Source: an optimization exercise on an open RTL-to-GDS flow (aim: small area and a short achievable clock period). Production flows keep margins and buffers that such runs may drop. RTL that was checked went through simulation tests only; none was proved equivalent to the original. The series may have gaps, and a smaller design here may also do less where the tests do not look. No functional check of the RTL was part of runs 2 to 7. No activity file was given, so power comes from the tool's default toggle rates.

==> flow/design.v <==
module vedic_2x2 (
    input  [1:0] a,
    input  [1:0] b,
    output [3:0] product
);
    wire [3:0] partial;
    wire c1, c2;
    assign partial[0] = a[0] & b[0];
    assign partial[1] = a[1] & b[0];
    assign partial[2] = a[0] & b[1];
    assign partial[3] = a[1] & b[1];
    assign product[0] = partial[0];
    assign {c1, product[1]} = partial[1] + partial[2];
    assign {c2, product[2]} = partial[3] + c1;
    assign product[3] = c2;
endmodule
module vedic_mult #(
    parameter WIDTH = 8
)(
    input  [WIDTH-1:0] a,
    input  [WIDTH-1:0] b,
    output [2*WIDTH-1:0] product
);
    generate
        if (WIDTH == 2) begin : base_case
            vedic_2x2 v2x2 (
                .a(a),
                .b(b),
                .product(product)
            );
        end else begin : recursive_case
            localparam HALF_WIDTH = WIDTH / 2;
            wire [WIDTH-1:0] q0, q1, q2, q3;
            wire [2*WIDTH-1:0] aligned_q0, aligned_q1, aligned_q2, aligned_q3;
            wire [2*WIDTH-1:0] temp1, temp2;
            vedic_mult #(HALF_WIDTH) m0 (
                .a(a[HALF_WIDTH-1:0]),
                .b(b[HALF_WIDTH-1:0]),
                .product(q0)
            );
            vedic_mult #(HALF_WIDTH) m1 (
                .a(a[WIDTH-1:HALF_WIDTH]),
                .b(b[HALF_WIDTH-1:0]),
                .product(q1)
            );
            vedic_mult #(HALF_WIDTH) m2 (
                .a(a[HALF_WIDTH-1:0]),
                .b(b[WIDTH-1:HALF_WIDTH]),
                .product(q2)
            );
            vedic_mult #(HALF_WIDTH) m3 (
                .a(a[WIDTH-1:HALF_WIDTH]),
                .b(b[WIDTH-1:HALF_WIDTH]),
                .product(q3)
            );
            assign aligned_q0 = {{WIDTH{1'b0}}, q0};
            assign aligned_q1 = {{HALF_WIDTH{1'b0}}, q1, {HALF_WIDTH{1'b0}}};
            assign aligned_q2 = {{HALF_WIDTH{1'b0}}, q2, {HALF_WIDTH{1'b0}}};
            assign aligned_q3 = {q3, {WIDTH{1'b0}}};
            assign temp1 = aligned_q0 + aligned_q1;
            assign temp2 = temp1 + aligned_q2;
            assign product = temp2 + aligned_q3;
        end
    endgenerate
endmodule
module sigmoid_activation #(
    parameter WIDTH = 16,
    parameter FRAC_BITS = 11
)(
    input  signed [WIDTH-1:0] x,
    output [WIDTH-1:0] y
);
    localparam signed [WIDTH-1:0] NEG_THRESHOLD = -(4 << FRAC_BITS);
    localparam signed [WIDTH-1:0] POS_THRESHOLD = (4 << FRAC_BITS);
    localparam [WIDTH-1:0] ZERO_VAL = {WIDTH{1'b0}};
    localparam [WIDTH-1:0] HALF_VAL = (1 << (WIDTH-1));
    localparam [WIDTH-1:0] ONE_VAL  = {WIDTH{1'b1}};
    reg [WIDTH-1:0] y_reg;
    always @(*) begin
        if ($signed(x) < NEG_THRESHOLD)
            y_reg = ZERO_VAL;
        else if ($signed(x) > POS_THRESHOLD)
            y_reg = ONE_VAL;
        else
            y_reg = HALF_VAL + {{3{x[WIDTH-1]}}, x[WIDTH-1:3]};
    end
    assign y = y_reg;
endmodule
module mac_unit #(
    parameter DATA_WIDTH = 8,
    parameter ACCUM_WIDTH = 32,
    parameter OUTPUT_WIDTH = 16,
    parameter USE_SQRT_CSLA = 1,
    parameter ENABLE_ACTIVATION = 1,
    parameter FRAC_BITS = 11
)(
    input  clk,
    input  rst_n,
    input  enable,
    input  clear_acc,
    input  [DATA_WIDTH-1:0] input_data,
    input  [DATA_WIDTH-1:0] weight,
    output [OUTPUT_WIDTH-1:0] mac_out,
    output [OUTPUT_WIDTH-1:0] activated_out,
    output valid,
    output overflow
);
    localparam MULT_WIDTH = 2 * DATA_WIDTH;
    wire [MULT_WIDTH-1:0] mult_result;
    reg [ACCUM_WIDTH-1:0] accumulator;
    reg [ACCUM_WIDTH-1:0] next_acc;
    wire [ACCUM_WIDTH:0] acc_sum;
    reg overflow_reg;
    reg valid_reg;
    vedic_mult #(
        .WIDTH(DATA_WIDTH)
    ) multiplier (
        .a(input_data),
        .b(weight),
        .product(mult_result)
    );
    assign acc_sum = {1'b0, accumulator} + {{(ACCUM_WIDTH-MULT_WIDTH+1){1'b0}}, mult_result};
    always @(*) begin
        if (enable) begin
            if (clear_acc) begin
                next_acc = {{(ACCUM_WIDTH-MULT_WIDTH){1'b0}}, mult_result};
            end else begin
                next_acc = acc_sum[ACCUM_WIDTH-1:0];
            end
        end else if (clear_acc) begin
            next_acc = {ACCUM_WIDTH{1'b0}};
        end else begin
            next_acc = accumulator;
        end
    end
    always @(posedge clk or negedge rst_n) begin
        if (!rst_n)
            accumulator <= {ACCUM_WIDTH{1'b0}};
        else
            accumulator <= next_acc;
    end
    always @(posedge clk or negedge rst_n) begin
        if (!rst_n)
            overflow_reg <= 1'b0;
        else if (clear_acc)
            overflow_reg <= 1'b0;
        else if (enable && acc_sum[ACCUM_WIDTH])
            overflow_reg <= 1'b1;
    end
    assign overflow = overflow_reg;
    assign mac_out = accumulator[OUTPUT_WIDTH-1:0];
    generate
        if (ENABLE_ACTIVATION) begin : gen_activation
            sigmoid_activation #(
                .WIDTH(OUTPUT_WIDTH),
                .FRAC_BITS(FRAC_BITS)
            ) activation (
                .x(mac_out),
                .y(activated_out)
            );
        end else begin : no_activation
            assign activated_out = mac_out;
        end
    endgenerate
    always @(posedge clk or negedge rst_n) begin
        if (!rst_n)
            valid_reg <= 1'b0;
        else
            valid_reg <= enable;
    end
    assign valid = valid_reg;
endmodule
module mac_array #(
    parameter NUM_CHANNELS = 4,
    parameter DATA_WIDTH = 8,
    parameter ACCUM_WIDTH = 32,
    parameter OUTPUT_WIDTH = 16
)(
    input  clk,
    input  rst_n,
    input  [NUM_CHANNELS-1:0] enable,
    input  [NUM_CHANNELS-1:0] clear_acc,
    input  [DATA_WIDTH*NUM_CHANNELS-1:0] input_data,
    input  [DATA_WIDTH*NUM_CHANNELS-1:0] weight,
    output [OUTPUT_WIDTH*NUM_CHANNELS-1:0] mac_out,
    output [OUTPUT_WIDTH*NUM_CHANNELS-1:0] activated_out,
    output [NUM_CHANNELS-1:0] valid,
    output [NUM_CHANNELS-1:0] overflow
);
    genvar i;
    generate
        for (i = 0; i < NUM_CHANNELS; i = i + 1) begin : mac_channels
            mac_unit #(
                .DATA_WIDTH(DATA_WIDTH),
                .ACCUM_WIDTH(ACCUM_WIDTH),
                .OUTPUT_WIDTH(OUTPUT_WIDTH)
            ) mac_inst (
                .clk(clk),
                .rst_n(rst_n),
                .enable(enable[i]),
                .clear_acc(clear_acc[i]),
                .input_data(input_data[DATA_WIDTH*(i+1)-1:DATA_WIDTH*i]),
                .weight(weight[DATA_WIDTH*(i+1)-1:DATA_WIDTH*i]),
                .mac_out(mac_out[OUTPUT_WIDTH*(i+1)-1:OUTPUT_WIDTH*i]),
                .activated_out(activated_out[OUTPUT_WIDTH*(i+1)-1:OUTPUT_WIDTH*i]),
                .valid(valid[i]),
                .overflow(overflow[i])
            );
        end
    endgenerate
endmodule
==> flow/run.sh <==
#!/bin/bash
# synth_recipe.tcl (not shown) runs the flow's synth.tcl, then flattens the netlist and writes it again
# the make line also repeats each setting of config.mk as NAME=value (left out here)
make -C /OpenROAD-flow-scripts/flow DESIGN_CONFIG=/design/flow/config.mk WORK_HOME=/design/flow/orfs CLKGATE_MAP_FILE= SYNTH_SCRIPT=/design/flow/synth_recipe.tcl finish
==> flow/config.mk <==
export PLATFORM = sky130hd
export DESIGN_NAME = mac_array
export DESIGN_NICKNAME = mac_array
export VERILOG_FILES = /design/flow/design.v
export SDC_FILE = /design/flow/constraint.sdc
export NUM_CORES = 4
export LEC_CHECK = 0
export CAP_MARGIN = 20
export CORE_MARGIN = 2
export CORE_UTILIZATION = 40
export SLEW_MARGIN = 20
==> flow/constraint.sdc <==
create_clock -name core_clock -period 8.5 [get_ports {clk}]
set_input_delay 1.7000 -clock core_clock [delete_from_list [all_inputs] [get_ports {clk}]]
set_output_delay 1.7000 -clock core_clock [all_outputs]
set_load 0.01 [all_outputs]
==> results.ini, run 1 <==
[synth]
yosysWarnings = 2
synth_edf_count = 0
synth_top_area_frac = 0.214
synthArstFlopShare = 1.00
synth-seq-cells = 136
yosysSeqAreaShare = 0.160
muxShareOfSynthArea = 0.0221
synth-simple-area-share = 0.193
synth.cell_area_sq_mm = 0.0213
synthAdderAreaFrac = 0.312
synth_area_leader_cell = ha_1
synth_compound_area_frac = 0.151
post_synth_xor_area_fraction = 0.0797
ys_top_cells_by_area = ha_1 (21%), dfrtp_1 (16%), fa_1 (9.8%)
synth_top_family_by_area = adder cells
syn_inst = 2526

[sta]
clock.fmax_ghz = 0.122
setup_viol = 0
timing.slew.headroom = 0.293
rsz0062_at_grt = true
slew_viol_final = 0
worstMarginPinSlew_ns = 1.06
hold_slack_ns = 0.502
clock_skew_ns = 0.00869
hold_viol_final = 0

[cts]
path_clk_slew_ns = 0.06
cts_hold_buffers = 0
clock_latency_ns = 0.44
cts_sinks = 136
postCtsResizedCells = 0
cts_buffers = 17
post_cts_buffers = 0
clock-root-buffer = clkbuf_16
cts_max_path_buffers = 2

[final_layout]
diodes = 0
multi_input_gates = 2000
nFillCells = 4999
dominant_cells = multi-input combinational cells
signal_buffers = 414
layout.cells.non_filler = 3535
final_cell_mix = ha_1 (360), inv_1 (266), and2_1 (260)
largest_reg_flops = 128
area.growth.synth_to_final_pct = 21.3
num-nonclk-inverters = 267
clockBufferCount = 18
buffer_area_frac = 0.141
register_area_sq_mm = 0.00340
nNetsFinal = 3378
seq_share = 0.132
drive_gt1_frac = 0.103
final_cell_area_sq_mm = 0.0258
multiInputGateArea_sq_mm = 0.0164

[pwr]
seq-power_uw = 995
internal-power_mw = 4.80
power_top_consumer = combinational cells
sw_frac_of_total = 0.459
power.static_leakage_nw = 13.2
power_clock_uw = 766
p_comb_mw = 7.10
pwr-share-comb = 0.801
clkPwrFrac = 0.086
ir_worst_vdd_uv = 250

[grt]
globalRoute.totalOverflow = 0
first_global_vias = 18600
grt.total_usage = 0.194
top_usage_layer = met2
grtUsageMet2 = 0.330
grtUsageMet1 = 0.260
antenna_found_initial = 0
grt_max_degree = 82

[route]
drtAntennaViolNets = 0
wl_microns = 53600
dr_wl_met3_microns = 1880
routed-wl-met2_microns = 25400
highest_layer = met4
wl_met1_microns = 25700
route.vias.total = 18300
vias_per_cell = 5.17
drc = 0
initialDrtViolationCount = 742

[floorplan]
core_area_sq_mm = 0.0527
die_area_sq_mm = 0.0552
start_util = 0.405

[worst_setup_path]
end_kind = register
required_ns = 8.83
crit_cells = 28
timing.critical_path.arrival_ns = 8.55
crit_family = adder cells
critPathMostFrequentCell = ha_1
crit_fanout = 5
start_kind = primary input
r2r_cells = 10
worst-r2r-setup-slack_ns = 5.47
critPathLaunch = input_data[25]
max_stage_delay_ns = 0.56
cp-endpoint = mac_channels[3].mac_inst.accumulator[22]$_DFFE_PN0P_
reg2reg_to = mac_channels[3].mac_inst.accumulator[22]$_DFFE_PN0P_

[job]
max-cap-violations = 0

[worst_hold_path]
holdPathStages = 2
hold_path_class = reg -> reg
holdCritStartpoint = mac_channels[1].mac_inst.overflow_reg$_DFFE_PN0P_

[placed_design]
post-dp-hpwl_microns = 43300
dp_cells = 3503
post-place-ws_ns = -0.450

[outcome]
status = no timing/DRC/antenna violations

### Ports around the boundary, run 1

Pins as bars across the die edge, other pins in gray.
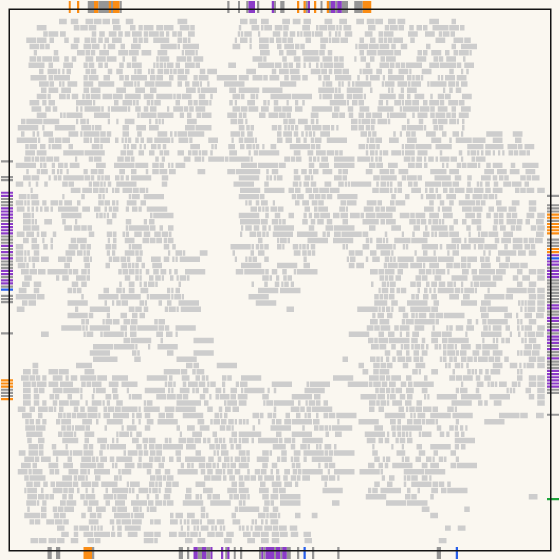
- green: rst_n (pins 1; direction input; edge right)
- purple: activated_out (pins 64; direction output; edge 22 right, 17 left, 16 bottom, 9 top)
- blue: clear_acc (pins 4; direction input; edge 2 bottom, 1 left, 1 right)
- orange: input_data (pins 32; direction input; edge 16 top, 8 right, 4 left, 4 bottom)
Die Y: 235 microns
Die W: 235 microns
PortBufs: 209

### Placed standard cells, run 1

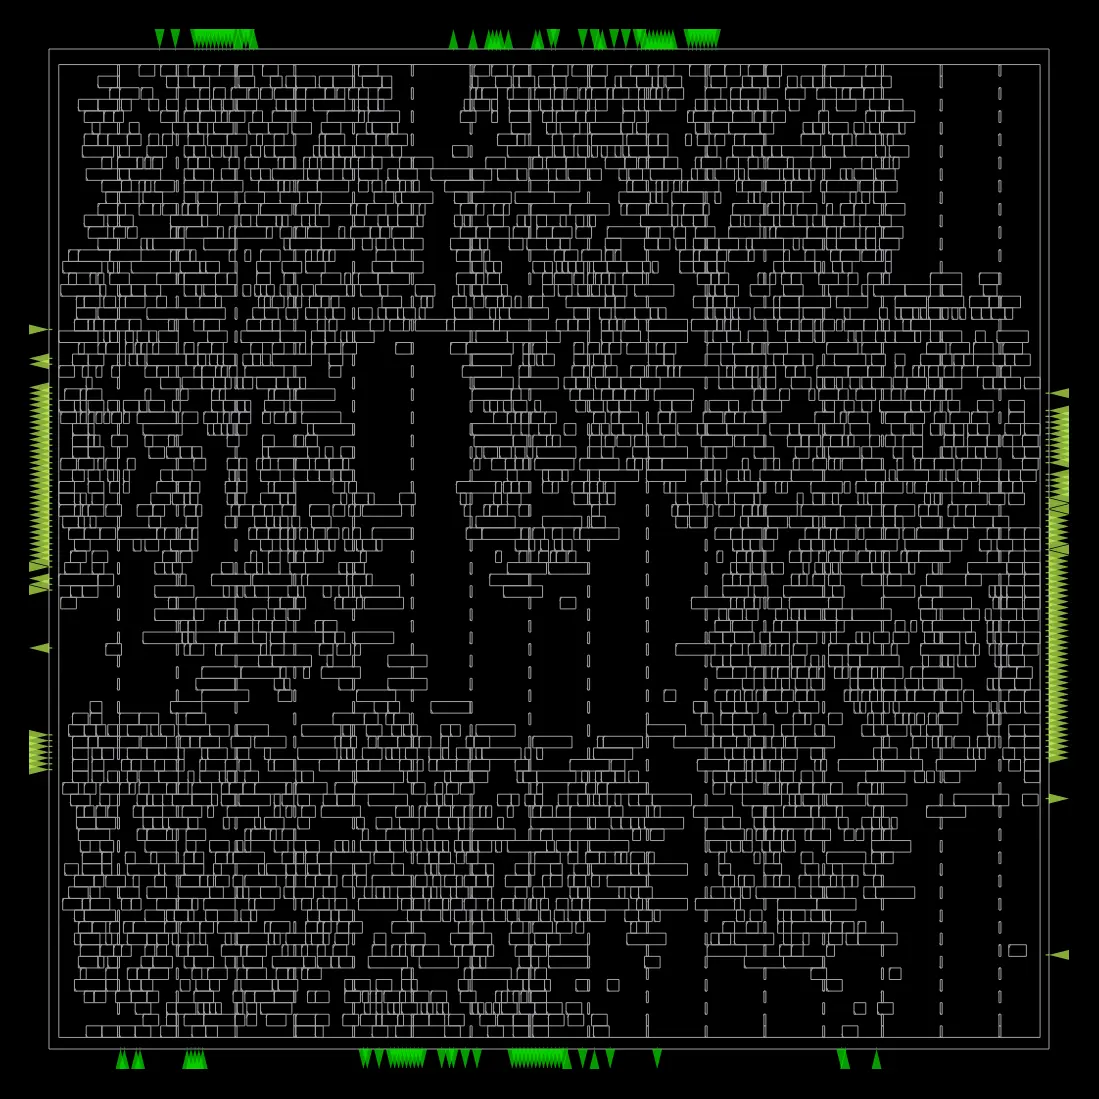
tap cells: 688
sequential cell count: 136

### Gate-type map, run 1

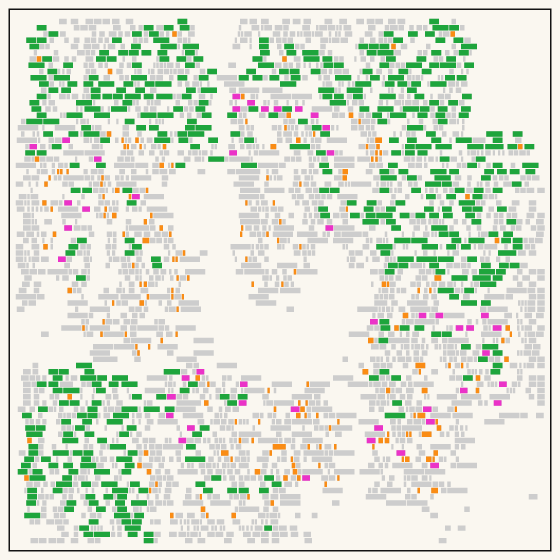
- magenta: multiplexers (cells 46; where all over the die)
- green: adder and majority cells (cells 469; where all over the die)
- orange: NOR gates (cells 190)

==> run 2: changes to the inputs <==
--- a/flow/design.v
+++ b/flow/design.v
@@ -69,20 +69,9 @@
 )(
-    input  signed [WIDTH-1:0] x,
-    output [WIDTH-1:0] y
+    input  [15:0] x,
+    output [15:0] y
 );
-    localparam signed [WIDTH-1:0] NEG_THRESHOLD = -(4 << FRAC_BITS);
-    localparam signed [WIDTH-1:0] POS_THRESHOLD = (4 << FRAC_BITS);
-    localparam [WIDTH-1:0] ZERO_VAL = {WIDTH{1'b0}};
-    localparam [WIDTH-1:0] HALF_VAL = (1 << (WIDTH-1));
-    localparam [WIDTH-1:0] ONE_VAL  = {WIDTH{1'b1}};
-    reg [WIDTH-1:0] y_reg;
-    always @(*) begin
-        if ($signed(x) < NEG_THRESHOLD)
-            y_reg = ZERO_VAL;
-        else if ($signed(x) > POS_THRESHOLD)
-            y_reg = ONE_VAL;
-        else
-            y_reg = HALF_VAL + {{3{x[WIDTH-1]}}, x[WIDTH-1:3]};
-    end
-    assign y = y_reg;
+    wire neg_sat = x[15] & ~(x[14] & x[13]);
+    wire pos_sat = ~x[15] & (x[14] | (x[13] & (|x[12:0])));
+    wire [15:0] lin = {~x[15], x[15], x[15], x[15:3]};
+    assign y = pos_sat ? 16'hFFFF : (neg_sat ? 16'h0000 : lin);
 endmodule
@@ -91,6 +80,3 @@
     parameter ACCUM_WIDTH = 32,
-    parameter OUTPUT_WIDTH = 16,
-    parameter USE_SQRT_CSLA = 1,
-    parameter ENABLE_ACTIVATION = 1,
-    parameter FRAC_BITS = 11
+    parameter OUTPUT_WIDTH = 16
 )(
@@ -100,6 +86,6 @@
     input  clear_acc,
-    input  [DATA_WIDTH-1:0] input_data,
-    input  [DATA_WIDTH-1:0] weight,
-    output [OUTPUT_WIDTH-1:0] mac_out,
-    output [OUTPUT_WIDTH-1:0] activated_out,
+    input  [7:0] input_data,
+    input  [7:0] weight,
+    output [15:0] mac_out,
+    output [15:0] activated_out,
     output valid,
@@ -107,66 +93,32 @@
 );
-    localparam MULT_WIDTH = 2 * DATA_WIDTH;
-    wire [MULT_WIDTH-1:0] mult_result;
-    reg [ACCUM_WIDTH-1:0] accumulator;
-    reg [ACCUM_WIDTH-1:0] next_acc;
-    wire [ACCUM_WIDTH:0] acc_sum;
+    reg [15:0] acc_lo;
+    reg [15:0] acc_hi;
     reg overflow_reg;
     reg valid_reg;
-    vedic_mult #(
-        .WIDTH(DATA_WIDTH)
-    ) multiplier (
-        .a(input_data),
-        .b(weight),
-        .product(mult_result)
-    );
-    assign acc_sum = {1'b0, accumulator} + {{(ACCUM_WIDTH-MULT_WIDTH+1){1'b0}}, mult_result};
-    always @(*) begin
-        if (enable) begin
-            if (clear_acc) begin
-                next_acc = {{(ACCUM_WIDTH-MULT_WIDTH){1'b0}}, mult_result};
-            end else begin
-                next_acc = acc_sum[ACCUM_WIDTH-1:0];
-            end
-        end else if (clear_acc) begin
-            next_acc = {ACCUM_WIDTH{1'b0}};
+    wire [7:0] a = input_data & {8{enable}};
+    wire [15:0] lo_m = acc_lo & {16{~clear_acc}};
+    wire [16:0] s = lo_m + a * weight;
+    wire [15:0] hi_m = acc_hi & {16{~clear_acc}};
+    wire [15:0] hi_n = s[16] ? hi_m + 16'd1 : hi_m;
+    wire c32 = s[16] & (&acc_hi);
+    always @(posedge clk or negedge rst_n) begin
+        if (!rst_n) begin
+            acc_lo <= 16'd0;
+            acc_hi <= 16'd0;
+            overflow_reg <= 1'b0;
+            valid_reg <= 1'b0;
         end else begin
-            next_acc = accumulator;
+            acc_lo <= s[15:0];
+            acc_hi <= hi_n;
+            overflow_reg <= ~clear_acc & (overflow_reg | c32);
+            valid_reg <= enable;
         end
     end
-    always @(posedge clk or negedge rst_n) begin
-        if (!rst_n)
-            accumulator <= {ACCUM_WIDTH{1'b0}};
-        else
-            accumulator <= next_acc;
-    end
-    always @(posedge clk or negedge rst_n) begin
-        if (!rst_n)
-            overflow_reg <= 1'b0;
-        else if (clear_acc)
-            overflow_reg <= 1'b0;
-        else if (enable && acc_sum[ACCUM_WIDTH])
-            overflow_reg <= 1'b1;
-    end
     assign overflow = overflow_reg;
-    assign mac_out = accumulator[OUTPUT_WIDTH-1:0];
-    generate
-        if (ENABLE_ACTIVATION) begin : gen_activation
-            sigmoid_activation #(
-                .WIDTH(OUTPUT_WIDTH),
-                .FRAC_BITS(FRAC_BITS)
-            ) activation (
-                .x(mac_out),
-                .y(activated_out)
-            );
-        end else begin : no_activation
-            assign activated_out = mac_out;
-        end
-    endgenerate
-    always @(posedge clk or negedge rst_n) begin
-        if (!rst_n)
-            valid_reg <= 1'b0;
-        else
-            valid_reg <= enable;
-    end
     assign valid = valid_reg;
+    assign mac_out = acc_lo;
+    sigmoid_activation activation (
+        .x(acc_lo),
+        .y(activated_out)
+    );
 endmodule
### Gate-type map, run 2

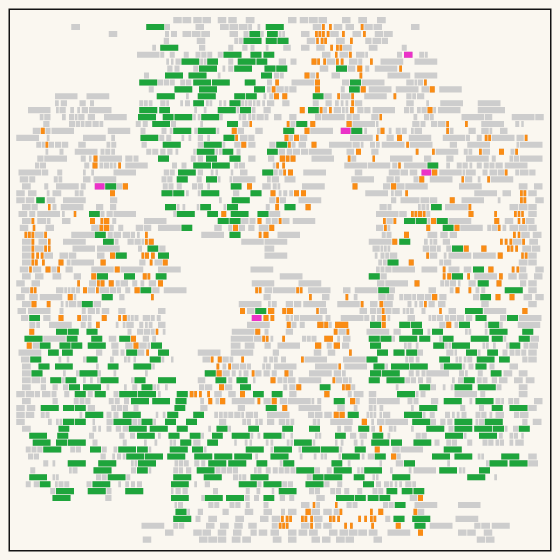
- green: adder and majority cells (cells 361; where all over the die)
- orange: NOR gates (cells 341; where all over the die)
- magenta: multiplexers (cells 5)
final non-filler cell total: 2753
fraction of area in multi-input gates: 0.619

==> results.ini, run 2 <==
[synth]
muxShareOfSynthArea = 0.00318
ys_top_cells_by_area = dfrtp_1 (20%), fa_1 (17%), ha_1 (15%)
synth_area_leader_cell = dfrtp_1
synth_top_family_by_area = adder cells
synth-simple-area-share = 0.241
synth_edf_count = 0
synthArstFlopShare = 1.00
post_synth_xor_area_fraction = 0.0723
synthAdderAreaFrac = 0.325
synth_top_area_frac = 0.197
synth.cell_area_sq_mm = 0.0173
synth_compound_area_frac = 0.0936

[pwr]
power.static_leakage_nw = 10.5
seq-power_mw = 1.01
internal-power_mw = 2.76
sw_frac_of_total = 0.431
power_top_consumer = combinational cells
pwr-share-comb = 0.635

[grt]
grt_max_degree = 80
antenna_found_initial = 0
first_global_vias = 14600
top_usage_layer = met2
grtUsageMet2 = 0.326

[final_layout]
num-nonclk-inverters = 233
final_cell_mix = inv_1 (233), and3_1 (231), ha_1 (212)
clockBufferCount = 17
drive_gt1_frac = 0.0309
seq_share = 0.166
nNetsFinal = 2589
dominant_cells = multi-input combinational cells
diodes = 0
signal_buffers = 224
multiInputGateArea_sq_mm = 0.0127
multi_input_gates = 1543
nFillCells = 4118
final_cell_area_sq_mm = 0.0205

[cts]
clock_latency_ns = 0.45
cts_hold_buffers = 0
cts_buffers = 17
postCtsResizedCells = 0
cts_max_path_buffers = 2
cts_sinks = 136
post_cts_buffers = 0
path_clk_slew_ns = 0.07
clock-root-buffer = clkbuf_16

[floorplan]
start_util = 0.404
die_x_microns = 212

[worst_hold_path]
holdPathStages = 2
hold_path_class = reg -> reg
holdCritStartpoint = mac_channels[1].mac_inst.overflow_reg$_DFF_PN0_

[job]
max-cap-violations = 0

[worst_setup_path]
critPathLaunch = enable[3]
max_stage_delay_ns = 0.73
crit_family = adder cells
r2r_cells = 11
crit_cells = 25
timing.critical_path.arrival_ns = 8.24
crit_fanout = 23
start_kind = primary input

[route]
wl_met1_microns = 19700
highest_layer = met4
routed-wl-met2_microns = 19900
initialDrtViolationCount = 836
dr_wl_met3_microns = 1660
vias_per_cell = 5.22
drc = 0

[placed_design]
post-dp-hpwl_microns = 32400
post-place-ws_ns = 0.169
dp_cells = 2721

[sta]
rsz0062_at_grt = false
timing.slew.headroom = 0.439
worstMarginPinSlew_ns = 0.830
clock_skew_ns = 0.00966
setup_viol = 0
hold_viol_final = 0
slew_viol_final = 0
clock.fmax_ghz = 0.127

[outcome]
status = no timing/DRC/antenna violations

### Met1 routing, run 2

Supply wires on this layer in gray. Cells faint in the background.
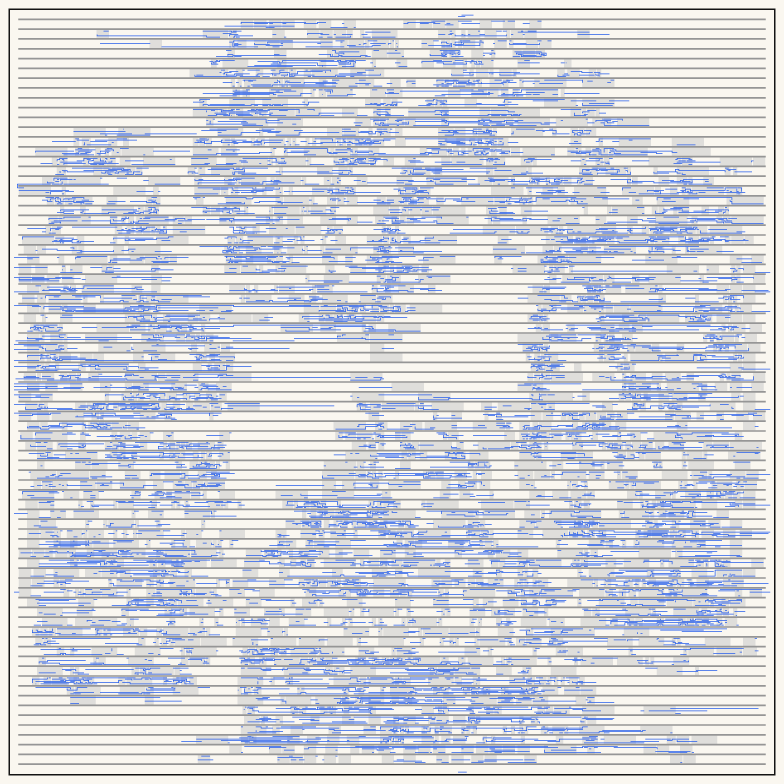
- wire length on this layer: 19700 microns
- main direction: horizontal
- nets with wire on the layer: 2368
- share of all routed wire: 47%
met1 usage: 0.262
via count: 14400
Detailed Route WL: 41900 microns

==> run 3: changes to the inputs <==
--- a/flow/config.mk
+++ b/flow/config.mk
@@ -7,2 +7,3 @@
 export LEC_CHECK = 0
+export ABC_CLOCK_PERIOD_IN_PS = 2000
 export CAP_MARGIN = 20
@@ -10,2 +11,3 @@
 export CORE_UTILIZATION = 40
+export SETUP_SLACK_MARGIN = 4.5
 export SLEW_MARGIN = 20
### Ports around the boundary, run 3

Pins as bars across the die edge, other pins in gray.
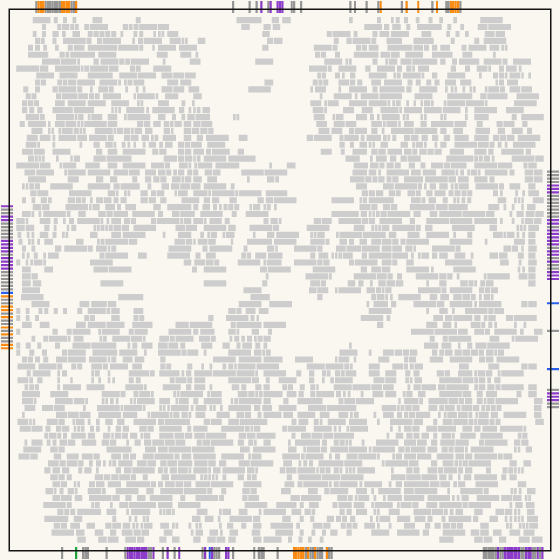
- purple: activated_out (pins 64; direction output; edge 29 bottom, 19 right, 11 left, 5 top)
- green: rst_n (pins 1; direction input; edge bottom)
- orange: input_data (pins 32; direction input; edge 16 top, 8 bottom, 8 left)
- blue: clear_acc (pins 4; direction input; edge 2 right, 1 left, 1 bottom)
Die Y: 212 microns
Die W: 212 microns

==> results.ini, run 3 <==
[synth]
synthAdderAreaFrac = 0.325
synth-simple-area-share = 0.241
yosysWarnings = 1
synth_top_family_by_area = adder cells
synthArstFlopShare = 1.00
synth_edf_count = 0
yosysSeqAreaShare = 0.197
synth-seq-cells = 136
post_synth_xor_area_fraction = 0.0723
synth_area_leader_cell = dfrtp_1
synth_compound_area_frac = 0.0936
ys_top_cells_by_area = dfrtp_1 (20%), fa_1 (17%), ha_1 (15%)
syn_inst = 1980
muxShareOfSynthArea = 0.00318
yosysMostFrequentCell = inv_1

[sta]
slew_viol_final = 0
hold_slack_ns = 0.500
worstMarginPinSlew_ns = 0.879
clock.fmax_ghz = 0.148
setup_viol = 0
hold_viol_final = 0
timing.slew.headroom = 0.414
clock_skew_ns = 0.0182

[final_layout]
layout.cells.non_filler = 2906
seq_share = 0.138
final_cell_area_sq_mm = 0.0247
buffer_area_frac = 0.156
final_cell_mix = inv_1 (210), and3_1 (189), nor2_1 (168)
clockBufferCount = 21
multi_input_area_share = 0.613
multi_input_gates = 1543
dominant_cells = multi-input combinational cells
design.seq.count = 136
nNetsFinal = 2742
multiInputGateArea_sq_mm = 0.0152
diodes = 0
area.growth.synth_to_final_pct = 42.9
num-nonclk-inverters = 233
signal_buffers = 377
nFillCells = 3678

[route]
route.vias.total = 15300
routed-wl-met2_microns = 23900
initialDrtViolationCount = 605
wl_met1_microns = 20700
highest_layer = met4
dr_wl_met3_microns = 1680
wl_microns = 47100
drtAntennaViolNets = 0
drc = 0

[worst_setup_path]
cp-endpoint = mac_channels[0].mac_inst.acc_hi[1]$_DFF_PN0_
timing.critical_path.arrival_ns = 7.07
cp_slowest_cell = fa_1
critPathMostFrequentCell = fa_1
crit_buf_inv = 7
r2r_cells = 12
max_stage_delay_ns = 0.50
required_ns = 8.84
crit_family = adder cells
crit_fanout = 8
critPathLaunch = enable[0]
worst-r2r-setup-slack_ns = 5.37

[job]
max-cap-violations = 0

[grt]
first_global_vias = 15500
grtUsageMet1 = 0.267
grt_max_degree = 73
antenna_found_initial = 0
globalRoute.totalOverflow = 0
grtUsageMet2 = 0.361

[floorplan]
start_util = 0.404
die_area_sq_mm = 0.0450
nWellTaps = 585

[pwr]
power_clock_uw = 879
power.static_leakage_nw = 12.1
power.density_mw_per_mm2 = 244
pwr-share-comb = 0.687
sw_frac_of_total = 0.417
internal-power_mw = 3.51
p_comb_mw = 4.14
power_top_consumer = combinational cells
clkPwrFrac = 0.146
ir_worst_vdd_uv = 183

[cts]
cts_hold_buffers = 0
clock-root-buffer = clkbuf_16
path_clk_slew_ns = 0.06
post_cts_buffers = 102
clock_latency_ns = 0.46
postCtsResizedCells = 553
cts_max_path_buffers = 2
cts_sinks = 136

[outcome]
status = no timing/DRC/antenna violations

[placed_design]
portBuffers = 209
post-dp-hpwl_microns = 32000
post-place-ws_ns = 0.502
dp_cells = 2717

[worst_hold_path]
holdPathStages = 2
holdCritStartpoint = mac_channels[0].mac_inst.overflow_reg$_DFF_PN0_

### Gate-type map, run 3

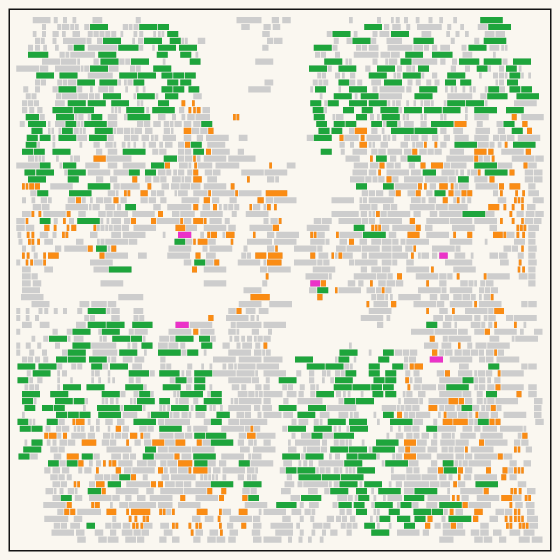
- magenta: multiplexers (cells 5)
- orange: NOR gates (cells 341; where all over the die)
- green: adder and majority cells (cells 361; where all over the die)

==> run 4: a larger rewrite; changed files in full <==
==> flow/design.v <==
module vedic_2x2 (
    input  [1:0] a,
    input  [1:0] b,
    output [3:0] product
);
    wire [3:0] partial;
    wire c1, c2;
    assign partial[0] = a[0] & b[0];
    assign partial[1] = a[1] & b[0];
    assign partial[2] = a[0] & b[1];
    assign partial[3] = a[1] & b[1];
    assign product[0] = partial[0];
    assign {c1, product[1]} = partial[1] + partial[2];
    assign {c2, product[2]} = partial[3] + c1;
    assign product[3] = c2;
endmodule
module vedic_mult #(
    parameter WIDTH = 8
)(
    input  [WIDTH-1:0] a,
    input  [WIDTH-1:0] b,
    output [2*WIDTH-1:0] product
);
    generate
        if (WIDTH == 2) begin : base_case
            vedic_2x2 v2x2 (
                .a(a),
                .b(b),
                .product(product)
            );
        end else begin : recursive_case
            localparam HALF_WIDTH = WIDTH / 2;
            wire [WIDTH-1:0] q0, q1, q2, q3;
            wire [2*WIDTH-1:0] aligned_q0, aligned_q1, aligned_q2, aligned_q3;
            wire [2*WIDTH-1:0] temp1, temp2;
            vedic_mult #(HALF_WIDTH) m0 (
                .a(a[HALF_WIDTH-1:0]),
                .b(b[HALF_WIDTH-1:0]),
                .product(q0)
            );
            vedic_mult #(HALF_WIDTH) m1 (
                .a(a[WIDTH-1:HALF_WIDTH]),
                .b(b[HALF_WIDTH-1:0]),
                .product(q1)
            );
            vedic_mult #(HALF_WIDTH) m2 (
                .a(a[HALF_WIDTH-1:0]),
                .b(b[WIDTH-1:HALF_WIDTH]),
                .product(q2)
            );
            vedic_mult #(HALF_WIDTH) m3 (
                .a(a[WIDTH-1:HALF_WIDTH]),
                .b(b[WIDTH-1:HALF_WIDTH]),
                .product(q3)
            );
            assign aligned_q0 = {{WIDTH{1'b0}}, q0};
            assign aligned_q1 = {{HALF_WIDTH{1'b0}}, q1, {HALF_WIDTH{1'b0}}};
            assign aligned_q2 = {{HALF_WIDTH{1'b0}}, q2, {HALF_WIDTH{1'b0}}};
            assign aligned_q3 = {q3, {WIDTH{1'b0}}};
            assign temp1 = aligned_q0 + aligned_q1;
            assign temp2 = temp1 + aligned_q2;
            assign product = temp2 + aligned_q3;
        end
    endgenerate
endmodule
module sigmoid_activation #(
    parameter WIDTH = 16,
    parameter FRAC_BITS = 11
)(
    input  [15:0] x,
    output [15:0] y
);
    wire neg_sat = x[15] & ~(x[14] & x[13]);
    wire pos_sat = ~x[15] & (x[14] | (x[13] & (|x[12:0])));
    wire [15:0] lin = {~x[15], x[15], x[15], x[15:3]};
    assign y = pos_sat ? 16'hFFFF : (neg_sat ? 16'h0000 : lin);
endmodule
module mac_unit (
    input  clk,
    input  rst_n,
    input  enable,
    input  clear_acc,
    input  [7:0] input_data,
    input  [7:0] weight,
    output [15:0] mac_out,
    output [15:0] activated_out,
    output valid,
    output overflow
);
    reg [15:0] acc_lo;
    reg [15:0] acc_hi;
    reg        hi_cin;      
    reg        overflow_reg;
    reg        valid_reg;
    wire [7:0] a = input_data & {8{enable}};
    wire [63:0] pp;
    genvar gi, gj;
    generate
        for (gi = 0; gi < 8; gi = gi + 1) begin : g_pp_i
            for (gj = 0; gj < 8; gj = gj + 1) begin : g_pp_j
                assign pp[gi*8+gj] = a[gi] & weight[gj];
            end
        end
    endgenerate
    wire [15:0] lo_m = acc_lo & {16{~clear_acc}};
    wire ts1, tc2, ts3, tc4, ts5, tc6, ts7, tc8, ts9, tc10, ts11, tc12, ts13, tc14, ts15, tc16, ts17, tc18, ts19, tc20, ts21, tc22, ts23, tc24, ts25, tc26, ts27, tc28, ts29, tc30, ts31, tc32, ts33, tc34, ts35, tc36, ts37, tc38, ts39, tc40, ts41, tc42, ts43, tc44, ts45, tc46, ts47, tc48, ts49, tc50, ts51, tc52, ts53, tc54, ts55, tc56, ts57, tc58, ts59, tc60, ts61, tc62, ts63, tc64, ts65, tc66, ts67, tc68, ts69, tc70, ts71, tc72, ts73, tc74, ts75, tc76, ts77, tc78, ts79, tc80, ts81, tc82, ts83, tc84, ts85, tc86, ts87, tc88, ts89, tc90, ts91, tc92, ts93, tc94, ts95, tc96, ts97, tc98, ts99, tc100, ts101, tc102, ts103, tc104, ts105, tc106, ts107, tc108, ts109, tc110, ts111, tc112;
    assign ts1 = lo_m[5] ^ pp[12];
    assign tc2 = lo_m[5] & pp[12];
    assign ts3 = lo_m[6] ^ pp[13] ^ pp[20];
    assign tc4 = (lo_m[6] & pp[13]) | (lo_m[6] & pp[20]) | (pp[13] & pp[20]);
    assign ts5 = pp[27] ^ pp[34];
    assign tc6 = pp[27] & pp[34];
    assign ts7 = lo_m[7] ^ pp[14] ^ pp[21];
    assign tc8 = (lo_m[7] & pp[14]) | (lo_m[7] & pp[21]) | (pp[14] & pp[21]);
    assign ts9 = pp[28] ^ pp[35] ^ pp[42];
    assign tc10 = (pp[28] & pp[35]) | (pp[28] & pp[42]) | (pp[35] & pp[42]);
    assign ts11 = pp[49] ^ pp[56];
    assign tc12 = pp[49] & pp[56];
    assign ts13 = lo_m[8] ^ pp[15] ^ pp[22];
    assign tc14 = (lo_m[8] & pp[15]) | (lo_m[8] & pp[22]) | (pp[15] & pp[22]);
    assign ts15 = pp[29] ^ pp[36] ^ pp[43];
    assign tc16 = (pp[29] & pp[36]) | (pp[29] & pp[43]) | (pp[36] & pp[43]);
    assign ts17 = pp[50] ^ pp[57];
    assign tc18 = pp[50] & pp[57];
    assign ts19 = lo_m[9] ^ pp[23] ^ pp[30];
    assign tc20 = (lo_m[9] & pp[23]) | (lo_m[9] & pp[30]) | (pp[23] & pp[30]);
    assign ts21 = pp[37] ^ pp[44] ^ pp[51];
    assign tc22 = (pp[37] & pp[44]) | (pp[37] & pp[51]) | (pp[44] & pp[51]);
    assign ts23 = lo_m[10] ^ pp[31] ^ pp[38];
    assign tc24 = (lo_m[10] & pp[31]) | (lo_m[10] & pp[38]) | (pp[31] & pp[38]);
    assign ts25 = lo_m[3] ^ pp[10];
    assign tc26 = lo_m[3] & pp[10];
    assign ts27 = lo_m[4] ^ pp[11] ^ pp[18];
    assign tc28 = (lo_m[4] & pp[11]) | (lo_m[4] & pp[18]) | (pp[11] & pp[18]);
    assign ts29 = pp[25] ^ pp[32];
    assign tc30 = pp[25] & pp[32];
    assign ts31 = pp[19] ^ pp[26] ^ pp[33];
    assign tc32 = (pp[19] & pp[26]) | (pp[19] & pp[33]) | (pp[26] & pp[33]);
    assign ts33 = pp[40] ^ pp[5] ^ ts1;
    assign tc34 = (pp[40] & pp[5]) | (pp[40] & ts1) | (pp[5] & ts1);
    assign ts35 = pp[41] ^ pp[48] ^ pp[6];
    assign tc36 = (pp[41] & pp[48]) | (pp[41] & pp[6]) | (pp[48] & pp[6]);
    assign ts37 = tc2 ^ ts5 ^ ts3;
    assign tc38 = (tc2 & ts5) | (tc2 & ts3) | (ts5 & ts3);
    assign ts39 = pp[7] ^ tc6 ^ ts11;
    assign tc40 = (pp[7] & tc6) | (pp[7] & ts11) | (tc6 & ts11);
    assign ts41 = tc4 ^ ts7 ^ ts9;
    assign tc42 = (tc4 & ts7) | (tc4 & ts9) | (ts7 & ts9);
    assign ts43 = tc12 ^ ts17 ^ tc10;
    assign tc44 = (tc12 & ts17) | (tc12 & tc10) | (ts17 & tc10);
    assign ts45 = tc8 ^ ts13 ^ ts15;
    assign tc46 = (tc8 & ts13) | (tc8 & ts15) | (ts13 & ts15);
    assign ts47 = pp[58] ^ tc18 ^ tc14;
    assign tc48 = (pp[58] & tc18) | (pp[58] & tc14) | (tc18 & tc14);
    assign ts49 = tc16 ^ ts19 ^ ts21;
    assign tc50 = (tc16 & ts19) | (tc16 & ts21) | (ts19 & ts21);
    assign ts51 = pp[45] ^ pp[52] ^ pp[59];
    assign tc52 = (pp[45] & pp[52]) | (pp[45] & pp[59]) | (pp[52] & pp[59]);
    assign ts53 = tc20 ^ tc22 ^ ts23;
    assign tc54 = (tc20 & tc22) | (tc20 & ts23) | (tc22 & ts23);
    assign ts55 = lo_m[11] ^ pp[39] ^ pp[46];
    assign tc56 = (lo_m[11] & pp[39]) | (lo_m[11] & pp[46]) | (pp[39] & pp[46]);
    assign ts57 = pp[53] ^ pp[60] ^ tc24;
    assign tc58 = (pp[53] & pp[60]) | (pp[53] & tc24) | (pp[60] & tc24);
    assign ts59 = lo_m[12] ^ pp[47] ^ pp[54];
    assign tc60 = (lo_m[12] & pp[47]) | (lo_m[12] & pp[54]) | (pp[47] & pp[54]);
    assign ts61 = lo_m[2] ^ pp[16];
    assign tc62 = lo_m[2] & pp[16];
    assign ts63 = pp[17] ^ pp[24] ^ pp[3];
    assign tc64 = (pp[17] & pp[24]) | (pp[17] & pp[3]) | (pp[24] & pp[3]);
    assign ts65 = pp[4] ^ tc26 ^ ts29;
    assign tc66 = (pp[4] & tc26) | (pp[4] & ts29) | (tc26 & ts29);
    assign ts67 = tc30 ^ tc28 ^ ts31;
    assign tc68 = (tc30 & tc28) | (tc30 & ts31) | (tc28 & ts31);
    assign ts69 = tc32 ^ ts35 ^ tc34;
    assign tc70 = (tc32 & ts35) | (tc32 & tc34) | (ts35 & tc34);
    assign ts71 = tc36 ^ ts39 ^ tc38;
    assign tc72 = (tc36 & ts39) | (tc36 & tc38) | (ts39 & tc38);
    assign ts73 = tc40 ^ ts43 ^ tc42;
    assign tc74 = (tc40 & ts43) | (tc40 & tc42) | (ts43 & tc42);
    assign ts75 = tc44 ^ ts47 ^ tc46;
    assign tc76 = (tc44 & ts47) | (tc44 & tc46) | (ts47 & tc46);
    assign ts77 = ts51 ^ tc48 ^ tc50;
    assign tc78 = (ts51 & tc48) | (ts51 & tc50) | (tc48 & tc50);
    assign ts79 = tc52 ^ ts55 ^ ts57;
    assign tc80 = (tc52 & ts55) | (tc52 & ts57) | (ts55 & ts57);
    assign ts81 = pp[61] ^ tc56 ^ ts59;
    assign tc82 = (pp[61] & tc56) | (pp[61] & ts59) | (tc56 & ts59);
    assign ts83 = lo_m[13] ^ pp[55] ^ pp[62];
    assign tc84 = (lo_m[13] & pp[55]) | (lo_m[13] & pp[62]) | (pp[55] & pp[62]);
    assign ts85 = lo_m[1] ^ pp[1];
    assign tc86 = lo_m[1] & pp[1];
    assign ts87 = pp[2] ^ pp[9] ^ ts61;
    assign tc88 = (pp[2] & pp[9]) | (pp[2] & ts61) | (pp[9] & ts61);
    assign ts89 = tc62 ^ ts25 ^ ts63;
    assign tc90 = (tc62 & ts25) | (tc62 & ts63) | (ts25 & ts63);
    assign ts91 = tc64 ^ ts27 ^ ts65;
    assign tc92 = (tc64 & ts27) | (tc64 & ts65) | (ts27 & ts65);
    assign ts93 = tc66 ^ ts33 ^ ts67;
    assign tc94 = (tc66 & ts33) | (tc66 & ts67) | (ts33 & ts67);
    assign ts95 = tc68 ^ ts37 ^ ts69;
    assign tc96 = (tc68 & ts37) | (tc68 & ts69) | (ts37 & ts69);
    assign ts97 = ts41 ^ tc70 ^ ts71;
    assign tc98 = (ts41 & tc70) | (ts41 & ts71) | (tc70 & ts71);
    assign ts99 = ts45 ^ tc72 ^ ts73;
    assign tc100 = (ts45 & tc72) | (ts45 & ts73) | (tc72 & ts73);
    assign ts101 = ts49 ^ tc74 ^ ts75;
    assign tc102 = (ts49 & tc74) | (ts49 & ts75) | (tc74 & ts75);
    assign ts103 = ts53 ^ tc76 ^ ts77;
    assign tc104 = (ts53 & tc76) | (ts53 & ts77) | (tc76 & ts77);
    assign ts105 = tc54 ^ tc78 ^ ts79;
    assign tc106 = (tc54 & tc78) | (tc54 & ts79) | (tc78 & ts79);
    assign ts107 = tc58 ^ ts81 ^ tc80;
    assign tc108 = (tc58 & ts81) | (tc58 & tc80) | (ts81 & tc80);
    assign ts109 = tc60 ^ ts83 ^ tc82;
    assign tc110 = (tc60 & ts83) | (tc60 & tc82) | (ts83 & tc82);
    assign ts111 = lo_m[14] ^ pp[63] ^ tc84;
    assign tc112 = (lo_m[14] & pp[63]) | (lo_m[14] & tc84) | (pp[63] & tc84);
    wire [15:0] row_a = {lo_m[15], ts111, ts109, tc106, tc104, tc102, tc100, tc98, tc96, tc94, tc92, tc90, tc88, tc86, pp[8], lo_m[0]};
    wire [15:0] row_b = {tc112, tc110, tc108, ts107, ts105, ts103, ts101, ts99, ts97, ts95, ts93, ts91, ts89, ts87, ts85, pp[0]};
    wire [16:0] lo_sum = row_a + row_b;
    wire c16 = lo_sum[16];
    wire hi_ones = hi_cin ? (acc_hi == 16'hFFFE) : (acc_hi == 16'hFFFF);
    wire [15:0] hi_n = (acc_hi + {15'd0, hi_cin}) & {16{~clear_acc}};
    always @(posedge clk or negedge rst_n) begin
        if (!rst_n) begin
            acc_lo <= 16'd0;
            acc_hi <= 16'd0;
            hi_cin <= 1'b0;
            overflow_reg <= 1'b0;
            valid_reg <= 1'b0;
        end else begin
            acc_lo <= lo_sum[15:0];
            acc_hi <= hi_n;
            hi_cin <= c16;
            overflow_reg <= ~clear_acc & (overflow_reg | (c16 & hi_ones));
            valid_reg <= enable;
        end
    end
    assign overflow = overflow_reg;
    assign valid = valid_reg;
    assign mac_out = acc_lo;
    sigmoid_activation activation (
        .x(acc_lo),
        .y(activated_out)
    );
endmodule
module mac_array (
    input  clk,
    input  rst_n,
    input  [3:0] enable,
    input  [3:0] clear_acc,
    input  [31:0] input_data,
    input  [31:0] weight,
    output [63:0] mac_out,
    output [63:0] activated_out,
    output [3:0] valid,
    output [3:0] overflow
);
    genvar i;
    generate
        for (i = 0; i < 4; i = i + 1) begin : mac_channels
            mac_unit mac_inst (
                .clk(clk),
                .rst_n(rst_n),
                .enable(enable[i]),
                .clear_acc(clear_acc[i]),
                .input_data(input_data[8*i+7:8*i]),
                .weight(weight[8*i+7:8*i]),
                .mac_out(mac_out[16*i+15:16*i]),
                .activated_out(activated_out[16*i+15:16*i]),
                .valid(valid[i]),
                .overflow(overflow[i])
            );
        end
    endgenerate
endmodule
==> flow/config.mk <==
export PLATFORM = sky130hd
export DESIGN_NAME = mac_array
export DESIGN_NICKNAME = mac_array
export VERILOG_FILES = /design/flow/design.v
export SDC_FILE = /design/flow/constraint.sdc
export NUM_CORES = 4
export LEC_CHECK = 0
export CAP_MARGIN = 20
export CORE_MARGIN = 2
export CORE_UTILIZATION = 40
export SLEW_MARGIN = 20
### Placed standard cells, run 4

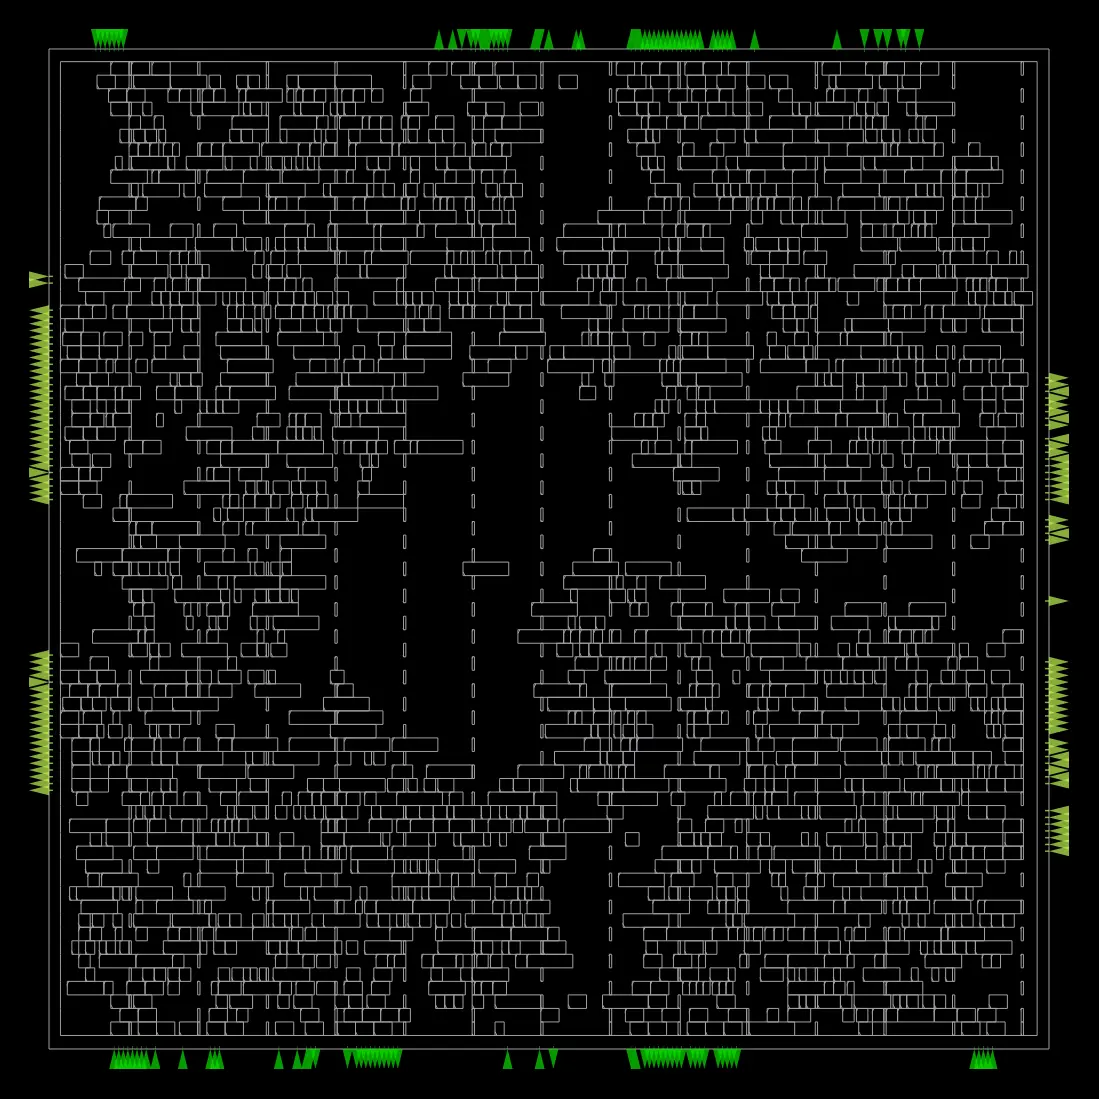
sequential cell count: 140
final non-filler cell total: 2368

==> results.ini, run 4 <==
[outcome]
status = no timing/DRC/antenna violations

[floorplan]
nWellTaps = 518
die_height_microns = 201

[placed_design]
post-place-ws_ns = 1.59
portBuffers = 209

[worst_setup_path]
reg2reg_to = mac_channels[3].mac_inst.overflow_reg$_DFF_PN0_
crit_buf_inv = 4
timing.critical_path.arrival_ns = 6.82
crit_fanout = 37
critPathLaunch = enable[0]
r2r_cells = 15
worst-r2r-setup-slack_ns = 4.03
critPathMostFrequentCell = fa_1
cp_slowest_cell = clkdlybuf4s50_1

[pwr]
clkPwrFrac = 0.151
sw_frac_of_total = 0.426
ir_worst_vdd_uv = 219
p_comb_mw = 3.16

[grt]
globalRoute.totalOverflow = 0

[final_layout]
multi_input_area_share = 0.582
drive_gt1_frac = 0.0335
nNetsFinal = 2211
multiInputGateArea_sq_mm = 0.0109
dominant_cells = multi-input combinational cells
num-nonclk-inverters = 237
nFillCells = 3653
diodes = 0
register_area_sq_mm = 0.00350

[synth]
muxShareOfSynthArea = 0.000644
post_synth_xor_area_fraction = 0.0507
synth_top_family_by_area = adder cells
ys_top_cells_by_area = fa_1 (25%), dfrtp_1 (23%), and3_1 (8.9%)
yosysSeqAreaShare = 0.225

[cts]
clock_latency_ns = 0.42
clock-root-buffer = clkbuf_16
cts_buffers = 17
post_cts_buffers = 0
path_clk_slew_ns = 0.07

[sta]
clock_skew_ns = 0.0143
slew_viol_final = 0
hold_viol_final = 0
setup_viol = 0
timing.slew.headroom = 0.318
worstMarginPinSlew_ns = 1.02

[route]
routed-wl-met2_microns = 18400
initialDrtViolationCount = 528
drtAntennaViolNets = 0

[worst_hold_path]
holdCritStartpoint = mac_channels[0].mac_inst.acc_hi[11]$_DFF_PN0_

### Met1 routing, run 4

Supply wires on this layer in gray. Cells faint in the background.
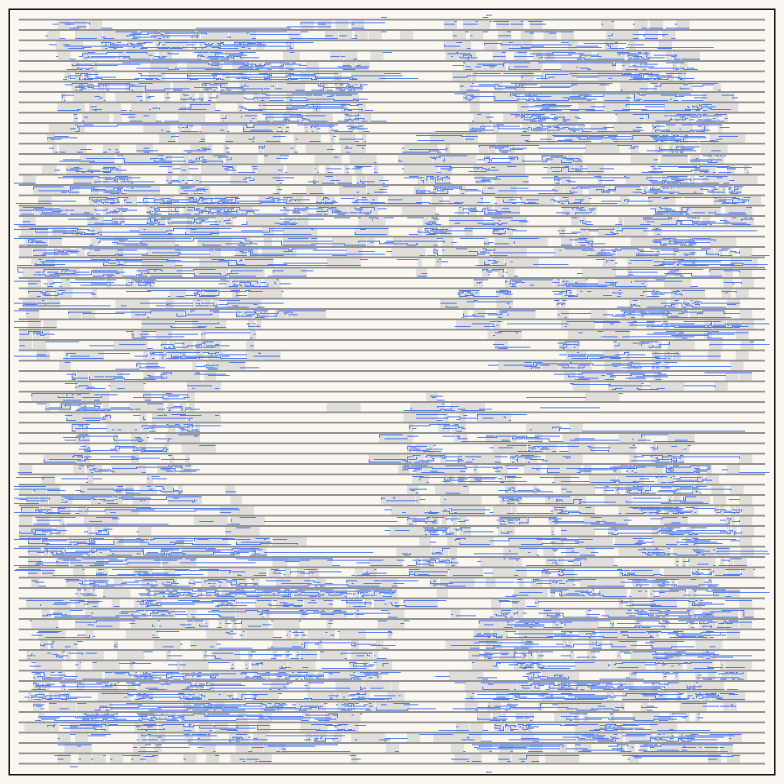
Detailed Route WL: 39200 microns
met1 usage: 0.282
via count: 12400

==> run 5: changes to the inputs <==
--- a/flow/design.v
+++ b/flow/design.v
@@ -220,3 +220,70 @@
     wire [15:0] row_b = {tc112, tc110, tc108, ts107, ts105, ts103, ts101, ts99, ts97, ts95, ts93, ts91, ts89, ts87, ts85, pp[0]};
-    wire [16:0] lo_sum = row_a + row_b;
+    wire [15:0] g0 = row_a & row_b;
+    wire [15:0] p0 = row_a ^ row_b;
+    wire gl1_1 = g0[1] | (p0[1] & g0[0]);
+    wire pl1_1 = p0[1] & p0[0];
+    wire gl1_3 = g0[3] | (p0[3] & g0[2]);
+    wire pl1_3 = p0[3] & p0[2];
+    wire gl1_5 = g0[5] | (p0[5] & g0[4]);
+    wire pl1_5 = p0[5] & p0[4];
+    wire gl1_7 = g0[7] | (p0[7] & g0[6]);
+    wire pl1_7 = p0[7] & p0[6];
+    wire gl1_9 = g0[9] | (p0[9] & g0[8]);
+    wire pl1_9 = p0[9] & p0[8];
+    wire gl1_11 = g0[11] | (p0[11] & g0[10]);
+    wire pl1_11 = p0[11] & p0[10];
+    wire gl1_13 = g0[13] | (p0[13] & g0[12]);
+    wire pl1_13 = p0[13] & p0[12];
+    wire gl1_15 = g0[15] | (p0[15] & g0[14]);
+    wire pl1_15 = p0[15] & p0[14];
+    wire gl2_2 = g0[2] | (p0[2] & gl1_1);
+    wire pl2_2 = p0[2] & pl1_1;
+    wire gl2_3 = gl1_3 | (pl1_3 & gl1_1);
+    wire pl2_3 = pl1_3 & pl1_1;
+    wire gl2_6 = g0[6] | (p0[6] & gl1_5);
+    wire pl2_6 = p0[6] & pl1_5;
+    wire gl2_7 = gl1_7 | (pl1_7 & gl1_5);
+    wire pl2_7 = pl1_7 & pl1_5;
+    wire gl2_10 = g0[10] | (p0[10] & gl1_9);
+    wire pl2_10 = p0[10] & pl1_9;
+    wire gl2_11 = gl1_11 | (pl1_11 & gl1_9);
+    wire pl2_11 = pl1_11 & pl1_9;
+    wire gl2_14 = g0[14] | (p0[14] & gl1_13);
+    wire pl2_14 = p0[14] & pl1_13;
+    wire gl2_15 = gl1_15 | (pl1_15 & gl1_13);
+    wire pl2_15 = pl1_15 & pl1_13;
+    wire gl3_4 = g0[4] | (p0[4] & gl2_3);
+    wire pl3_4 = p0[4] & pl2_3;
+    wire gl3_5 = gl1_5 | (pl1_5 & gl2_3);
+    wire pl3_5 = pl1_5 & pl2_3;
+    wire gl3_6 = gl2_6 | (pl2_6 & gl2_3);
+    wire pl3_6 = pl2_6 & pl2_3;
+    wire gl3_7 = gl2_7 | (pl2_7 & gl2_3);
+    wire pl3_7 = pl2_7 & pl2_3;
+    wire gl3_12 = g0[12] | (p0[12] & gl2_11);
+    wire pl3_12 = p0[12] & pl2_11;
+    wire gl3_13 = gl1_13 | (pl1_13 & gl2_11);
+    wire pl3_13 = pl1_13 & pl2_11;
+    wire gl3_14 = gl2_14 | (pl2_14 & gl2_11);
+    wire pl3_14 = pl2_14 & pl2_11;
+    wire gl3_15 = gl2_15 | (pl2_15 & gl2_11);
+    wire pl3_15 = pl2_15 & pl2_11;
+    wire gl4_8 = g0[8] | (p0[8] & gl3_7);
+    wire pl4_8 = p0[8] & pl3_7;
+    wire gl4_9 = gl1_9 | (pl1_9 & gl3_7);
+    wire pl4_9 = pl1_9 & pl3_7;
+    wire gl4_10 = gl2_10 | (pl2_10 & gl3_7);
+    wire pl4_10 = pl2_10 & pl3_7;
+    wire gl4_11 = gl2_11 | (pl2_11 & gl3_7);
+    wire pl4_11 = pl2_11 & pl3_7;
+    wire gl4_12 = gl3_12 | (pl3_12 & gl3_7);
+    wire pl4_12 = pl3_12 & pl3_7;
+    wire gl4_13 = gl3_13 | (pl3_13 & gl3_7);
+    wire pl4_13 = pl3_13 & pl3_7;
+    wire gl4_14 = gl3_14 | (pl3_14 & gl3_7);
+    wire pl4_14 = pl3_14 & pl3_7;
+    wire gl4_15 = gl3_15 | (pl3_15 & gl3_7);
+    wire pl4_15 = pl3_15 & pl3_7;
+    wire [15:0] cg = {gl4_15, gl4_14, gl4_13, gl4_12, gl4_11, gl4_10, gl4_9, gl4_8, gl3_7, gl3_6, gl3_5, gl3_4, gl2_3, gl2_2, gl1_1, g0[0]};
+    wire [16:0] lo_sum = {cg[15], p0 ^ {cg[14:0], 1'b0}};
     wire c16 = lo_sum[16];
### Met1 routing, run 5

Supply wires on this layer in gray. Cells faint in the background.
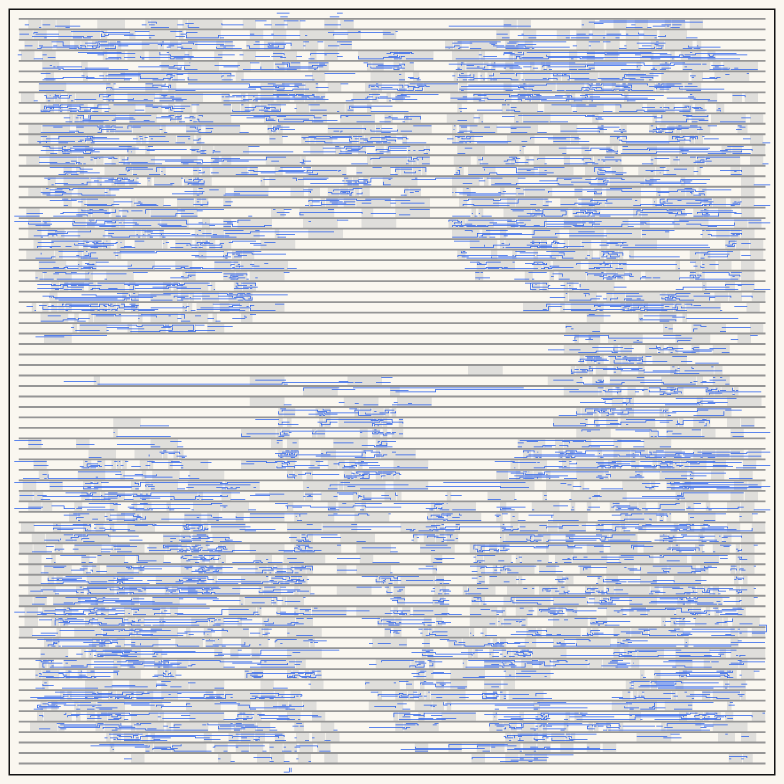
- nets with wire on the layer: 1915
- wire length on this layer: 17700 microns
met1 usage: 0.275
Detailed Route WL: 37700 microns
via count: 11600

==> results.ini, run 5 <==
[pwr]
clkPwrFrac = 0.162
p_comb_mw = 2.87
seq-power_mw = 1.02
pwr-share-comb = 0.618

[cts]
cts_buffers = 17
postCtsResizedCells = 0
cts_max_path_buffers = 2
cts_sinks = 140

[worst_setup_path]
crit_family = adder cells
crit_cells = 15
worst-r2r-setup-slack_ns = 4.19
crit_buf_inv = 4
cp_slowest_cell = clkdlybuf4s50_1
end_kind = register
r2r_cells = 13
reg2reg_to = mac_channels[0].mac_inst.overflow_reg$_DFF_PN0_
critPathMostFrequentCell = fa_1

[synth]
synth_top_family_by_area = adder cells
synth-simple-area-share = 0.213
yosysMostFrequentCell = inv_1
synth.cell_area_sq_mm = 0.0151
syn_inst = 1576
synthAdderAreaFrac = 0.361
yosysSeqAreaShare = 0.232

[final_layout]
final_cell_area_sq_mm = 0.0182
seq_share = 0.193
signal_buffers = 220
dominant_cells = multi-input combinational cells
final_cell_mix = inv_1 (234), fa_1 (208), and3_1 (207)
drive_gt1_frac = 0.0306

[sta]
hold_viol_final = 0
hold_slack_ns = 0.518
slew_viol_final = 0
setup_viol = 0
rsz0062_at_grt = false
clock.fmax_ghz = 0.153

[route]
routed-wl-met2_microns = 18200

[floorplan]
die_x_microns = 198
die_height_microns = 198

[grt]
antenna_found_initial = 0

[placed_design]
post-dp-hpwl_microns = 29500

[outcome]
status = no timing/DRC/antenna violations

[worst_hold_path]
holdPathStages = 1

### Gate-type map, run 5

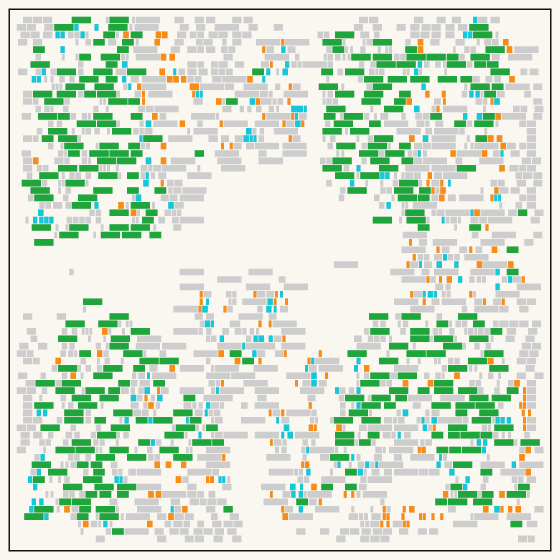
- orange: NOR gates (cells 183; where all over the die)
- green: adder and majority cells (cells 311; where all over the die)
- cyan: NAND gates (cells 163; where all over the die)
fraction of area in multi-input gates: 0.572
commonest non-fill, non-tap cell in the layout: inv_1

==> run 6: changes to the inputs <==
--- a/flow/config.mk
+++ b/flow/config.mk
@@ -10,2 +10,3 @@
 export CORE_UTILIZATION = 40
+export SETUP_SLACK_MARGIN = 3.0
 export SLEW_MARGIN = 20
### Ports around the boundary, run 6

Pins as bars across the die edge, other pins in gray.
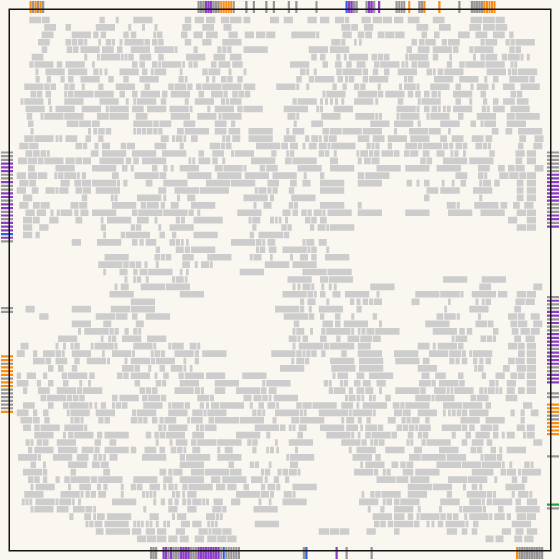
- green: rst_n (pins 1; direction input; edge right)
- orange: input_data (pins 32; direction input; edge 16 top, 8 left, 7 right, 1 bottom)
- blue: clear_acc (pins 4; direction input; edge 2 bottom, 1 left, 1 top)
- purple: activated_out (pins 64; direction output; edge 26 right, 17 bottom, 13 left, 8 top)
- all pins by edge: 59 right, 58 top, 50 bottom, 43 left
Die Y: 198 microns
Die W: 198 microns

==> results.ini, run 6 <==
[cts]
cts_sinks = 140
post_cts_buffers = 1
cts_max_path_buffers = 2
clock_latency_ns = 0.42
cts_hold_buffers = 0
cts_buffers = 17

[final_layout]
seq_share = 0.191
nNetsFinal = 2134
multi_input_gates = 1137
layout.cells.non_filler = 2276
clockBufferCount = 19
nFillCells = 3538
design.seq.count = 140
multiInputGateArea_sq_mm = 0.0105
drive_gt1_frac = 0.0487
buffer_area_frac = 0.120
register_area_sq_mm = 0.00350
signal_buffers = 222
layout_commonest_cell = inv_1
multi_input_area_share = 0.572
area.growth.synth_to_final_pct = 21.7
num-nonclk-inverters = 234
dominant_cells = multi-input combinational cells

[grt]
grtUsageMet2 = 0.329
grtUsageMet1 = 0.267
first_global_vias = 11800
grt_max_degree = 73
antenna_found_initial = 0

[synth]
post_synth_xor_area_fraction = 0.0476
synth-seq-cells = 140
synthAdderAreaFrac = 0.361
synth_compound_area_frac = 0.0678
synth_top_area_frac = 0.276
synth_top_family_by_area = adder cells
syn_inst = 1576
yosysMostFrequentCell = inv_1
synth_edf_count = 0
synth_area_leader_cell = fa_1

[sta]
hold_viol_final = 0
hold_slack_ns = 0.500
worstMarginPinSlew_ns = 0.943
setup_viol = 0
clock.fmax_ghz = 0.186
slew_viol_final = 0
clock_skew_ns = 0.00695

[worst_hold_path]
hold_path_class = reg -> reg
holdPathStages = 1
holdCritStartpoint = mac_channels[1].mac_inst.overflow_reg$_DFF_PN0_

[floorplan]
nWellTaps = 511
core_area_sq_mm = 0.0374
die_area_sq_mm = 0.0393

[placed_design]
portBuffers = 209
post-place-ws_ns = 1.52
dp_cells = 2243

[pwr]
pwr-share-comb = 0.615
ir_worst_vdd_uv = 181
power.density_mw_per_mm2 = 259
clkPwrFrac = 0.165
p_comb_mw = 2.92
internal-power_mw = 2.81
power_clock_uw = 783
power.static_leakage_nw = 9.55

[route]
drc = 0
highest_layer = met4
routed-wl-met2_microns = 18500
route.vias.total = 11800
vias_per_cell = 5.17
dr_wl_met3_microns = 1660
wl_met1_microns = 16500

[worst_setup_path]
reg2reg_to = mac_channels[1].mac_inst.overflow_reg$_DFF_PN0_
cp_slowest_cell = fa_1
r2r_cells = 14
required_ns = 8.85
crit_cells = 14
timing.critical_path.arrival_ns = 5.73
critPathLaunch = input_data[2]
start_kind = primary input
worst-r2r-setup-slack_ns = 4.36
crit_buf_inv = 3
end_kind = register
crit_family = adder cells
crit_fanout = 8
cp-endpoint = mac_channels[0].mac_inst.overflow_reg$_DFF_PN0_

[outcome]
status = no timing/DRC/antenna violations

### Met1 routing, run 6

Supply wires on this layer in gray. Cells faint in the background.
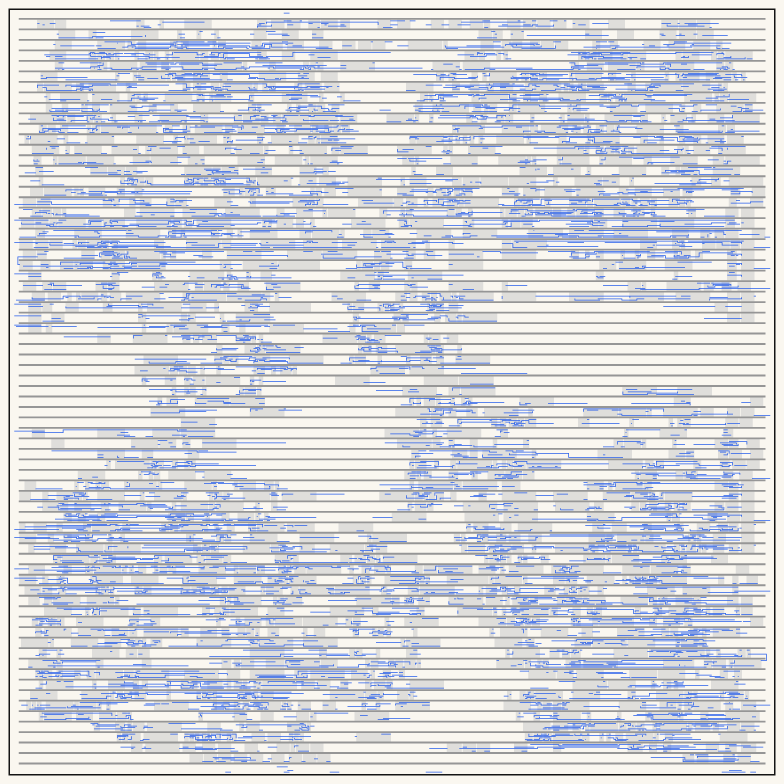
- longest straight run: 42.3 microns
- share of all routed wire: 44%
- wire length on this layer: 16500 microns
- main direction: horizontal

==> run 7: changes to the inputs <==
--- a/flow/config.mk
+++ b/flow/config.mk
@@ -10,3 +10,3 @@
 export CORE_UTILIZATION = 40
-export SETUP_SLACK_MARGIN = 3.0
+export SETUP_SLACK_MARGIN = 3.7
 export SLEW_MARGIN = 20
### Placed standard cells, run 7

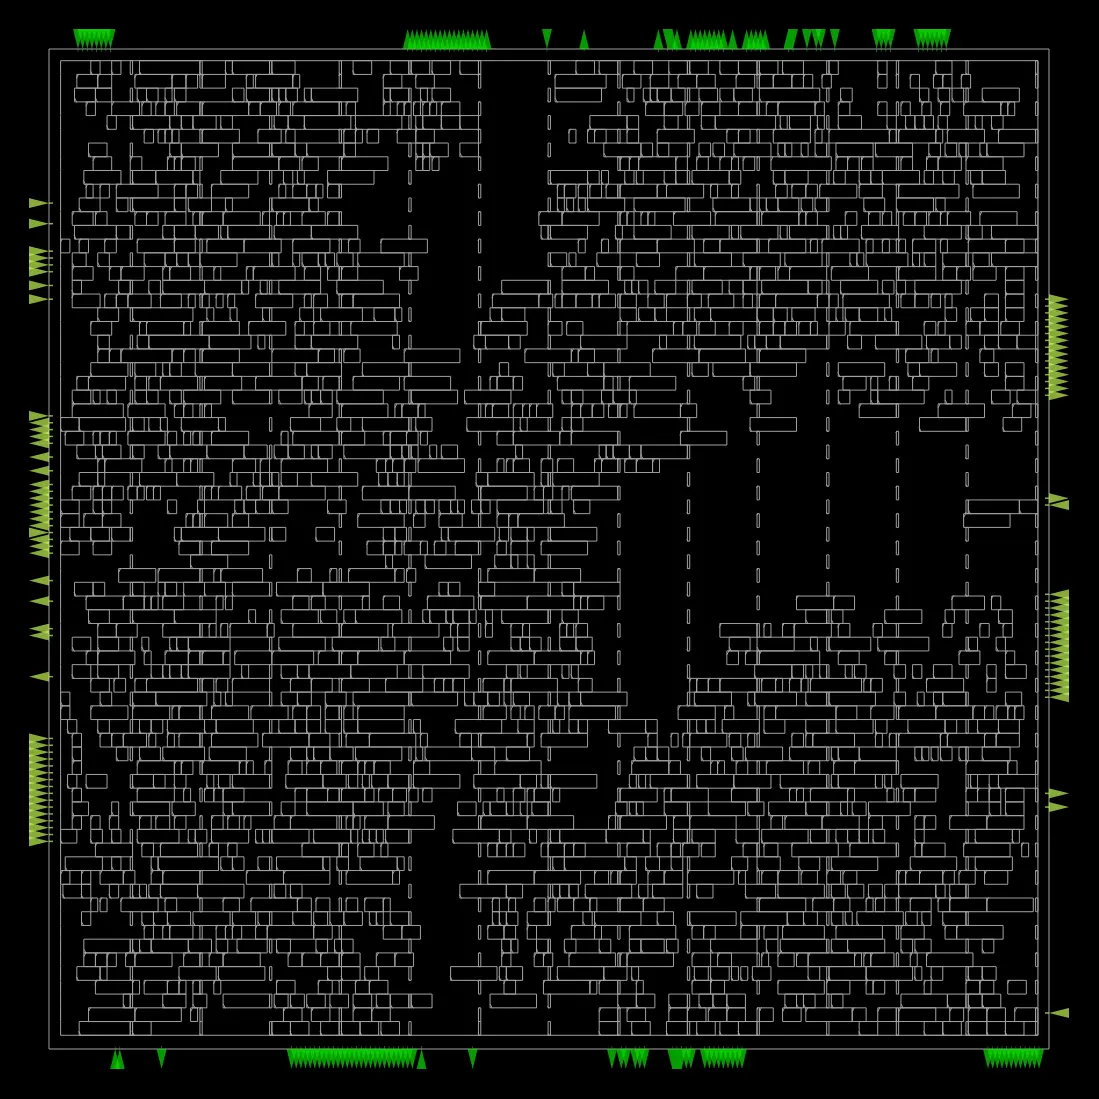
fillers: 3377
Seq/total area: 0.175
core footprint: 0.0374 sq mm

==> results.ini, run 7 <==
[placed_design]
portBuffers = 209
post-dp-hpwl_microns = 29500

[final_layout]
final_cell_mix = inv_1 (211), fa_1 (178), and3_1 (167)
register_area_sq_mm = 0.00350
multiInputGateArea_sq_mm = 0.0113
drive_gt1_frac = 0.199
clockBufferCount = 17
diodes = 0
buffer_area_frac = 0.152
num-nonclk-inverters = 234
multi_input_gates = 1137
signal_buffers = 285

[route]
drc = 0
initialDrtViolationCount = 534
wl_met1_microns = 18200
wl_microns = 40800
route.vias.total = 12100
dr_wl_met3_microns = 1590

[floorplan]
start_util = 0.403
die_height_microns = 198

[worst_setup_path]
cp_slowest_cell = fa_1
max_stage_delay_ns = 0.55
worst-r2r-setup-slack_ns = 4.51
crit_cells = 15
reg2reg_to = mac_channels[1].mac_inst.overflow_reg$_DFF_PN0_
r2r_cells = 14
timing.critical_path.arrival_ns = 5.41
crit_family = adder cells
critPathMostFrequentCell = fa_1
crit_buf_inv = 4
cp-endpoint = mac_channels[0].mac_inst.overflow_reg$_DFF_PN0_

[grt]
globalRoute.totalOverflow = 0
grt.total_usage = 0.213
grt_max_degree = 72
antenna_found_initial = 0
grtUsageMet1 = 0.288
top_usage_layer = met2
grtUsageMet2 = 0.354

[sta]
rsz0062_at_grt = true
clock.fmax_ghz = 0.198
slew_viol_final = 0
worstMarginPinSlew_ns = 1.06
setup_viol = 0
timing.slew.headroom = 0.292
clock_skew_ns = 0.0112

[pwr]
pwr-share-comb = 0.667
seq-power_mw = 1.03
internal-power_mw = 3.22
power.static_leakage_nw = 9.80
power.density_mw_per_mm2 = 272
sw_frac_of_total = 0.408

[synth]
ys_top_cells_by_area = fa_1 (28%), dfrtp_1 (23%), and3_1 (8.6%)
post_synth_xor_area_fraction = 0.0476
synth-seq-cells = 140
syn_inst = 1576
synth_top_area_frac = 0.276
synth_area_leader_cell = fa_1
yosysSeqAreaShare = 0.232
muxShareOfSynthArea = 0
synth_top_family_by_area = adder cells
synth-simple-area-share = 0.213

[outcome]
status = no timing/DRC/antenna violations

[cts]
clock_latency_ns = 0.44
post_cts_buffers = 33
cts_max_path_buffers = 2
postCtsResizedCells = 441
cts_hold_buffers = 0

[worst_hold_path]
holdCritStartpoint = mac_channels[0].mac_inst.overflow_reg$_DFF_PN0_
hold_path_class = reg -> reg

### Gate-type map, run 7

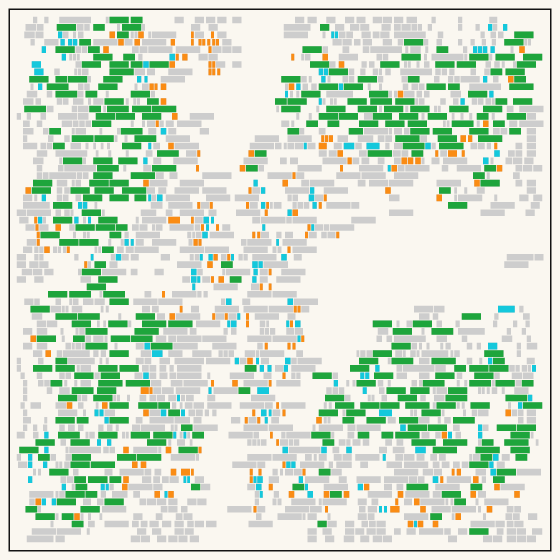
- green: adder and majority cells (cells 311; where all over the die)
- orange: NOR gates (cells 183; where all over the die)
- cyan: NAND gates (cells 163; where all over the die)
fraction of area in multi-input gates: 0.566
final non-filler cell total: 2339

--- run 8 (changed files replaced; the others as in run 7) ---
removed: flow/run.sh
==> flow/design.v <==
module csa_fa (
    input  a,
    input  b,
    input  c,
    output s,
    output co
);
    assign s = a ^ b ^ c;
    assign co = (a & b) | (a & c) | (b & c);
endmodule
module csa_ha (
    input  a,
    input  b,
    output s,
    output co
);
    assign s = a ^ b;
    assign co = a & b;
endmodule
module csa_han (
    input  a,
    input  b,
    output s,
    output co
);
    assign s = ~(a ^ b);
    assign co = a | b;
endmodule
module sigmoid_activation #(
    parameter WIDTH = 16,
    parameter FRAC_BITS = 11
)(
    input  [15:0] x,
    output [15:0] y
);
    wire neg_sat = x[15] & ~(x[14] & x[13]);
    wire pos_sat = ~x[15] & (x[14] | (x[13] & (|x[12:0])));
    wire [15:0] lin = {~x[15], x[15], x[15], x[15:3]};
    assign y = pos_sat ? 16'hFFFF : (neg_sat ? 16'h0000 : lin);
endmodule
module mac_unit (
    input  clk,
    input  rst_n,
    input  enable,
    input  clear_acc,
    input  [7:0] input_data,
    input  [7:0] weight,
    output [15:0] mac_out,
    output [15:0] activated_out,
    output valid,
    output overflow
);
    reg [7:0] lo_l;
    reg [7:0] up_s;
    reg [7:0] up_c;
    reg        up_ci;
    reg [15:0] acc_hi;
    reg        hi_p;
    reg        overflow_reg;
    reg        valid_reg;
    wire [7:0] ur_g = up_s & up_c;
    wire [7:0] ur_p = up_s ^ up_c;
    wire ur_g0c = ur_g[0] | (ur_p[0] & up_ci);
    wire ur_g1_1 = ur_g[1] | (ur_p[1] & ur_g0c);
    wire ur_g1_3 = ur_g[3] | (ur_p[3] & ur_g[2]);
    wire ur_p1_3 = ur_p[3] & ur_p[2];
    wire ur_g1_5 = ur_g[5] | (ur_p[5] & ur_g[4]);
    wire ur_p1_5 = ur_p[5] & ur_p[4];
    wire ur_g1_7 = ur_g[7] | (ur_p[7] & ur_g[6]);
    wire ur_p1_7 = ur_p[7] & ur_p[6];
    wire ur_g2_2 = ur_g[2] | (ur_p[2] & ur_g1_1);
    wire ur_g2_3 = ur_g1_3 | (ur_p1_3 & ur_g1_1);
    wire ur_g2_6 = ur_g[6] | (ur_p[6] & ur_g1_5);
    wire ur_p2_6 = ur_p[6] & ur_p1_5;
    wire ur_g2_7 = ur_g1_7 | (ur_p1_7 & ur_g1_5);
    wire ur_p2_7 = ur_p1_7 & ur_p1_5;
    wire ur_g3_4 = ur_g[4] | (ur_p[4] & ur_g2_3);
    wire ur_g3_5 = ur_g1_5 | (ur_p1_5 & ur_g2_3);
    wire ur_g3_6 = ur_g2_6 | (ur_p2_6 & ur_g2_3);
    wire ur_g3_7 = ur_g2_7 | (ur_p2_7 & ur_g2_3);
    wire [7:0] ur_s = ur_p ^ {ur_g3_6, ur_g3_5, ur_g3_4, ur_g2_3, ur_g2_2, ur_g1_1, ur_g0c, up_ci};
    wire ur_co = ur_g3_7;
    wire [15:0] acc = {ur_s, lo_l};
    wire hi_inc = hi_p | ur_co;
    wire ovf = overflow_reg | (hi_inc & (&acc_hi));
    wire [15:0] hi_n = (acc_hi + {15'd0, hi_inc}) & {16{~clear_acc}};
    wire [7:0] a_g = input_data & {8{enable}};
    wire [15:0] lo_m = acc & {16{~clear_acc}};
    wire [63:0] pp;
    genvar gi, gj;
    generate
        for (gi = 0; gi < 8; gi = gi + 1) begin : g_pp_i
            for (gj = 0; gj < 8; gj = gj + 1) begin : g_pp_j
                assign pp[gi*8+gj] = a_g[gi] & weight[gj];
            end
        end
    endgenerate
    wire ts1, tc2, ts3, tc4, ts5, tc6, ts7, tc8, ts9, tc10, ts11, tc12, ts13, tc14, ts15, tc16, ts17, tc18, ts19, tc20, ts21, tc22, ts23, tc24, ts25, tc26, ts27, tc28, ts29, tc30, ts31, tc32, ts33, tc34, ts35, tc36, ts37, tc38, ts39, tc40, ts41, tc42, ts43, tc44, ts45, tc46, ts47, tc48, ts49, tc50, ts51, tc52, ts53, tc54, ts55, tc56, ts57, tc58, ts59, tc60, ts61, tc62, ts63, tc64, ts65, tc66, ts67, tc68, ts69, tc70, ts71, tc72, ts73, tc74, ts75, tc76, ts77, tc78, ts79, tc80, ts81, tc82, ts83, tc84, ts85, tc86, ts87, tc88, ts89, tc90, ts91, tc92, ts93, tc94, ts95, tc96, ts97, tc98, ts99, tc100, ts101, tc102, ts103, tc104, ts105, tc106, ts107, tc108, ts109, tc110, ts111, tc112;
    csa_ha u_ts1 (.a(lo_m[5]), .b(pp[12]), .s(ts1), .co(tc2));
    csa_fa u_ts3 (.a(lo_m[6]), .b(pp[13]), .c(pp[20]), .s(ts3), .co(tc4));
    csa_ha u_ts5 (.a(pp[27]), .b(pp[34]), .s(ts5), .co(tc6));
    csa_fa u_ts7 (.a(lo_m[7]), .b(pp[14]), .c(pp[21]), .s(ts7), .co(tc8));
    csa_fa u_ts9 (.a(pp[28]), .b(pp[35]), .c(pp[42]), .s(ts9), .co(tc10));
    csa_ha u_ts11 (.a(pp[49]), .b(pp[56]), .s(ts11), .co(tc12));
    csa_fa u_ts13 (.a(lo_m[8]), .b(pp[15]), .c(pp[22]), .s(ts13), .co(tc14));
    csa_fa u_ts15 (.a(pp[29]), .b(pp[36]), .c(pp[43]), .s(ts15), .co(tc16));
    csa_ha u_ts17 (.a(pp[50]), .b(pp[57]), .s(ts17), .co(tc18));
    csa_fa u_ts19 (.a(lo_m[9]), .b(pp[23]), .c(pp[30]), .s(ts19), .co(tc20));
    csa_fa u_ts21 (.a(pp[37]), .b(pp[44]), .c(pp[51]), .s(ts21), .co(tc22));
    csa_fa u_ts23 (.a(lo_m[10]), .b(pp[31]), .c(pp[38]), .s(ts23), .co(tc24));
    csa_ha u_ts25 (.a(lo_m[3]), .b(pp[10]), .s(ts25), .co(tc26));
    csa_fa u_ts27 (.a(lo_m[4]), .b(pp[11]), .c(pp[18]), .s(ts27), .co(tc28));
    csa_ha u_ts29 (.a(pp[25]), .b(pp[32]), .s(ts29), .co(tc30));
    csa_fa u_ts31 (.a(pp[19]), .b(pp[26]), .c(pp[33]), .s(ts31), .co(tc32));
    csa_fa u_ts33 (.a(pp[40]), .b(pp[5]), .c(ts1), .s(ts33), .co(tc34));
    csa_fa u_ts35 (.a(pp[41]), .b(pp[48]), .c(pp[6]), .s(ts35), .co(tc36));
    csa_fa u_ts37 (.a(tc2), .b(ts5), .c(ts3), .s(ts37), .co(tc38));
    csa_fa u_ts39 (.a(pp[7]), .b(tc6), .c(ts11), .s(ts39), .co(tc40));
    csa_fa u_ts41 (.a(tc4), .b(ts7), .c(ts9), .s(ts41), .co(tc42));
    csa_fa u_ts43 (.a(tc12), .b(ts17), .c(tc10), .s(ts43), .co(tc44));
    csa_fa u_ts45 (.a(tc8), .b(ts13), .c(ts15), .s(ts45), .co(tc46));
    csa_fa u_ts47 (.a(pp[58]), .b(tc18), .c(tc14), .s(ts47), .co(tc48));
    csa_fa u_ts49 (.a(tc16), .b(ts19), .c(ts21), .s(ts49), .co(tc50));
    csa_fa u_ts51 (.a(pp[45]), .b(pp[52]), .c(pp[59]), .s(ts51), .co(tc52));
    csa_fa u_ts53 (.a(tc20), .b(tc22), .c(ts23), .s(ts53), .co(tc54));
    csa_fa u_ts55 (.a(lo_m[11]), .b(pp[39]), .c(pp[46]), .s(ts55), .co(tc56));
    csa_fa u_ts57 (.a(pp[53]), .b(pp[60]), .c(tc24), .s(ts57), .co(tc58));
    csa_fa u_ts59 (.a(lo_m[12]), .b(pp[47]), .c(pp[54]), .s(ts59), .co(tc60));
    csa_ha u_ts61 (.a(lo_m[2]), .b(pp[16]), .s(ts61), .co(tc62));
    csa_fa u_ts63 (.a(pp[17]), .b(pp[24]), .c(pp[3]), .s(ts63), .co(tc64));
    csa_fa u_ts65 (.a(pp[4]), .b(tc26), .c(ts29), .s(ts65), .co(tc66));
    csa_fa u_ts67 (.a(tc30), .b(tc28), .c(ts31), .s(ts67), .co(tc68));
    csa_fa u_ts69 (.a(tc32), .b(ts35), .c(tc34), .s(ts69), .co(tc70));
    csa_fa u_ts71 (.a(tc36), .b(ts39), .c(tc38), .s(ts71), .co(tc72));
    csa_fa u_ts73 (.a(tc40), .b(ts43), .c(tc42), .s(ts73), .co(tc74));
    csa_fa u_ts75 (.a(tc44), .b(ts47), .c(tc46), .s(ts75), .co(tc76));
    csa_fa u_ts77 (.a(ts51), .b(tc48), .c(tc50), .s(ts77), .co(tc78));
    csa_fa u_ts79 (.a(tc52), .b(ts55), .c(ts57), .s(ts79), .co(tc80));
    csa_fa u_ts81 (.a(pp[61]), .b(tc56), .c(ts59), .s(ts81), .co(tc82));
    csa_fa u_ts83 (.a(lo_m[13]), .b(pp[55]), .c(pp[62]), .s(ts83), .co(tc84));
    csa_ha u_ts85 (.a(lo_m[1]), .b(pp[1]), .s(ts85), .co(tc86));
    csa_fa u_ts87 (.a(pp[2]), .b(pp[9]), .c(ts61), .s(ts87), .co(tc88));
    csa_fa u_ts89 (.a(tc62), .b(ts25), .c(ts63), .s(ts89), .co(tc90));
    csa_fa u_ts91 (.a(tc64), .b(ts27), .c(ts65), .s(ts91), .co(tc92));
    csa_fa u_ts93 (.a(tc66), .b(ts33), .c(ts67), .s(ts93), .co(tc94));
    csa_fa u_ts95 (.a(tc68), .b(ts37), .c(ts69), .s(ts95), .co(tc96));
    csa_fa u_ts97 (.a(ts41), .b(tc70), .c(ts71), .s(ts97), .co(tc98));
    csa_fa u_ts99 (.a(ts45), .b(tc72), .c(ts73), .s(ts99), .co(tc100));
    csa_fa u_ts101 (.a(ts49), .b(tc74), .c(ts75), .s(ts101), .co(tc102));
    csa_fa u_ts103 (.a(ts53), .b(tc76), .c(ts77), .s(ts103), .co(tc104));
    csa_fa u_ts105 (.a(tc54), .b(tc78), .c(ts79), .s(ts105), .co(tc106));
    csa_fa u_ts107 (.a(tc58), .b(ts81), .c(tc80), .s(ts107), .co(tc108));
    csa_fa u_ts109 (.a(tc60), .b(ts83), .c(tc82), .s(ts109), .co(tc110));
    csa_fa u_ts111 (.a(lo_m[14]), .b(pp[63]), .c(tc84), .s(ts111), .co(tc112));
    wire [15:0] row_a = {lo_m[15], ts111, ts109, tc106, tc104, tc102, tc100, tc98, tc96, tc94, tc92, tc90, tc88, tc86, pp[8], lo_m[0]};
    wire [15:0] row_b = {tc112, tc110, tc108, ts107, ts105, ts103, ts101, ts99, ts97, ts95, ts93, ts91, ts89, ts87, ts85, pp[0]};
    wire [7:0] lr_g = row_a[7:0] & row_b[7:0];
    wire [7:0] lr_p = row_a[7:0] ^ row_b[7:0];
    wire lr_g1_1 = lr_g[1] | (lr_p[1] & lr_g[0]);
    wire lr_g1_3 = lr_g[3] | (lr_p[3] & lr_g[2]);
    wire lr_p1_3 = lr_p[3] & lr_p[2];
    wire lr_g1_5 = lr_g[5] | (lr_p[5] & lr_g[4]);
    wire lr_p1_5 = lr_p[5] & lr_p[4];
    wire lr_g1_7 = lr_g[7] | (lr_p[7] & lr_g[6]);
    wire lr_p1_7 = lr_p[7] & lr_p[6];
    wire lr_g2_2 = lr_g[2] | (lr_p[2] & lr_g1_1);
    wire lr_g2_3 = lr_g1_3 | (lr_p1_3 & lr_g1_1);
    wire lr_g2_6 = lr_g[6] | (lr_p[6] & lr_g1_5);
    wire lr_p2_6 = lr_p[6] & lr_p1_5;
    wire lr_g2_7 = lr_g1_7 | (lr_p1_7 & lr_g1_5);
    wire lr_p2_7 = lr_p1_7 & lr_p1_5;
    wire lr_g3_4 = lr_g[4] | (lr_p[4] & lr_g2_3);
    wire lr_g3_5 = lr_g1_5 | (lr_p1_5 & lr_g2_3);
    wire lr_g3_6 = lr_g2_6 | (lr_p2_6 & lr_g2_3);
    wire lr_g3_7 = lr_g2_7 | (lr_p2_7 & lr_g2_3);
    wire [7:0] lr_s = lr_p ^ {lr_g3_6, lr_g3_5, lr_g3_4, lr_g2_3, lr_g2_2, lr_g1_1, lr_g[0], 1'b0};
    wire lr_co = lr_g3_7;
    wire c16 = 1'b0;
    always @(posedge clk or negedge rst_n) begin
        if (!rst_n) begin
            lo_l <= 8'd0;
            up_s <= 8'd0;
            up_c <= 8'd0;
            up_ci <= 1'b0;
            acc_hi <= 16'd0;
            hi_p <= 1'b0;
            overflow_reg <= 1'b0;
            valid_reg <= 1'b0;
        end else begin
            lo_l <= lr_s;
            up_s <= row_a[15:8];
            up_c <= row_b[15:8];
            up_ci <= lr_co;
            acc_hi <= hi_n;
            hi_p <= c16;
            overflow_reg <= ~clear_acc & ovf;
            valid_reg <= enable;
        end
    end
    assign overflow = ovf;
    assign valid = valid_reg;
    assign mac_out = acc;
    sigmoid_activation activation (
        .x(acc),
        .y(activated_out)
    );
endmodule
module mac_array (
    input  clk,
    input  rst_n,
    input  [3:0] enable,
    input  [3:0] clear_acc,
    input  [31:0] input_data,
    input  [31:0] weight,
    output [63:0] mac_out,
    output [63:0] activated_out,
    output [3:0] valid,
    output [3:0] overflow
);
    genvar i;
    generate
        for (i = 0; i < 4; i = i + 1) begin : mac_channels
            mac_unit mac_inst (
                .clk(clk),
                .rst_n(rst_n),
                .enable(enable[i]),
                .clear_acc(clear_acc[i]),
                .input_data(input_data[8*i+7:8*i]),
                .weight(weight[8*i+7:8*i]),
                .mac_out(mac_out[16*i+15:16*i]),
                .activated_out(activated_out[16*i+15:16*i]),
                .valid(valid[i]),
                .overflow(overflow[i])
            );
        end
    endgenerate
endmodule
==> flow/flow/run.sh <==
#!/bin/bash
# Layout flow: the standard ORFS flow with two changes.
#  1. Synthesis extracts full/half adder cells only inside the carry-save
#     cells (csa_fa, csa_ha); the other adders are left to ABC, so their
#     carry chains are not built from slow full-adder cells.  Registers are
#     untouched, so they match the standard synthesis.
#  2. The port buffers use the smallest buffer cell; timing repair upsizes
#     the ones on critical paths.
set -euo pipefail
HERE=$PWD
sed 's/^\(  extract_fa {\*}\[dont_use_extract_fa_args\]\)$/\1 csa_fa csa_ha/' \
  "$FLOW_HOME/scripts/synth.tcl" > "$HERE/synth_sel.tcl"
grep -q 'dont_use_extract_fa_args\] csa_fa csa_ha' "$HERE/synth_sel.tcl"
sed "s#^source \$::env(SCRIPTS_DIR)/synth.tcl\$#source $HERE/synth_sel.tcl#" \
  "$HERE/synth_recipe.tcl" > "$HERE/synth_recipe_sel.tcl"
grep -q "source $HERE/synth_sel.tcl" "$HERE/synth_recipe_sel.tcl"
export BUFFER_PORTS_ARGS="-buffer_cell sky130_fd_sc_hd__buf_1"
bash standard.sh SYNTH_SCRIPT="$HERE/synth_recipe_sel.tcl" finish > standard.log 2>&1
==> flow/standard.sh <==
#!/bin/bash
# synth_recipe.tcl (not shown) runs the flow's synth.tcl, then flattens the netlist and writes it again
# the make line also repeats each setting of config.mk as NAME=value (left out here)
make -C /OpenROAD-flow-scripts/flow DESIGN_CONFIG=/design/flow/config.mk WORK_HOME=/design/flow/orfs CLKGATE_MAP_FILE= SYNTH_SCRIPT=/design/flow/synth_recipe.tcl "${@:-finish}"
==> flow/config.mk <==
export PLATFORM = sky130hd
export DESIGN_NAME = mac_array
export DESIGN_NICKNAME = mac_array
export VERILOG_FILES = /design/flow/design.v
export SDC_FILE = /design/flow/constraint.sdc
export NUM_CORES = 4
export LEC_CHECK = 0
export CAP_MARGIN = 20
export CORE_MARGIN = 2
export CORE_UTILIZATION = 40
export CTS_BUF_LIST = sky130_fd_sc_hd__clkbuf_4 sky130_fd_sc_hd__clkbuf_8
export SETUP_SLACK_MARGIN = 4.3
export SLEW_MARGIN = 20
export SYNTH_HIERARCHICAL = 1
### Gate-type map, run 8

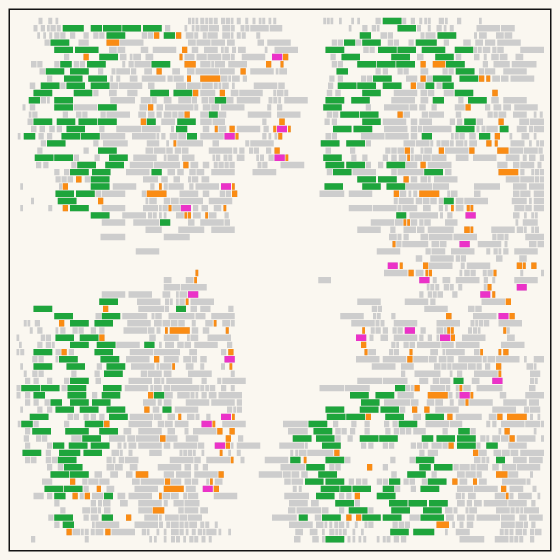
fraction of area in multi-input gates: 0.634
final non-filler cell total: 2334

==> results.ini, run 8 <==
[final_layout]
final_cell_mix = and3_1 (256), fa_1 (188), dfrtp_1 (153)
drive_gt1_frac = 0.266
dominant_cells = multi-input combinational cells
buffer_area_frac = 0.0892
num-nonclk-inverters = 40
multiInputGateArea_sq_mm = 0.0127
layout_commonest_cell = and3_1
nNetsFinal = 2098
clockBufferCount = 20
final_cell_area_sq_mm = 0.0200
multi_input_gates = 1272
diodes = 0
signal_buffers = 297
largest_reg_flops = 64

[floorplan]
start_util = 0.404
nWellTaps = 525
core_area_sq_mm = 0.0396
die_area_sq_mm = 0.0417

[worst_setup_path]
crit_cells = 10
start_kind = register
max_stage_delay_ns = 0.43
worst-r2r-setup-slack_ns = 4.96
cp-endpoint = activated_out[25]
reg2reg_to = mac_channels[1].mac_inst.up_c[2]$_DFF_PN0_
crit_family = compound AO/OA/AOI/OAI gates
cp_slowest_cell = dfrtp_1
end_kind = output pin
required_ns = 6.80
crit_fanout = 7
r2r_cells = 7

[synth]
synth_compound_area_frac = 0.100
post_synth_xor_area_fraction = 0.0744
synth_edf_count = 0
synthAdderAreaFrac = 0.278
synth-seq-cells = 172
ys_top_cells_by_area = dfrtp_1 (27%), fa_1 (24%), and3_1 (10%)
synth_top_family_by_area = adder cells
synthArstFlopShare = 1.00
yosysSeqAreaShare = 0.269
yosysWarnings = 7
synth-simple-area-share = 0.227
syn_inst = 1552
synth_area_leader_cell = dfrtp_1
muxShareOfSynthArea = 0.0169

[pwr]
internal-power_mw = 3.58
power.static_leakage_nw = 9.15
ir_worst_vdd_uv = 178
power_top_consumer = combinational cells
p_comb_mw = 4.84
power_clock_uw = 624
power.density_mw_per_mm2 = 338

[route]
routed-wl-met2_microns = 20700
highest_layer = met4
vias_per_cell = 5.53
drc = 0
wl_met1_microns = 19200
route.vias.total = 12900
wl_microns = 42200

[job]
max-cap-violations = 0

[cts]
clock_latency_ns = 0.49
post_cts_buffers = 57
path_clk_slew_ns = 0.09
clock-root-buffer = clkbuf_8
cts_hold_buffers = 0
cts_buffers = 17
cts_sinks = 172

[placed_design]
post-place-ws_ns = 3.33
portBuffers = 209
dp_cells = 2212

[grt]
grtUsageMet1 = 0.275
grt_max_degree = 68
first_global_vias = 13100
antenna_found_initial = 0
globalRoute.totalOverflow = 0
grt.total_usage = 0.203

[sta]
slew_viol_final = 0
clock_skew_ns = 0.0152
hold_slack_ns = 0.562
clock.fmax_ghz = 0.226
hold_viol_final = 0

[worst_hold_path]
holdCritStartpoint = mac_channels[2].mac_inst.acc_hi[14]$_DFF_PN0_
hold_path_class = reg -> reg
holdPathStages = 2

[outcome]
status = no timing/DRC/antenna violations

### Clock wires, drivers and flops, run 8

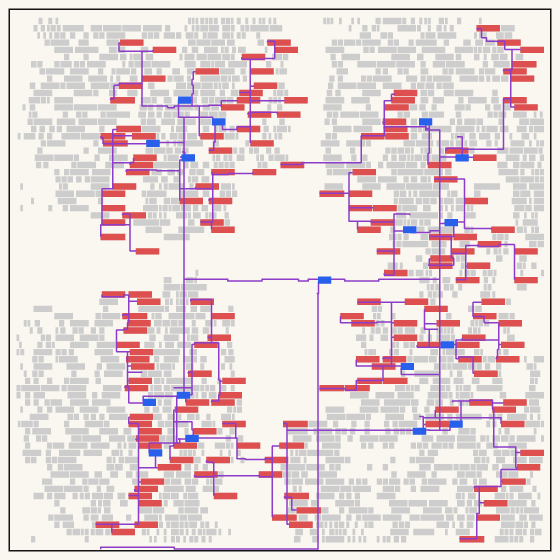
- blue: clock drivers (count 17)
- purple: clock wires (length 2520 microns)
- red: flip-flops (count 172)
- flops lie: all over the die
- routed clock nets: 18

==> run 9: changes to the inputs <==
--- a/flow/config.mk
+++ b/flow/config.mk
@@ -11,3 +11,3 @@
 export CTS_BUF_LIST = sky130_fd_sc_hd__clkbuf_4 sky130_fd_sc_hd__clkbuf_8
-export SETUP_SLACK_MARGIN = 4.3
+export SETUP_SLACK_MARGIN = 4.6
 export SLEW_MARGIN = 20
### Gate-type map, run 9

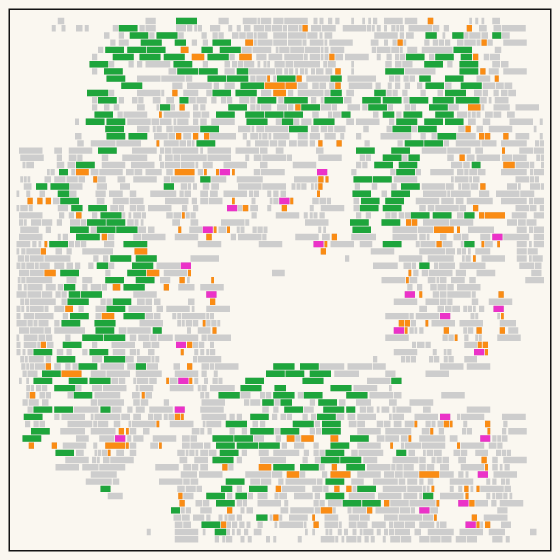
- green: adder and majority cells (cells 244; where all over the die)
- orange: NOR gates (cells 172; where all over the die)
- magenta: multiplexers (cells 24)
fraction of area in multi-input gates: 0.609
final non-filler cell total: 2406

==> results.ini, run 9 <==
[outcome]
status = no timing/DRC/antenna violations

[floorplan]
die_area_sq_mm = 0.0417
start_util = 0.404

[cts]
cts_hold_buffers = 0
postCtsResizedCells = 353
cts_buffers = 17
clock-root-buffer = clkbuf_8
cts_max_path_buffers = 2
cts_sinks = 172
path_clk_slew_ns = 0.09
clock_latency_ns = 0.54

[synth]
synthAdderAreaFrac = 0.278
synth-seq-cells = 172
syn_inst = 1552
synth_edf_count = 0
synthArstFlopShare = 1.00

[grt]
first_global_vias = 13600
grtUsageMet2 = 0.350

[placed_design]
dp_cells = 2210
post-dp-hpwl_microns = 28700

[job]
max-cap-violations = 0

[sta]
worstMarginPinSlew_ns = 0.945
slew_viol_final = 0
clock.fmax_ghz = 0.220
timing.slew.headroom = 0.370

[worst_setup_path]
r2r_cells = 9
timing.critical_path.arrival_ns = 2.84
start_kind = register
crit_fanout = 5
worst-r2r-setup-slack_ns = 4.97
max_stage_delay_ns = 0.49
reg2reg_to = mac_channels[3].mac_inst.up_c[1]$_DFF_PN0_

[final_layout]
final_cell_mix = and3_1 (235), dfrtp_1 (150), fa_1 (141)
num-nonclk-inverters = 40
final_cell_area_sq_mm = 0.0220
buffer_area_frac = 0.139
design.seq.count = 172
nNetsFinal = 2166
drive_gt1_frac = 0.382
seq_share = 0.197
register_area_sq_mm = 0.00433
area.growth.synth_to_final_pct = 37.4
layout_commonest_cell = and3_1

[pwr]
sw_frac_of_total = 0.445
p_comb_mw = 5.74
power.static_leakage_nw = 9.91

[route]
dr_wl_met3_microns = 1910
highest_layer = met4

### Met1 routing, run 9

Supply wires on this layer in gray. Cells faint in the background.
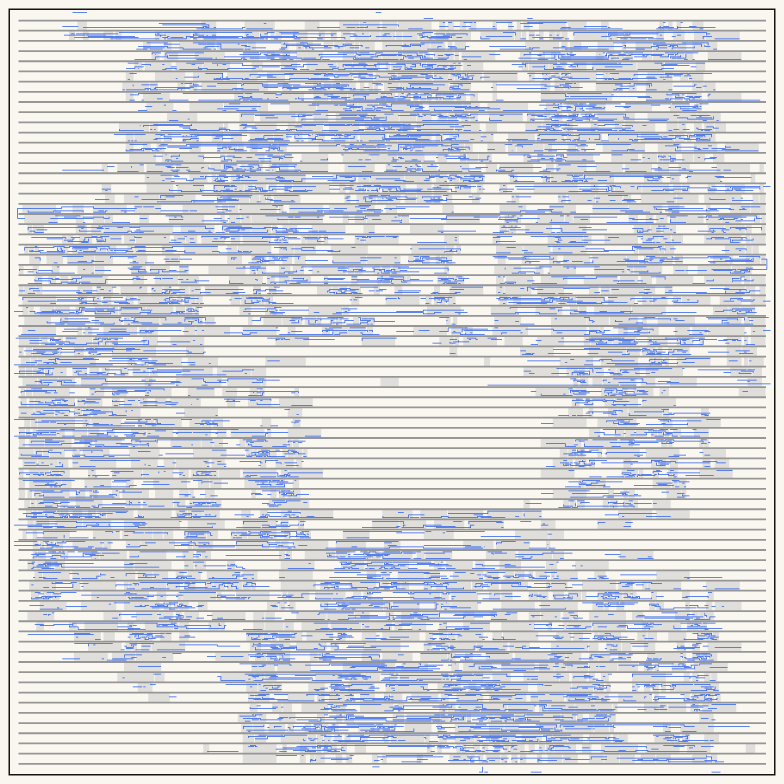
- main direction: horizontal
- longest straight run: 39.2 microns
met1 usage: 0.279
via count: 13400
Detailed Route WL: 44200 microns

==> run 10: changes to the inputs <==
--- a/flow/config.mk
+++ b/flow/config.mk
@@ -7,2 +7,3 @@
 export LEC_CHECK = 0
+export ABC_CLOCK_PERIOD_IN_PS = 3500
 export CAP_MARGIN = 20
@@ -11,3 +12,3 @@
 export CTS_BUF_LIST = sky130_fd_sc_hd__clkbuf_4 sky130_fd_sc_hd__clkbuf_8
-export SETUP_SLACK_MARGIN = 4.6
+export SETUP_SLACK_MARGIN = 4.0
 export SLEW_MARGIN = 20
### Met1 routing, run 10

Supply wires on this layer in gray. Cells faint in the background.
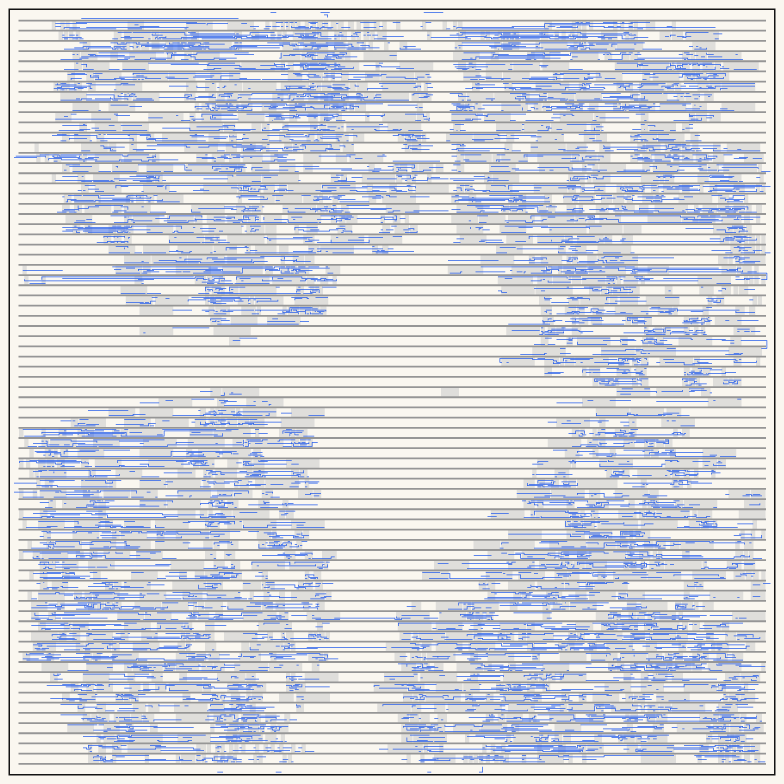
met1 usage: 0.264
via count: 12700
Detailed Route WL: 39700 microns

==> results.ini, run 10 <==
[worst_setup_path]
start_kind = register
max_stage_delay_ns = 0.59
timing.critical_path.arrival_ns = 2.82
end_kind = output pin
reg2reg_to = mac_channels[0].mac_inst.up_c[2]$_DFF_PN0_
worst-r2r-setup-slack_ns = 4.75
critPathLaunch = mac_channels[0].mac_inst.up_c[0]$_DFF_PN0_
r2r_cells = 8
required_ns = 6.80
crit_fanout = 6
crit_family = XOR/XNOR gates
crit_cells = 7
cp-endpoint = activated_out[13]

[synth]
yosysWarnings = 7
yosysMostFrequentCell = and3_1
synthAdderAreaFrac = 0.278
synth-seq-cells = 172
synth_top_family_by_area = adder cells
muxShareOfSynthArea = 0.0169
synth-simple-area-share = 0.227
synth.cell_area_sq_mm = 0.0160
synth_top_area_frac = 0.269
synth_area_leader_cell = dfrtp_1
synth_compound_area_frac = 0.100
yosysSeqAreaShare = 0.269
post_synth_xor_area_fraction = 0.0744

[route]
routed-wl-met2_microns = 19400
dr_wl_met3_microns = 1340
wl_met1_microns = 18400
highest_layer = met4
drtAntennaViolNets = 0
vias_per_cell = 5.53
drc = 0
initialDrtViolationCount = 677

[sta]
rsz0062_at_grt = true
hold_slack_ns = 0.559
timing.slew.headroom = 0.434
setup_viol = 0
clock_skew_ns = 0.0157
hold_viol_final = 0
worstMarginPinSlew_ns = 0.850
slew_viol_final = 0

[grt]
grtUsageMet2 = 0.310
grt_max_degree = 68
antenna_found_initial = 0
globalRoute.totalOverflow = 0
grt.total_usage = 0.190

[final_layout]
nNetsFinal = 2051
register_area_sq_mm = 0.00432
largest_reg_flops = 64
multiInputGateArea_sq_mm = 0.0122
final_cell_mix = and3_1 (264), fa_1 (192), buf_1 (172)
area.growth.synth_to_final_pct = 18.8
num-nonclk-inverters = 40
nFillCells = 3694
buffer_area_frac = 0.0657
diodes = 0
signal_buffers = 255
multi_input_gates = 1267
design.seq.count = 172

[floorplan]
nWellTaps = 525
die_area_sq_mm = 0.0417
die_height_microns = 204
core_area_sq_mm = 0.0396

[cts]
postCtsResizedCells = 137
cts_hold_buffers = 0
clock-root-buffer = clkbuf_8
post_cts_buffers = 18
path_clk_slew_ns = 0.10
cts_sinks = 172
cts_buffers = 17

[placed_design]
portBuffers = 209
post-dp-hpwl_microns = 28900
post-place-ws_ns = 3.38
dp_cells = 2213

[worst_hold_path]
holdPathStages = 2

[pwr]
sw_frac_of_total = 0.479
p_comb_mw = 4.26
pwr-share-comb = 0.690
ir_worst_vdd_uv = 163
internal-power_mw = 3.22
power.static_leakage_nw = 8.66
clkPwrFrac = 0.102
seq-power_mw = 1.29
power.density_mw_per_mm2 = 324

[outcome]
status = no timing/DRC/antenna violations

[job]
max-cap-violations = 0

### Gate-type map, run 10

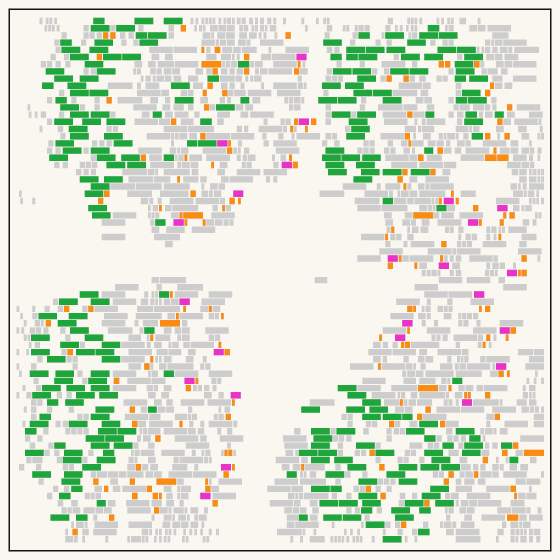
commonest non-fill, non-tap cell in the layout: and3_1
final non-filler cell total: 2291
fraction of area in multi-input gates: 0.642

==> run 11: changes to the inputs <==
--- a/flow/config.mk
+++ b/flow/config.mk
@@ -7,3 +7,2 @@
 export LEC_CHECK = 0
-export ABC_CLOCK_PERIOD_IN_PS = 3500
 export CAP_MARGIN = 20
### Clock wires, drivers and flops, run 11

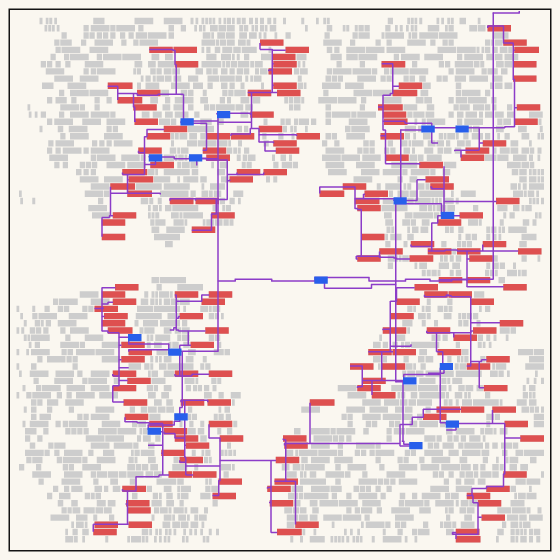
- blue: clock drivers (count 17)
- red: flip-flops (count 172)
- purple: clock wires (length 2470 microns)
- flops lie: all over the die
- routed clock nets: 18
P_clk: 631 uW
clock power share: 0.102
clock skew: 0.0157 ns
Worst-Skew Late Latency: 0.50 ns

==> results.ini, run 11 <==
[synth]
synth_top_family_by_area = adder cells
yosysMostFrequentCell = and3_1
synthAdderAreaFrac = 0.278
syn_inst = 1552
post_synth_xor_area_fraction = 0.0744
yosysSeqAreaShare = 0.269
yosysWarnings = 7
synth-seq-cells = 172
synth_area_leader_cell = dfrtp_1

[route]
wl_met1_microns = 18400
routed-wl-met2_microns = 19400
initialDrtViolationCount = 677
highest_layer = met4
dr_wl_met3_microns = 1340
wl_microns = 39700

[floorplan]
die_height_microns = 204
start_util = 0.404
nWellTaps = 525
die_area_sq_mm = 0.0417

[final_layout]
layout.cells.non_filler = 2291
clockBufferCount = 20
seq_share = 0.227
design.seq.count = 172
multi_input_gates = 1267
nNetsFinal = 2051
register_area_sq_mm = 0.00432
signal_buffers = 255
area.growth.synth_to_final_pct = 18.8
multiInputGateArea_sq_mm = 0.0122
final_cell_area_sq_mm = 0.0190
layout_commonest_cell = and3_1
multi_input_area_share = 0.642

[worst_setup_path]
crit_family = XOR/XNOR gates
r2r_cells = 8
cp-endpoint = activated_out[13]
start_kind = register
crit_fanout = 6
reg2reg_to = mac_channels[0].mac_inst.up_c[2]$_DFF_PN0_
end_kind = output pin
crit_buf_inv = 2
crit_cells = 7
timing.critical_path.arrival_ns = 2.82

[grt]
globalRoute.totalOverflow = 0
top_usage_layer = met2
grt.total_usage = 0.190
grtUsageMet2 = 0.310
antenna_found_initial = 0
first_global_vias = 12400

[pwr]
power_top_consumer = combinational cells

[cts]
cts_hold_buffers = 0
postCtsResizedCells = 137
clock-root-buffer = clkbuf_8
cts_max_path_buffers = 2

[placed_design]
post-dp-hpwl_microns = 28900
portBuffers = 209
dp_cells = 2213

[sta]
timing.slew.headroom = 0.434
hold_viol_final = 0
clock.fmax_ghz = 0.221
hold_slack_ns = 0.559

[worst_hold_path]
hold_path_class = reg -> reg

[job]
max-cap-violations = 0

[outcome]
status = no timing/DRC/antenna violations

### Ports around the boundary, run 11

Pins as bars across the die edge, other pins in gray.
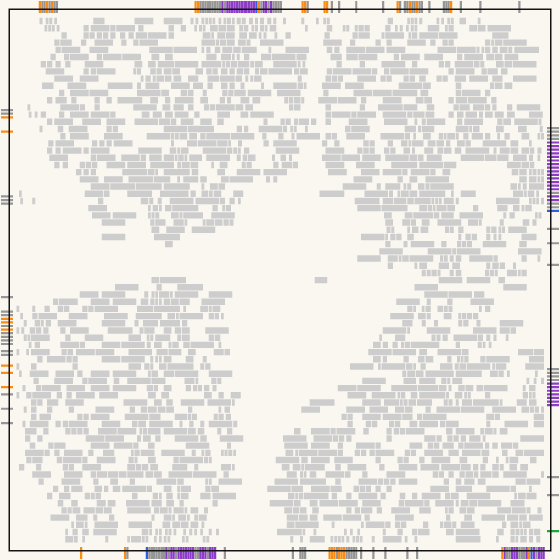
- orange: input_data (pins 32; direction input; edge 14 top, 10 bottom, 8 left)
- blue: clear_acc (pins 4; direction input; edge 2 bottom, 1 top, 1 right)
- purple: activated_out (pins 64; direction output; edge 25 bottom, 23 right, 16 top)
- green: rst_n (pins 1; direction input; edge right)
- all pins by edge: 72 bottom, 71 top, 41 right, 26 left

==> run 12: changes to the inputs <==
--- a/flow/config.mk
+++ b/flow/config.mk
@@ -9,4 +9,5 @@
 export CORE_MARGIN = 2
-export CORE_UTILIZATION = 40
+export CORE_UTILIZATION = 65
 export CTS_BUF_LIST = sky130_fd_sc_hd__clkbuf_4 sky130_fd_sc_hd__clkbuf_8
+export PLACE_DENSITY = 0.75
 export SETUP_SLACK_MARGIN = 4.0
### Placed standard cells, run 12

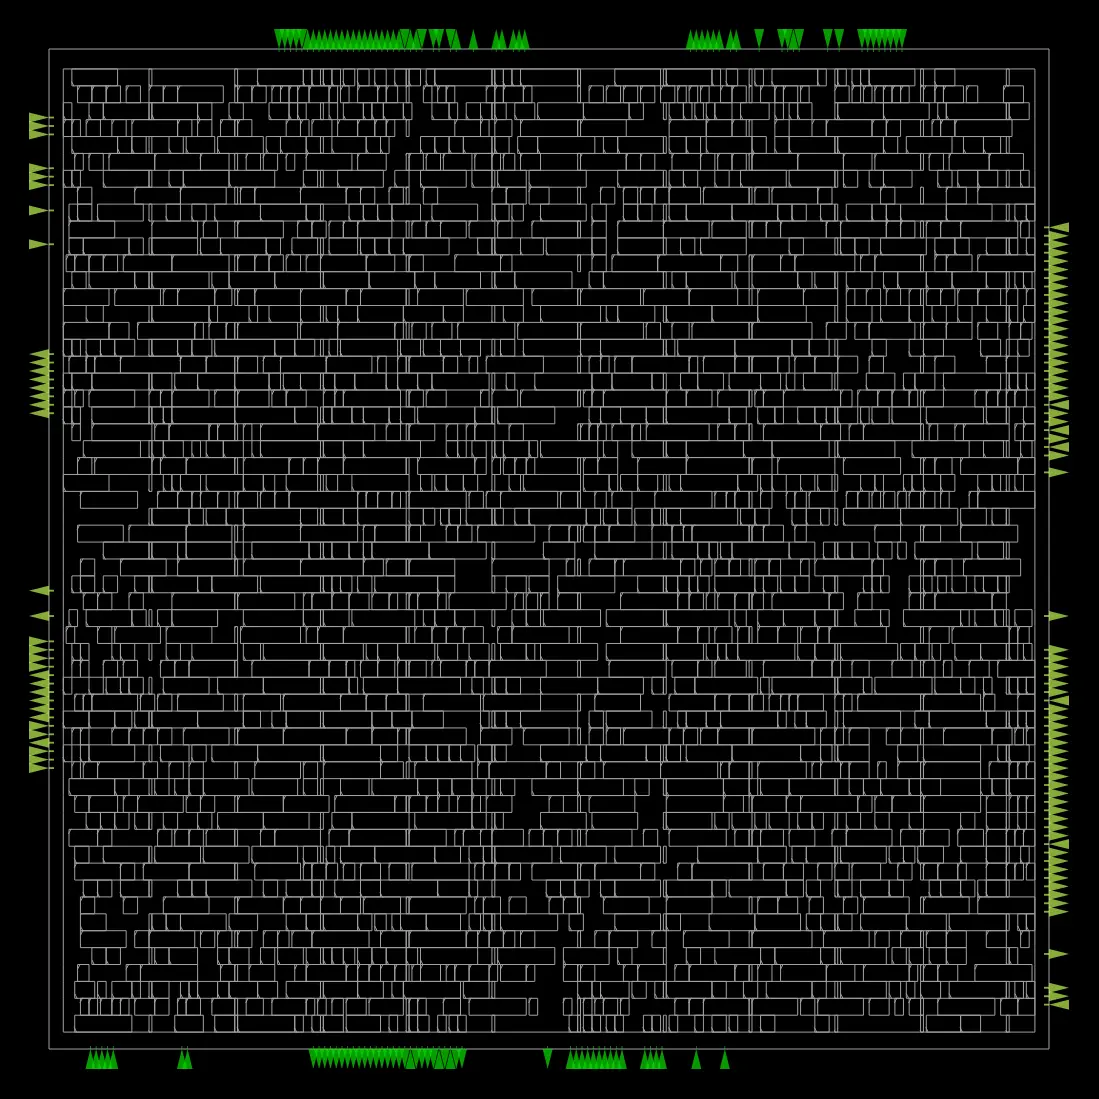
sequential cell count: 172
final core occ: 0.785
final non-filler cell total: 2109
tap cells: 324
Seq/total area: 0.227

==> results.ini, run 12 <==
[cts]
path_clk_slew_ns = 0.09
cts_hold_buffers = 0
clock_latency_ns = 0.49
clock-root-buffer = clkbuf_8
post_cts_buffers = 18
cts_max_path_buffers = 2
postCtsResizedCells = 100

[synth]
synth.cell_area_sq_mm = 0.0160
synth_compound_area_frac = 0.100
yosysWarnings = 7
synth_area_leader_cell = dfrtp_1
synth-seq-cells = 172
synth_edf_count = 0
yosysMostFrequentCell = and3_1
synth_top_area_frac = 0.269
muxShareOfSynthArea = 0.0169
synthAdderAreaFrac = 0.278
post_synth_xor_area_fraction = 0.0744

[final_layout]
area.growth.synth_to_final_pct = 18.8
largest_reg_flops = 64
layout_commonest_cell = and3_1
final_cell_area_sq_mm = 0.0190
multi_input_gates = 1267
final_cell_mix = and3_1 (264), fa_1 (192), buf_1 (167)
multiInputGateArea_sq_mm = 0.0123
buffer_area_frac = 0.0769
dominant_cells = multi-input combinational cells
num-nonclk-inverters = 40
signal_buffers = 275
drive_gt1_frac = 0.199
clockBufferCount = 20
nNetsFinal = 2071
register_area_sq_mm = 0.00433

[worst_setup_path]
cp_slowest_cell = dfrtp_1
timing.critical_path.arrival_ns = 2.94
crit_fanout = 6
crit_family = compound AO/OA/AOI/OAI gates
r2r_cells = 8
max_stage_delay_ns = 0.43
crit_cells = 11
critPathLaunch = mac_channels[1].mac_inst.up_c[3]$_DFF_PN0_
end_kind = output pin
required_ns = 6.80

[route]
wl_met1_microns = 17200
initialDrtViolationCount = 1190
drtAntennaViolNets = 0

[placed_design]
portBuffers = 209
dp_cells = 2018

[pwr]
power_top_consumer = combinational cells
sw_frac_of_total = 0.486
internal-power_mw = 3.30
power_clock_uw = 589
power.density_mw_per_mm2 = 337

[grt]
grt.total_usage = 0.304
top_usage_layer = met2
antenna_found_initial = 0
first_global_vias = 12700

[sta]
hold_slack_ns = 0.553
worstMarginPinSlew_ns = 0.971
clock.fmax_ghz = 0.215

[outcome]
status = no timing/DRC/antenna violations

[worst_hold_path]
holdCritStartpoint = mac_channels[3].mac_inst.acc_hi[14]$_DFF_PN0_
hold_path_class = reg -> reg

[floorplan]
die_x_microns = 161
die_area_sq_mm = 0.0259
start_util = 0.660

### Met1 routing, run 12

Supply wires on this layer in gray. Cells faint in the background.
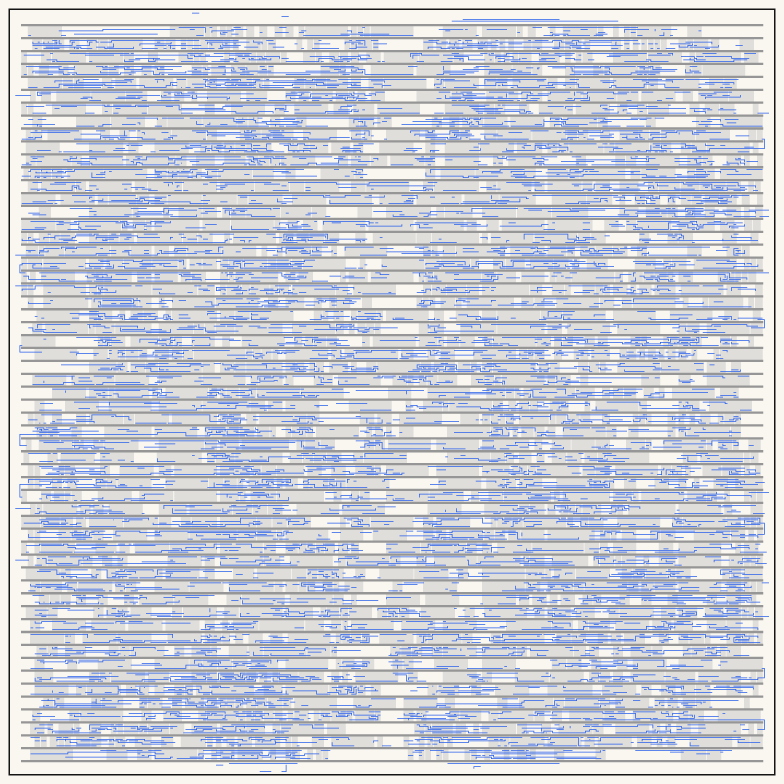
- nets with wire on the layer: 1804
- main direction: horizontal
- wire length on this layer: 17200 microns
- longest straight run: 36.8 microns
- share of all routed wire: 41%
Detailed Route WL: 41900 microns
met1 usage: 0.427
via count: 13400

==> run 13: changes to the inputs <==
--- a/flow/flow/run.sh
+++ b/flow/flow/run.sh
@@ -17,2 +17,2 @@
 export BUFFER_PORTS_ARGS="-buffer_cell sky130_fd_sc_hd__buf_1"
-bash standard.sh SYNTH_SCRIPT="$HERE/synth_recipe_sel.tcl" finish > standard.log 2>&1
+bash standard.sh SYNTH_SCRIPT="$HERE/synth_recipe_sel.tcl" RECOVER_POWER=100 finish > standard.log 2>&1
--- a/flow/config.mk
+++ b/flow/config.mk
@@ -9,5 +9,4 @@
 export CORE_MARGIN = 2
-export CORE_UTILIZATION = 65
+export CORE_UTILIZATION = 40
 export CTS_BUF_LIST = sky130_fd_sc_hd__clkbuf_4 sky130_fd_sc_hd__clkbuf_8
-export PLACE_DENSITY = 0.75
 export SETUP_SLACK_MARGIN = 4.0
### Met1 routing, run 13

Supply wires on this layer in gray. Cells faint in the background.
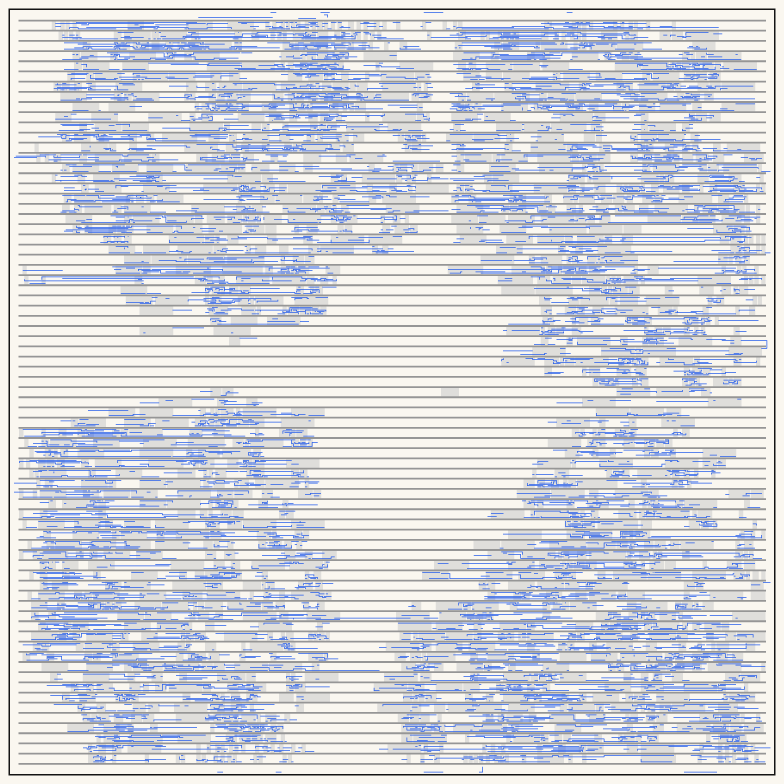
- wire length on this layer: 18500 microns
- share of all routed wire: 46%
- nets with wire on the layer: 1806
- longest straight run: 43.7 microns
- main direction: horizontal

==> results.ini, run 13 <==
[worst_setup_path]
max_stage_delay_ns = 0.56
worst-r2r-setup-slack_ns = 4.74
reg2reg_to = mac_channels[0].mac_inst.up_c[3]$_DFF_PN0_
timing.critical_path.arrival_ns = 4.03
critPathLaunch = mac_channels[0].mac_inst.up_s[0]$_DFF_PN0_
crit_fanout = 13
crit_cells = 11

[floorplan]
core_area_sq_mm = 0.0396
nWellTaps = 525

[cts]
cts_buffers = 17
cts_hold_buffers = 0
clock_latency_ns = 0.50
path_clk_slew_ns = 0.10
clock-root-buffer = clkbuf_8
postCtsResizedCells = 137

[sta]
clock.fmax_ghz = 0.174
hold_slack_ns = 0.560
clock_skew_ns = 0.0143
rsz0062_at_grt = true
slew_viol_final = 486
worstMarginPinSlew_ns = 2.56

[route]
routed-wl-met2_microns = 19300
initialDrtViolationCount = 678
dr_wl_met3_microns = 1440
route.vias.total = 12700

[final_layout]
nFillCells = 3796
signal_buffers = 255
layout.cells.non_filler = 2291
diodes = 0
area.growth.synth_to_final_pct = 14.8
clockBufferCount = 20
multiInputGateArea_sq_mm = 0.0117
num-nonclk-inverters = 40
design.seq.count = 172
nNetsFinal = 2051
final_cell_area_sq_mm = 0.0184
multi_input_area_share = 0.636
multi_input_gates = 1267

[outcome]
so_faults = capacitance limit, slew limit
status = finished with violations

[placed_design]
post-dp-hpwl_microns = 28900
dp_cells = 2213
portBuffers = 209
post-place-ws_ns = 3.38

[job]
max-cap-violations = 9

[grt]
grt_max_degree = 68
antenna_found_initial = 0
grtUsageMet1 = 0.264
top_usage_layer = met2
grt.total_usage = 0.190

[pwr]
power.density_mw_per_mm2 = 313
power_clock_uw = 631
seq-power_mw = 1.28
power_top_consumer = combinational cells
power.static_leakage_nw = 8.39
sw_frac_of_total = 0.487

[synth]
synth.cell_area_sq_mm = 0.0160
synth_top_family_by_area = adder cells
synth_edf_count = 0
synth_compound_area_frac = 0.100
synthAdderAreaFrac = 0.278
post_synth_xor_area_fraction = 0.0744
muxShareOfSynthArea = 0.0169
synth-seq-cells = 172
synthArstFlopShare = 1.00
synth_top_area_frac = 0.269
yosysWarnings = 7
synth-simple-area-share = 0.227
syn_inst = 1552

[worst_hold_path]
holdPathStages = 2

### Worst path highlighted, run 13

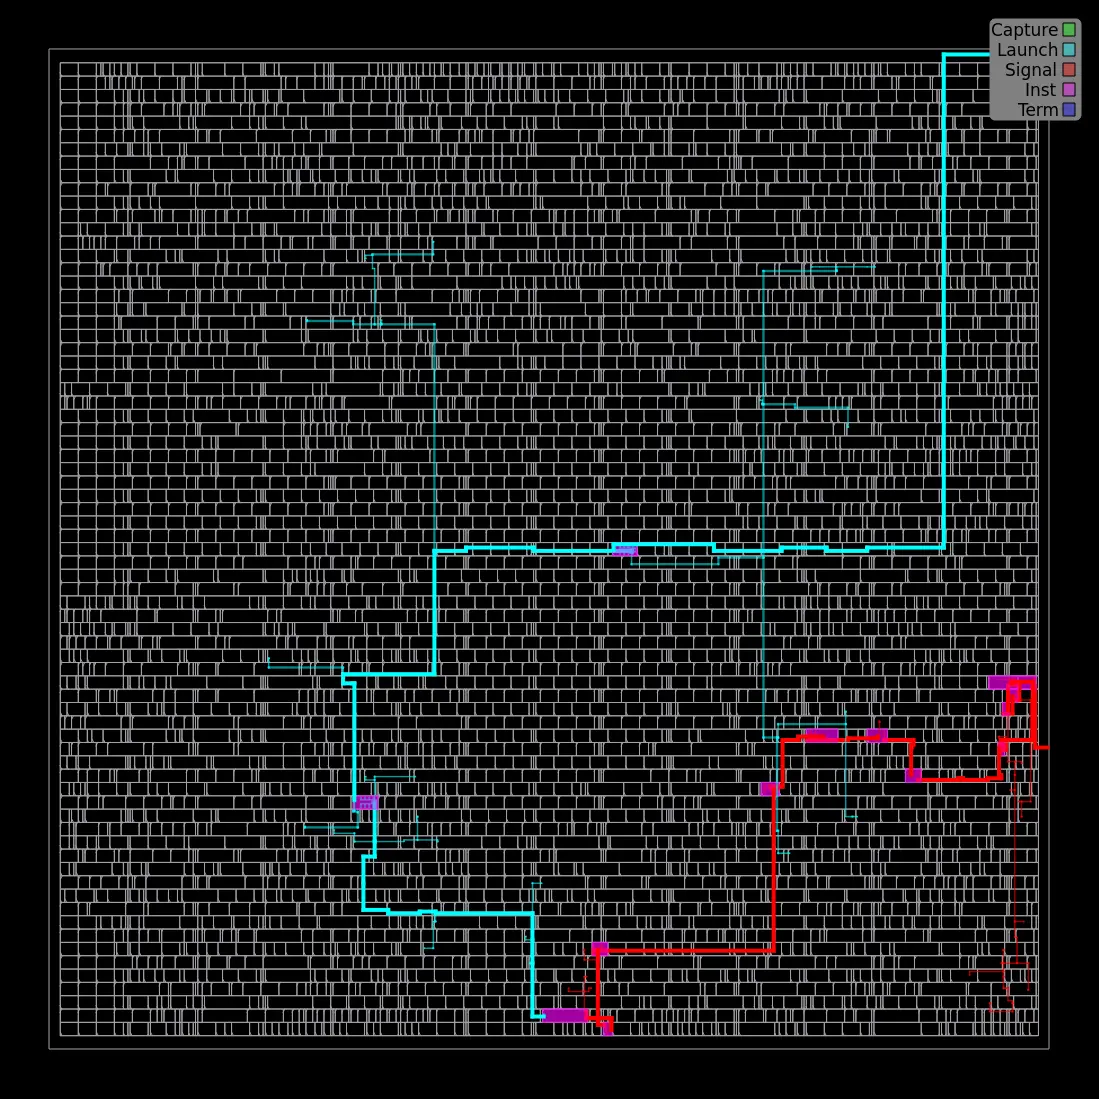
final core occ: 0.464
post-route minimum period: 5.73 ns

==> static timing again, ports no longer ideal <==
How much do the figures lean on ideal ports? The routed layouts below were timed once more, with nothing changed but the port constraints. Step 1 sets driving cells, clkbuf_16 on the clock port and buf_2 on the other inputs (assumed; they add their load-dependent delay and slew). Step 2 also shifts input and output timing later by t, the mid clock arrival at the registers, as if the neighbouring blocks saw the same clock. a / b / c = ideal ports / drivers / drivers and shift; a / b = the first two.
run | t, ns | setup slack, ns | hold slack, ns | worst setup path at the end | worst register clock-pin slew, ns
run 1 | 0.485 | 0.274 / 0.301 / -0.185 | 0.502 / 0.502 / 0.502 | input to register | 0.06 / 0.06
run 2 | 0.491 | 0.619 / 0.639 / 0.148 | 0.507 / 0.507 / 0.507 | input to register | 0.07 / 0.07
run 3 | 0.500 | 1.764 / 1.754 / 1.254 | 0.500 / 0.500 / 0.500 | input to register | 0.07 / 0.07
run 4 | 0.463 | 1.979 / 1.994 / 1.531 | 0.542 / 0.542 / 0.542 | input to register | 0.07 / 0.07
run 5 | 0.469 | 1.979 / 1.997 / 1.528 | 0.518 / 0.518 / 0.518 | input to register | 0.07 / 0.07
run 6 | 0.474 | 3.119 / 3.146 / 2.672 | 0.500 / 0.500 / 0.500 | input to register | 0.07 / 0.07
run 7 | 0.485 | 3.451 / 3.413 / 2.927 | 0.499 / 0.499 / 0.499 | input to register | 0.07 / 0.07
run 8 | 0.526 | 4.081 / 4.037 / 3.833 | 0.562 / 0.562 / 0.562 | input to register | 0.10 / 0.10
run 9 | 0.579 | 3.962 / 3.919 / 3.930 | 0.561 / 0.561 / 0.561 | input to register | 0.11 / 0.11
run 10 | 0.535 | 3.984 / 3.936 / 3.600 | 0.559 / 0.559 / 0.559 | input to register | 0.10 / 0.10
run 11 | 0.535 | 3.984 / 3.936 / 3.600 | 0.559 / 0.559 / 0.559 | input to register | 0.10 / 0.10
run 12 | 0.516 | 3.858 / 3.818 / 3.631 | 0.553 / 0.553 / 0.553 | input to register | 0.10 / 0.10
run 13 | 0.536 | 2.765 / 2.718 / 2.378 | 0.560 / 0.560 / 0.560 | input to register | 0.10 / 0.10
Met with ideal ports but missed after step 2: setup timing in run 1. The setup slack of run 7, which loses most, moves by -0.038 ns with the drivers and by -0.524 ns with both steps.
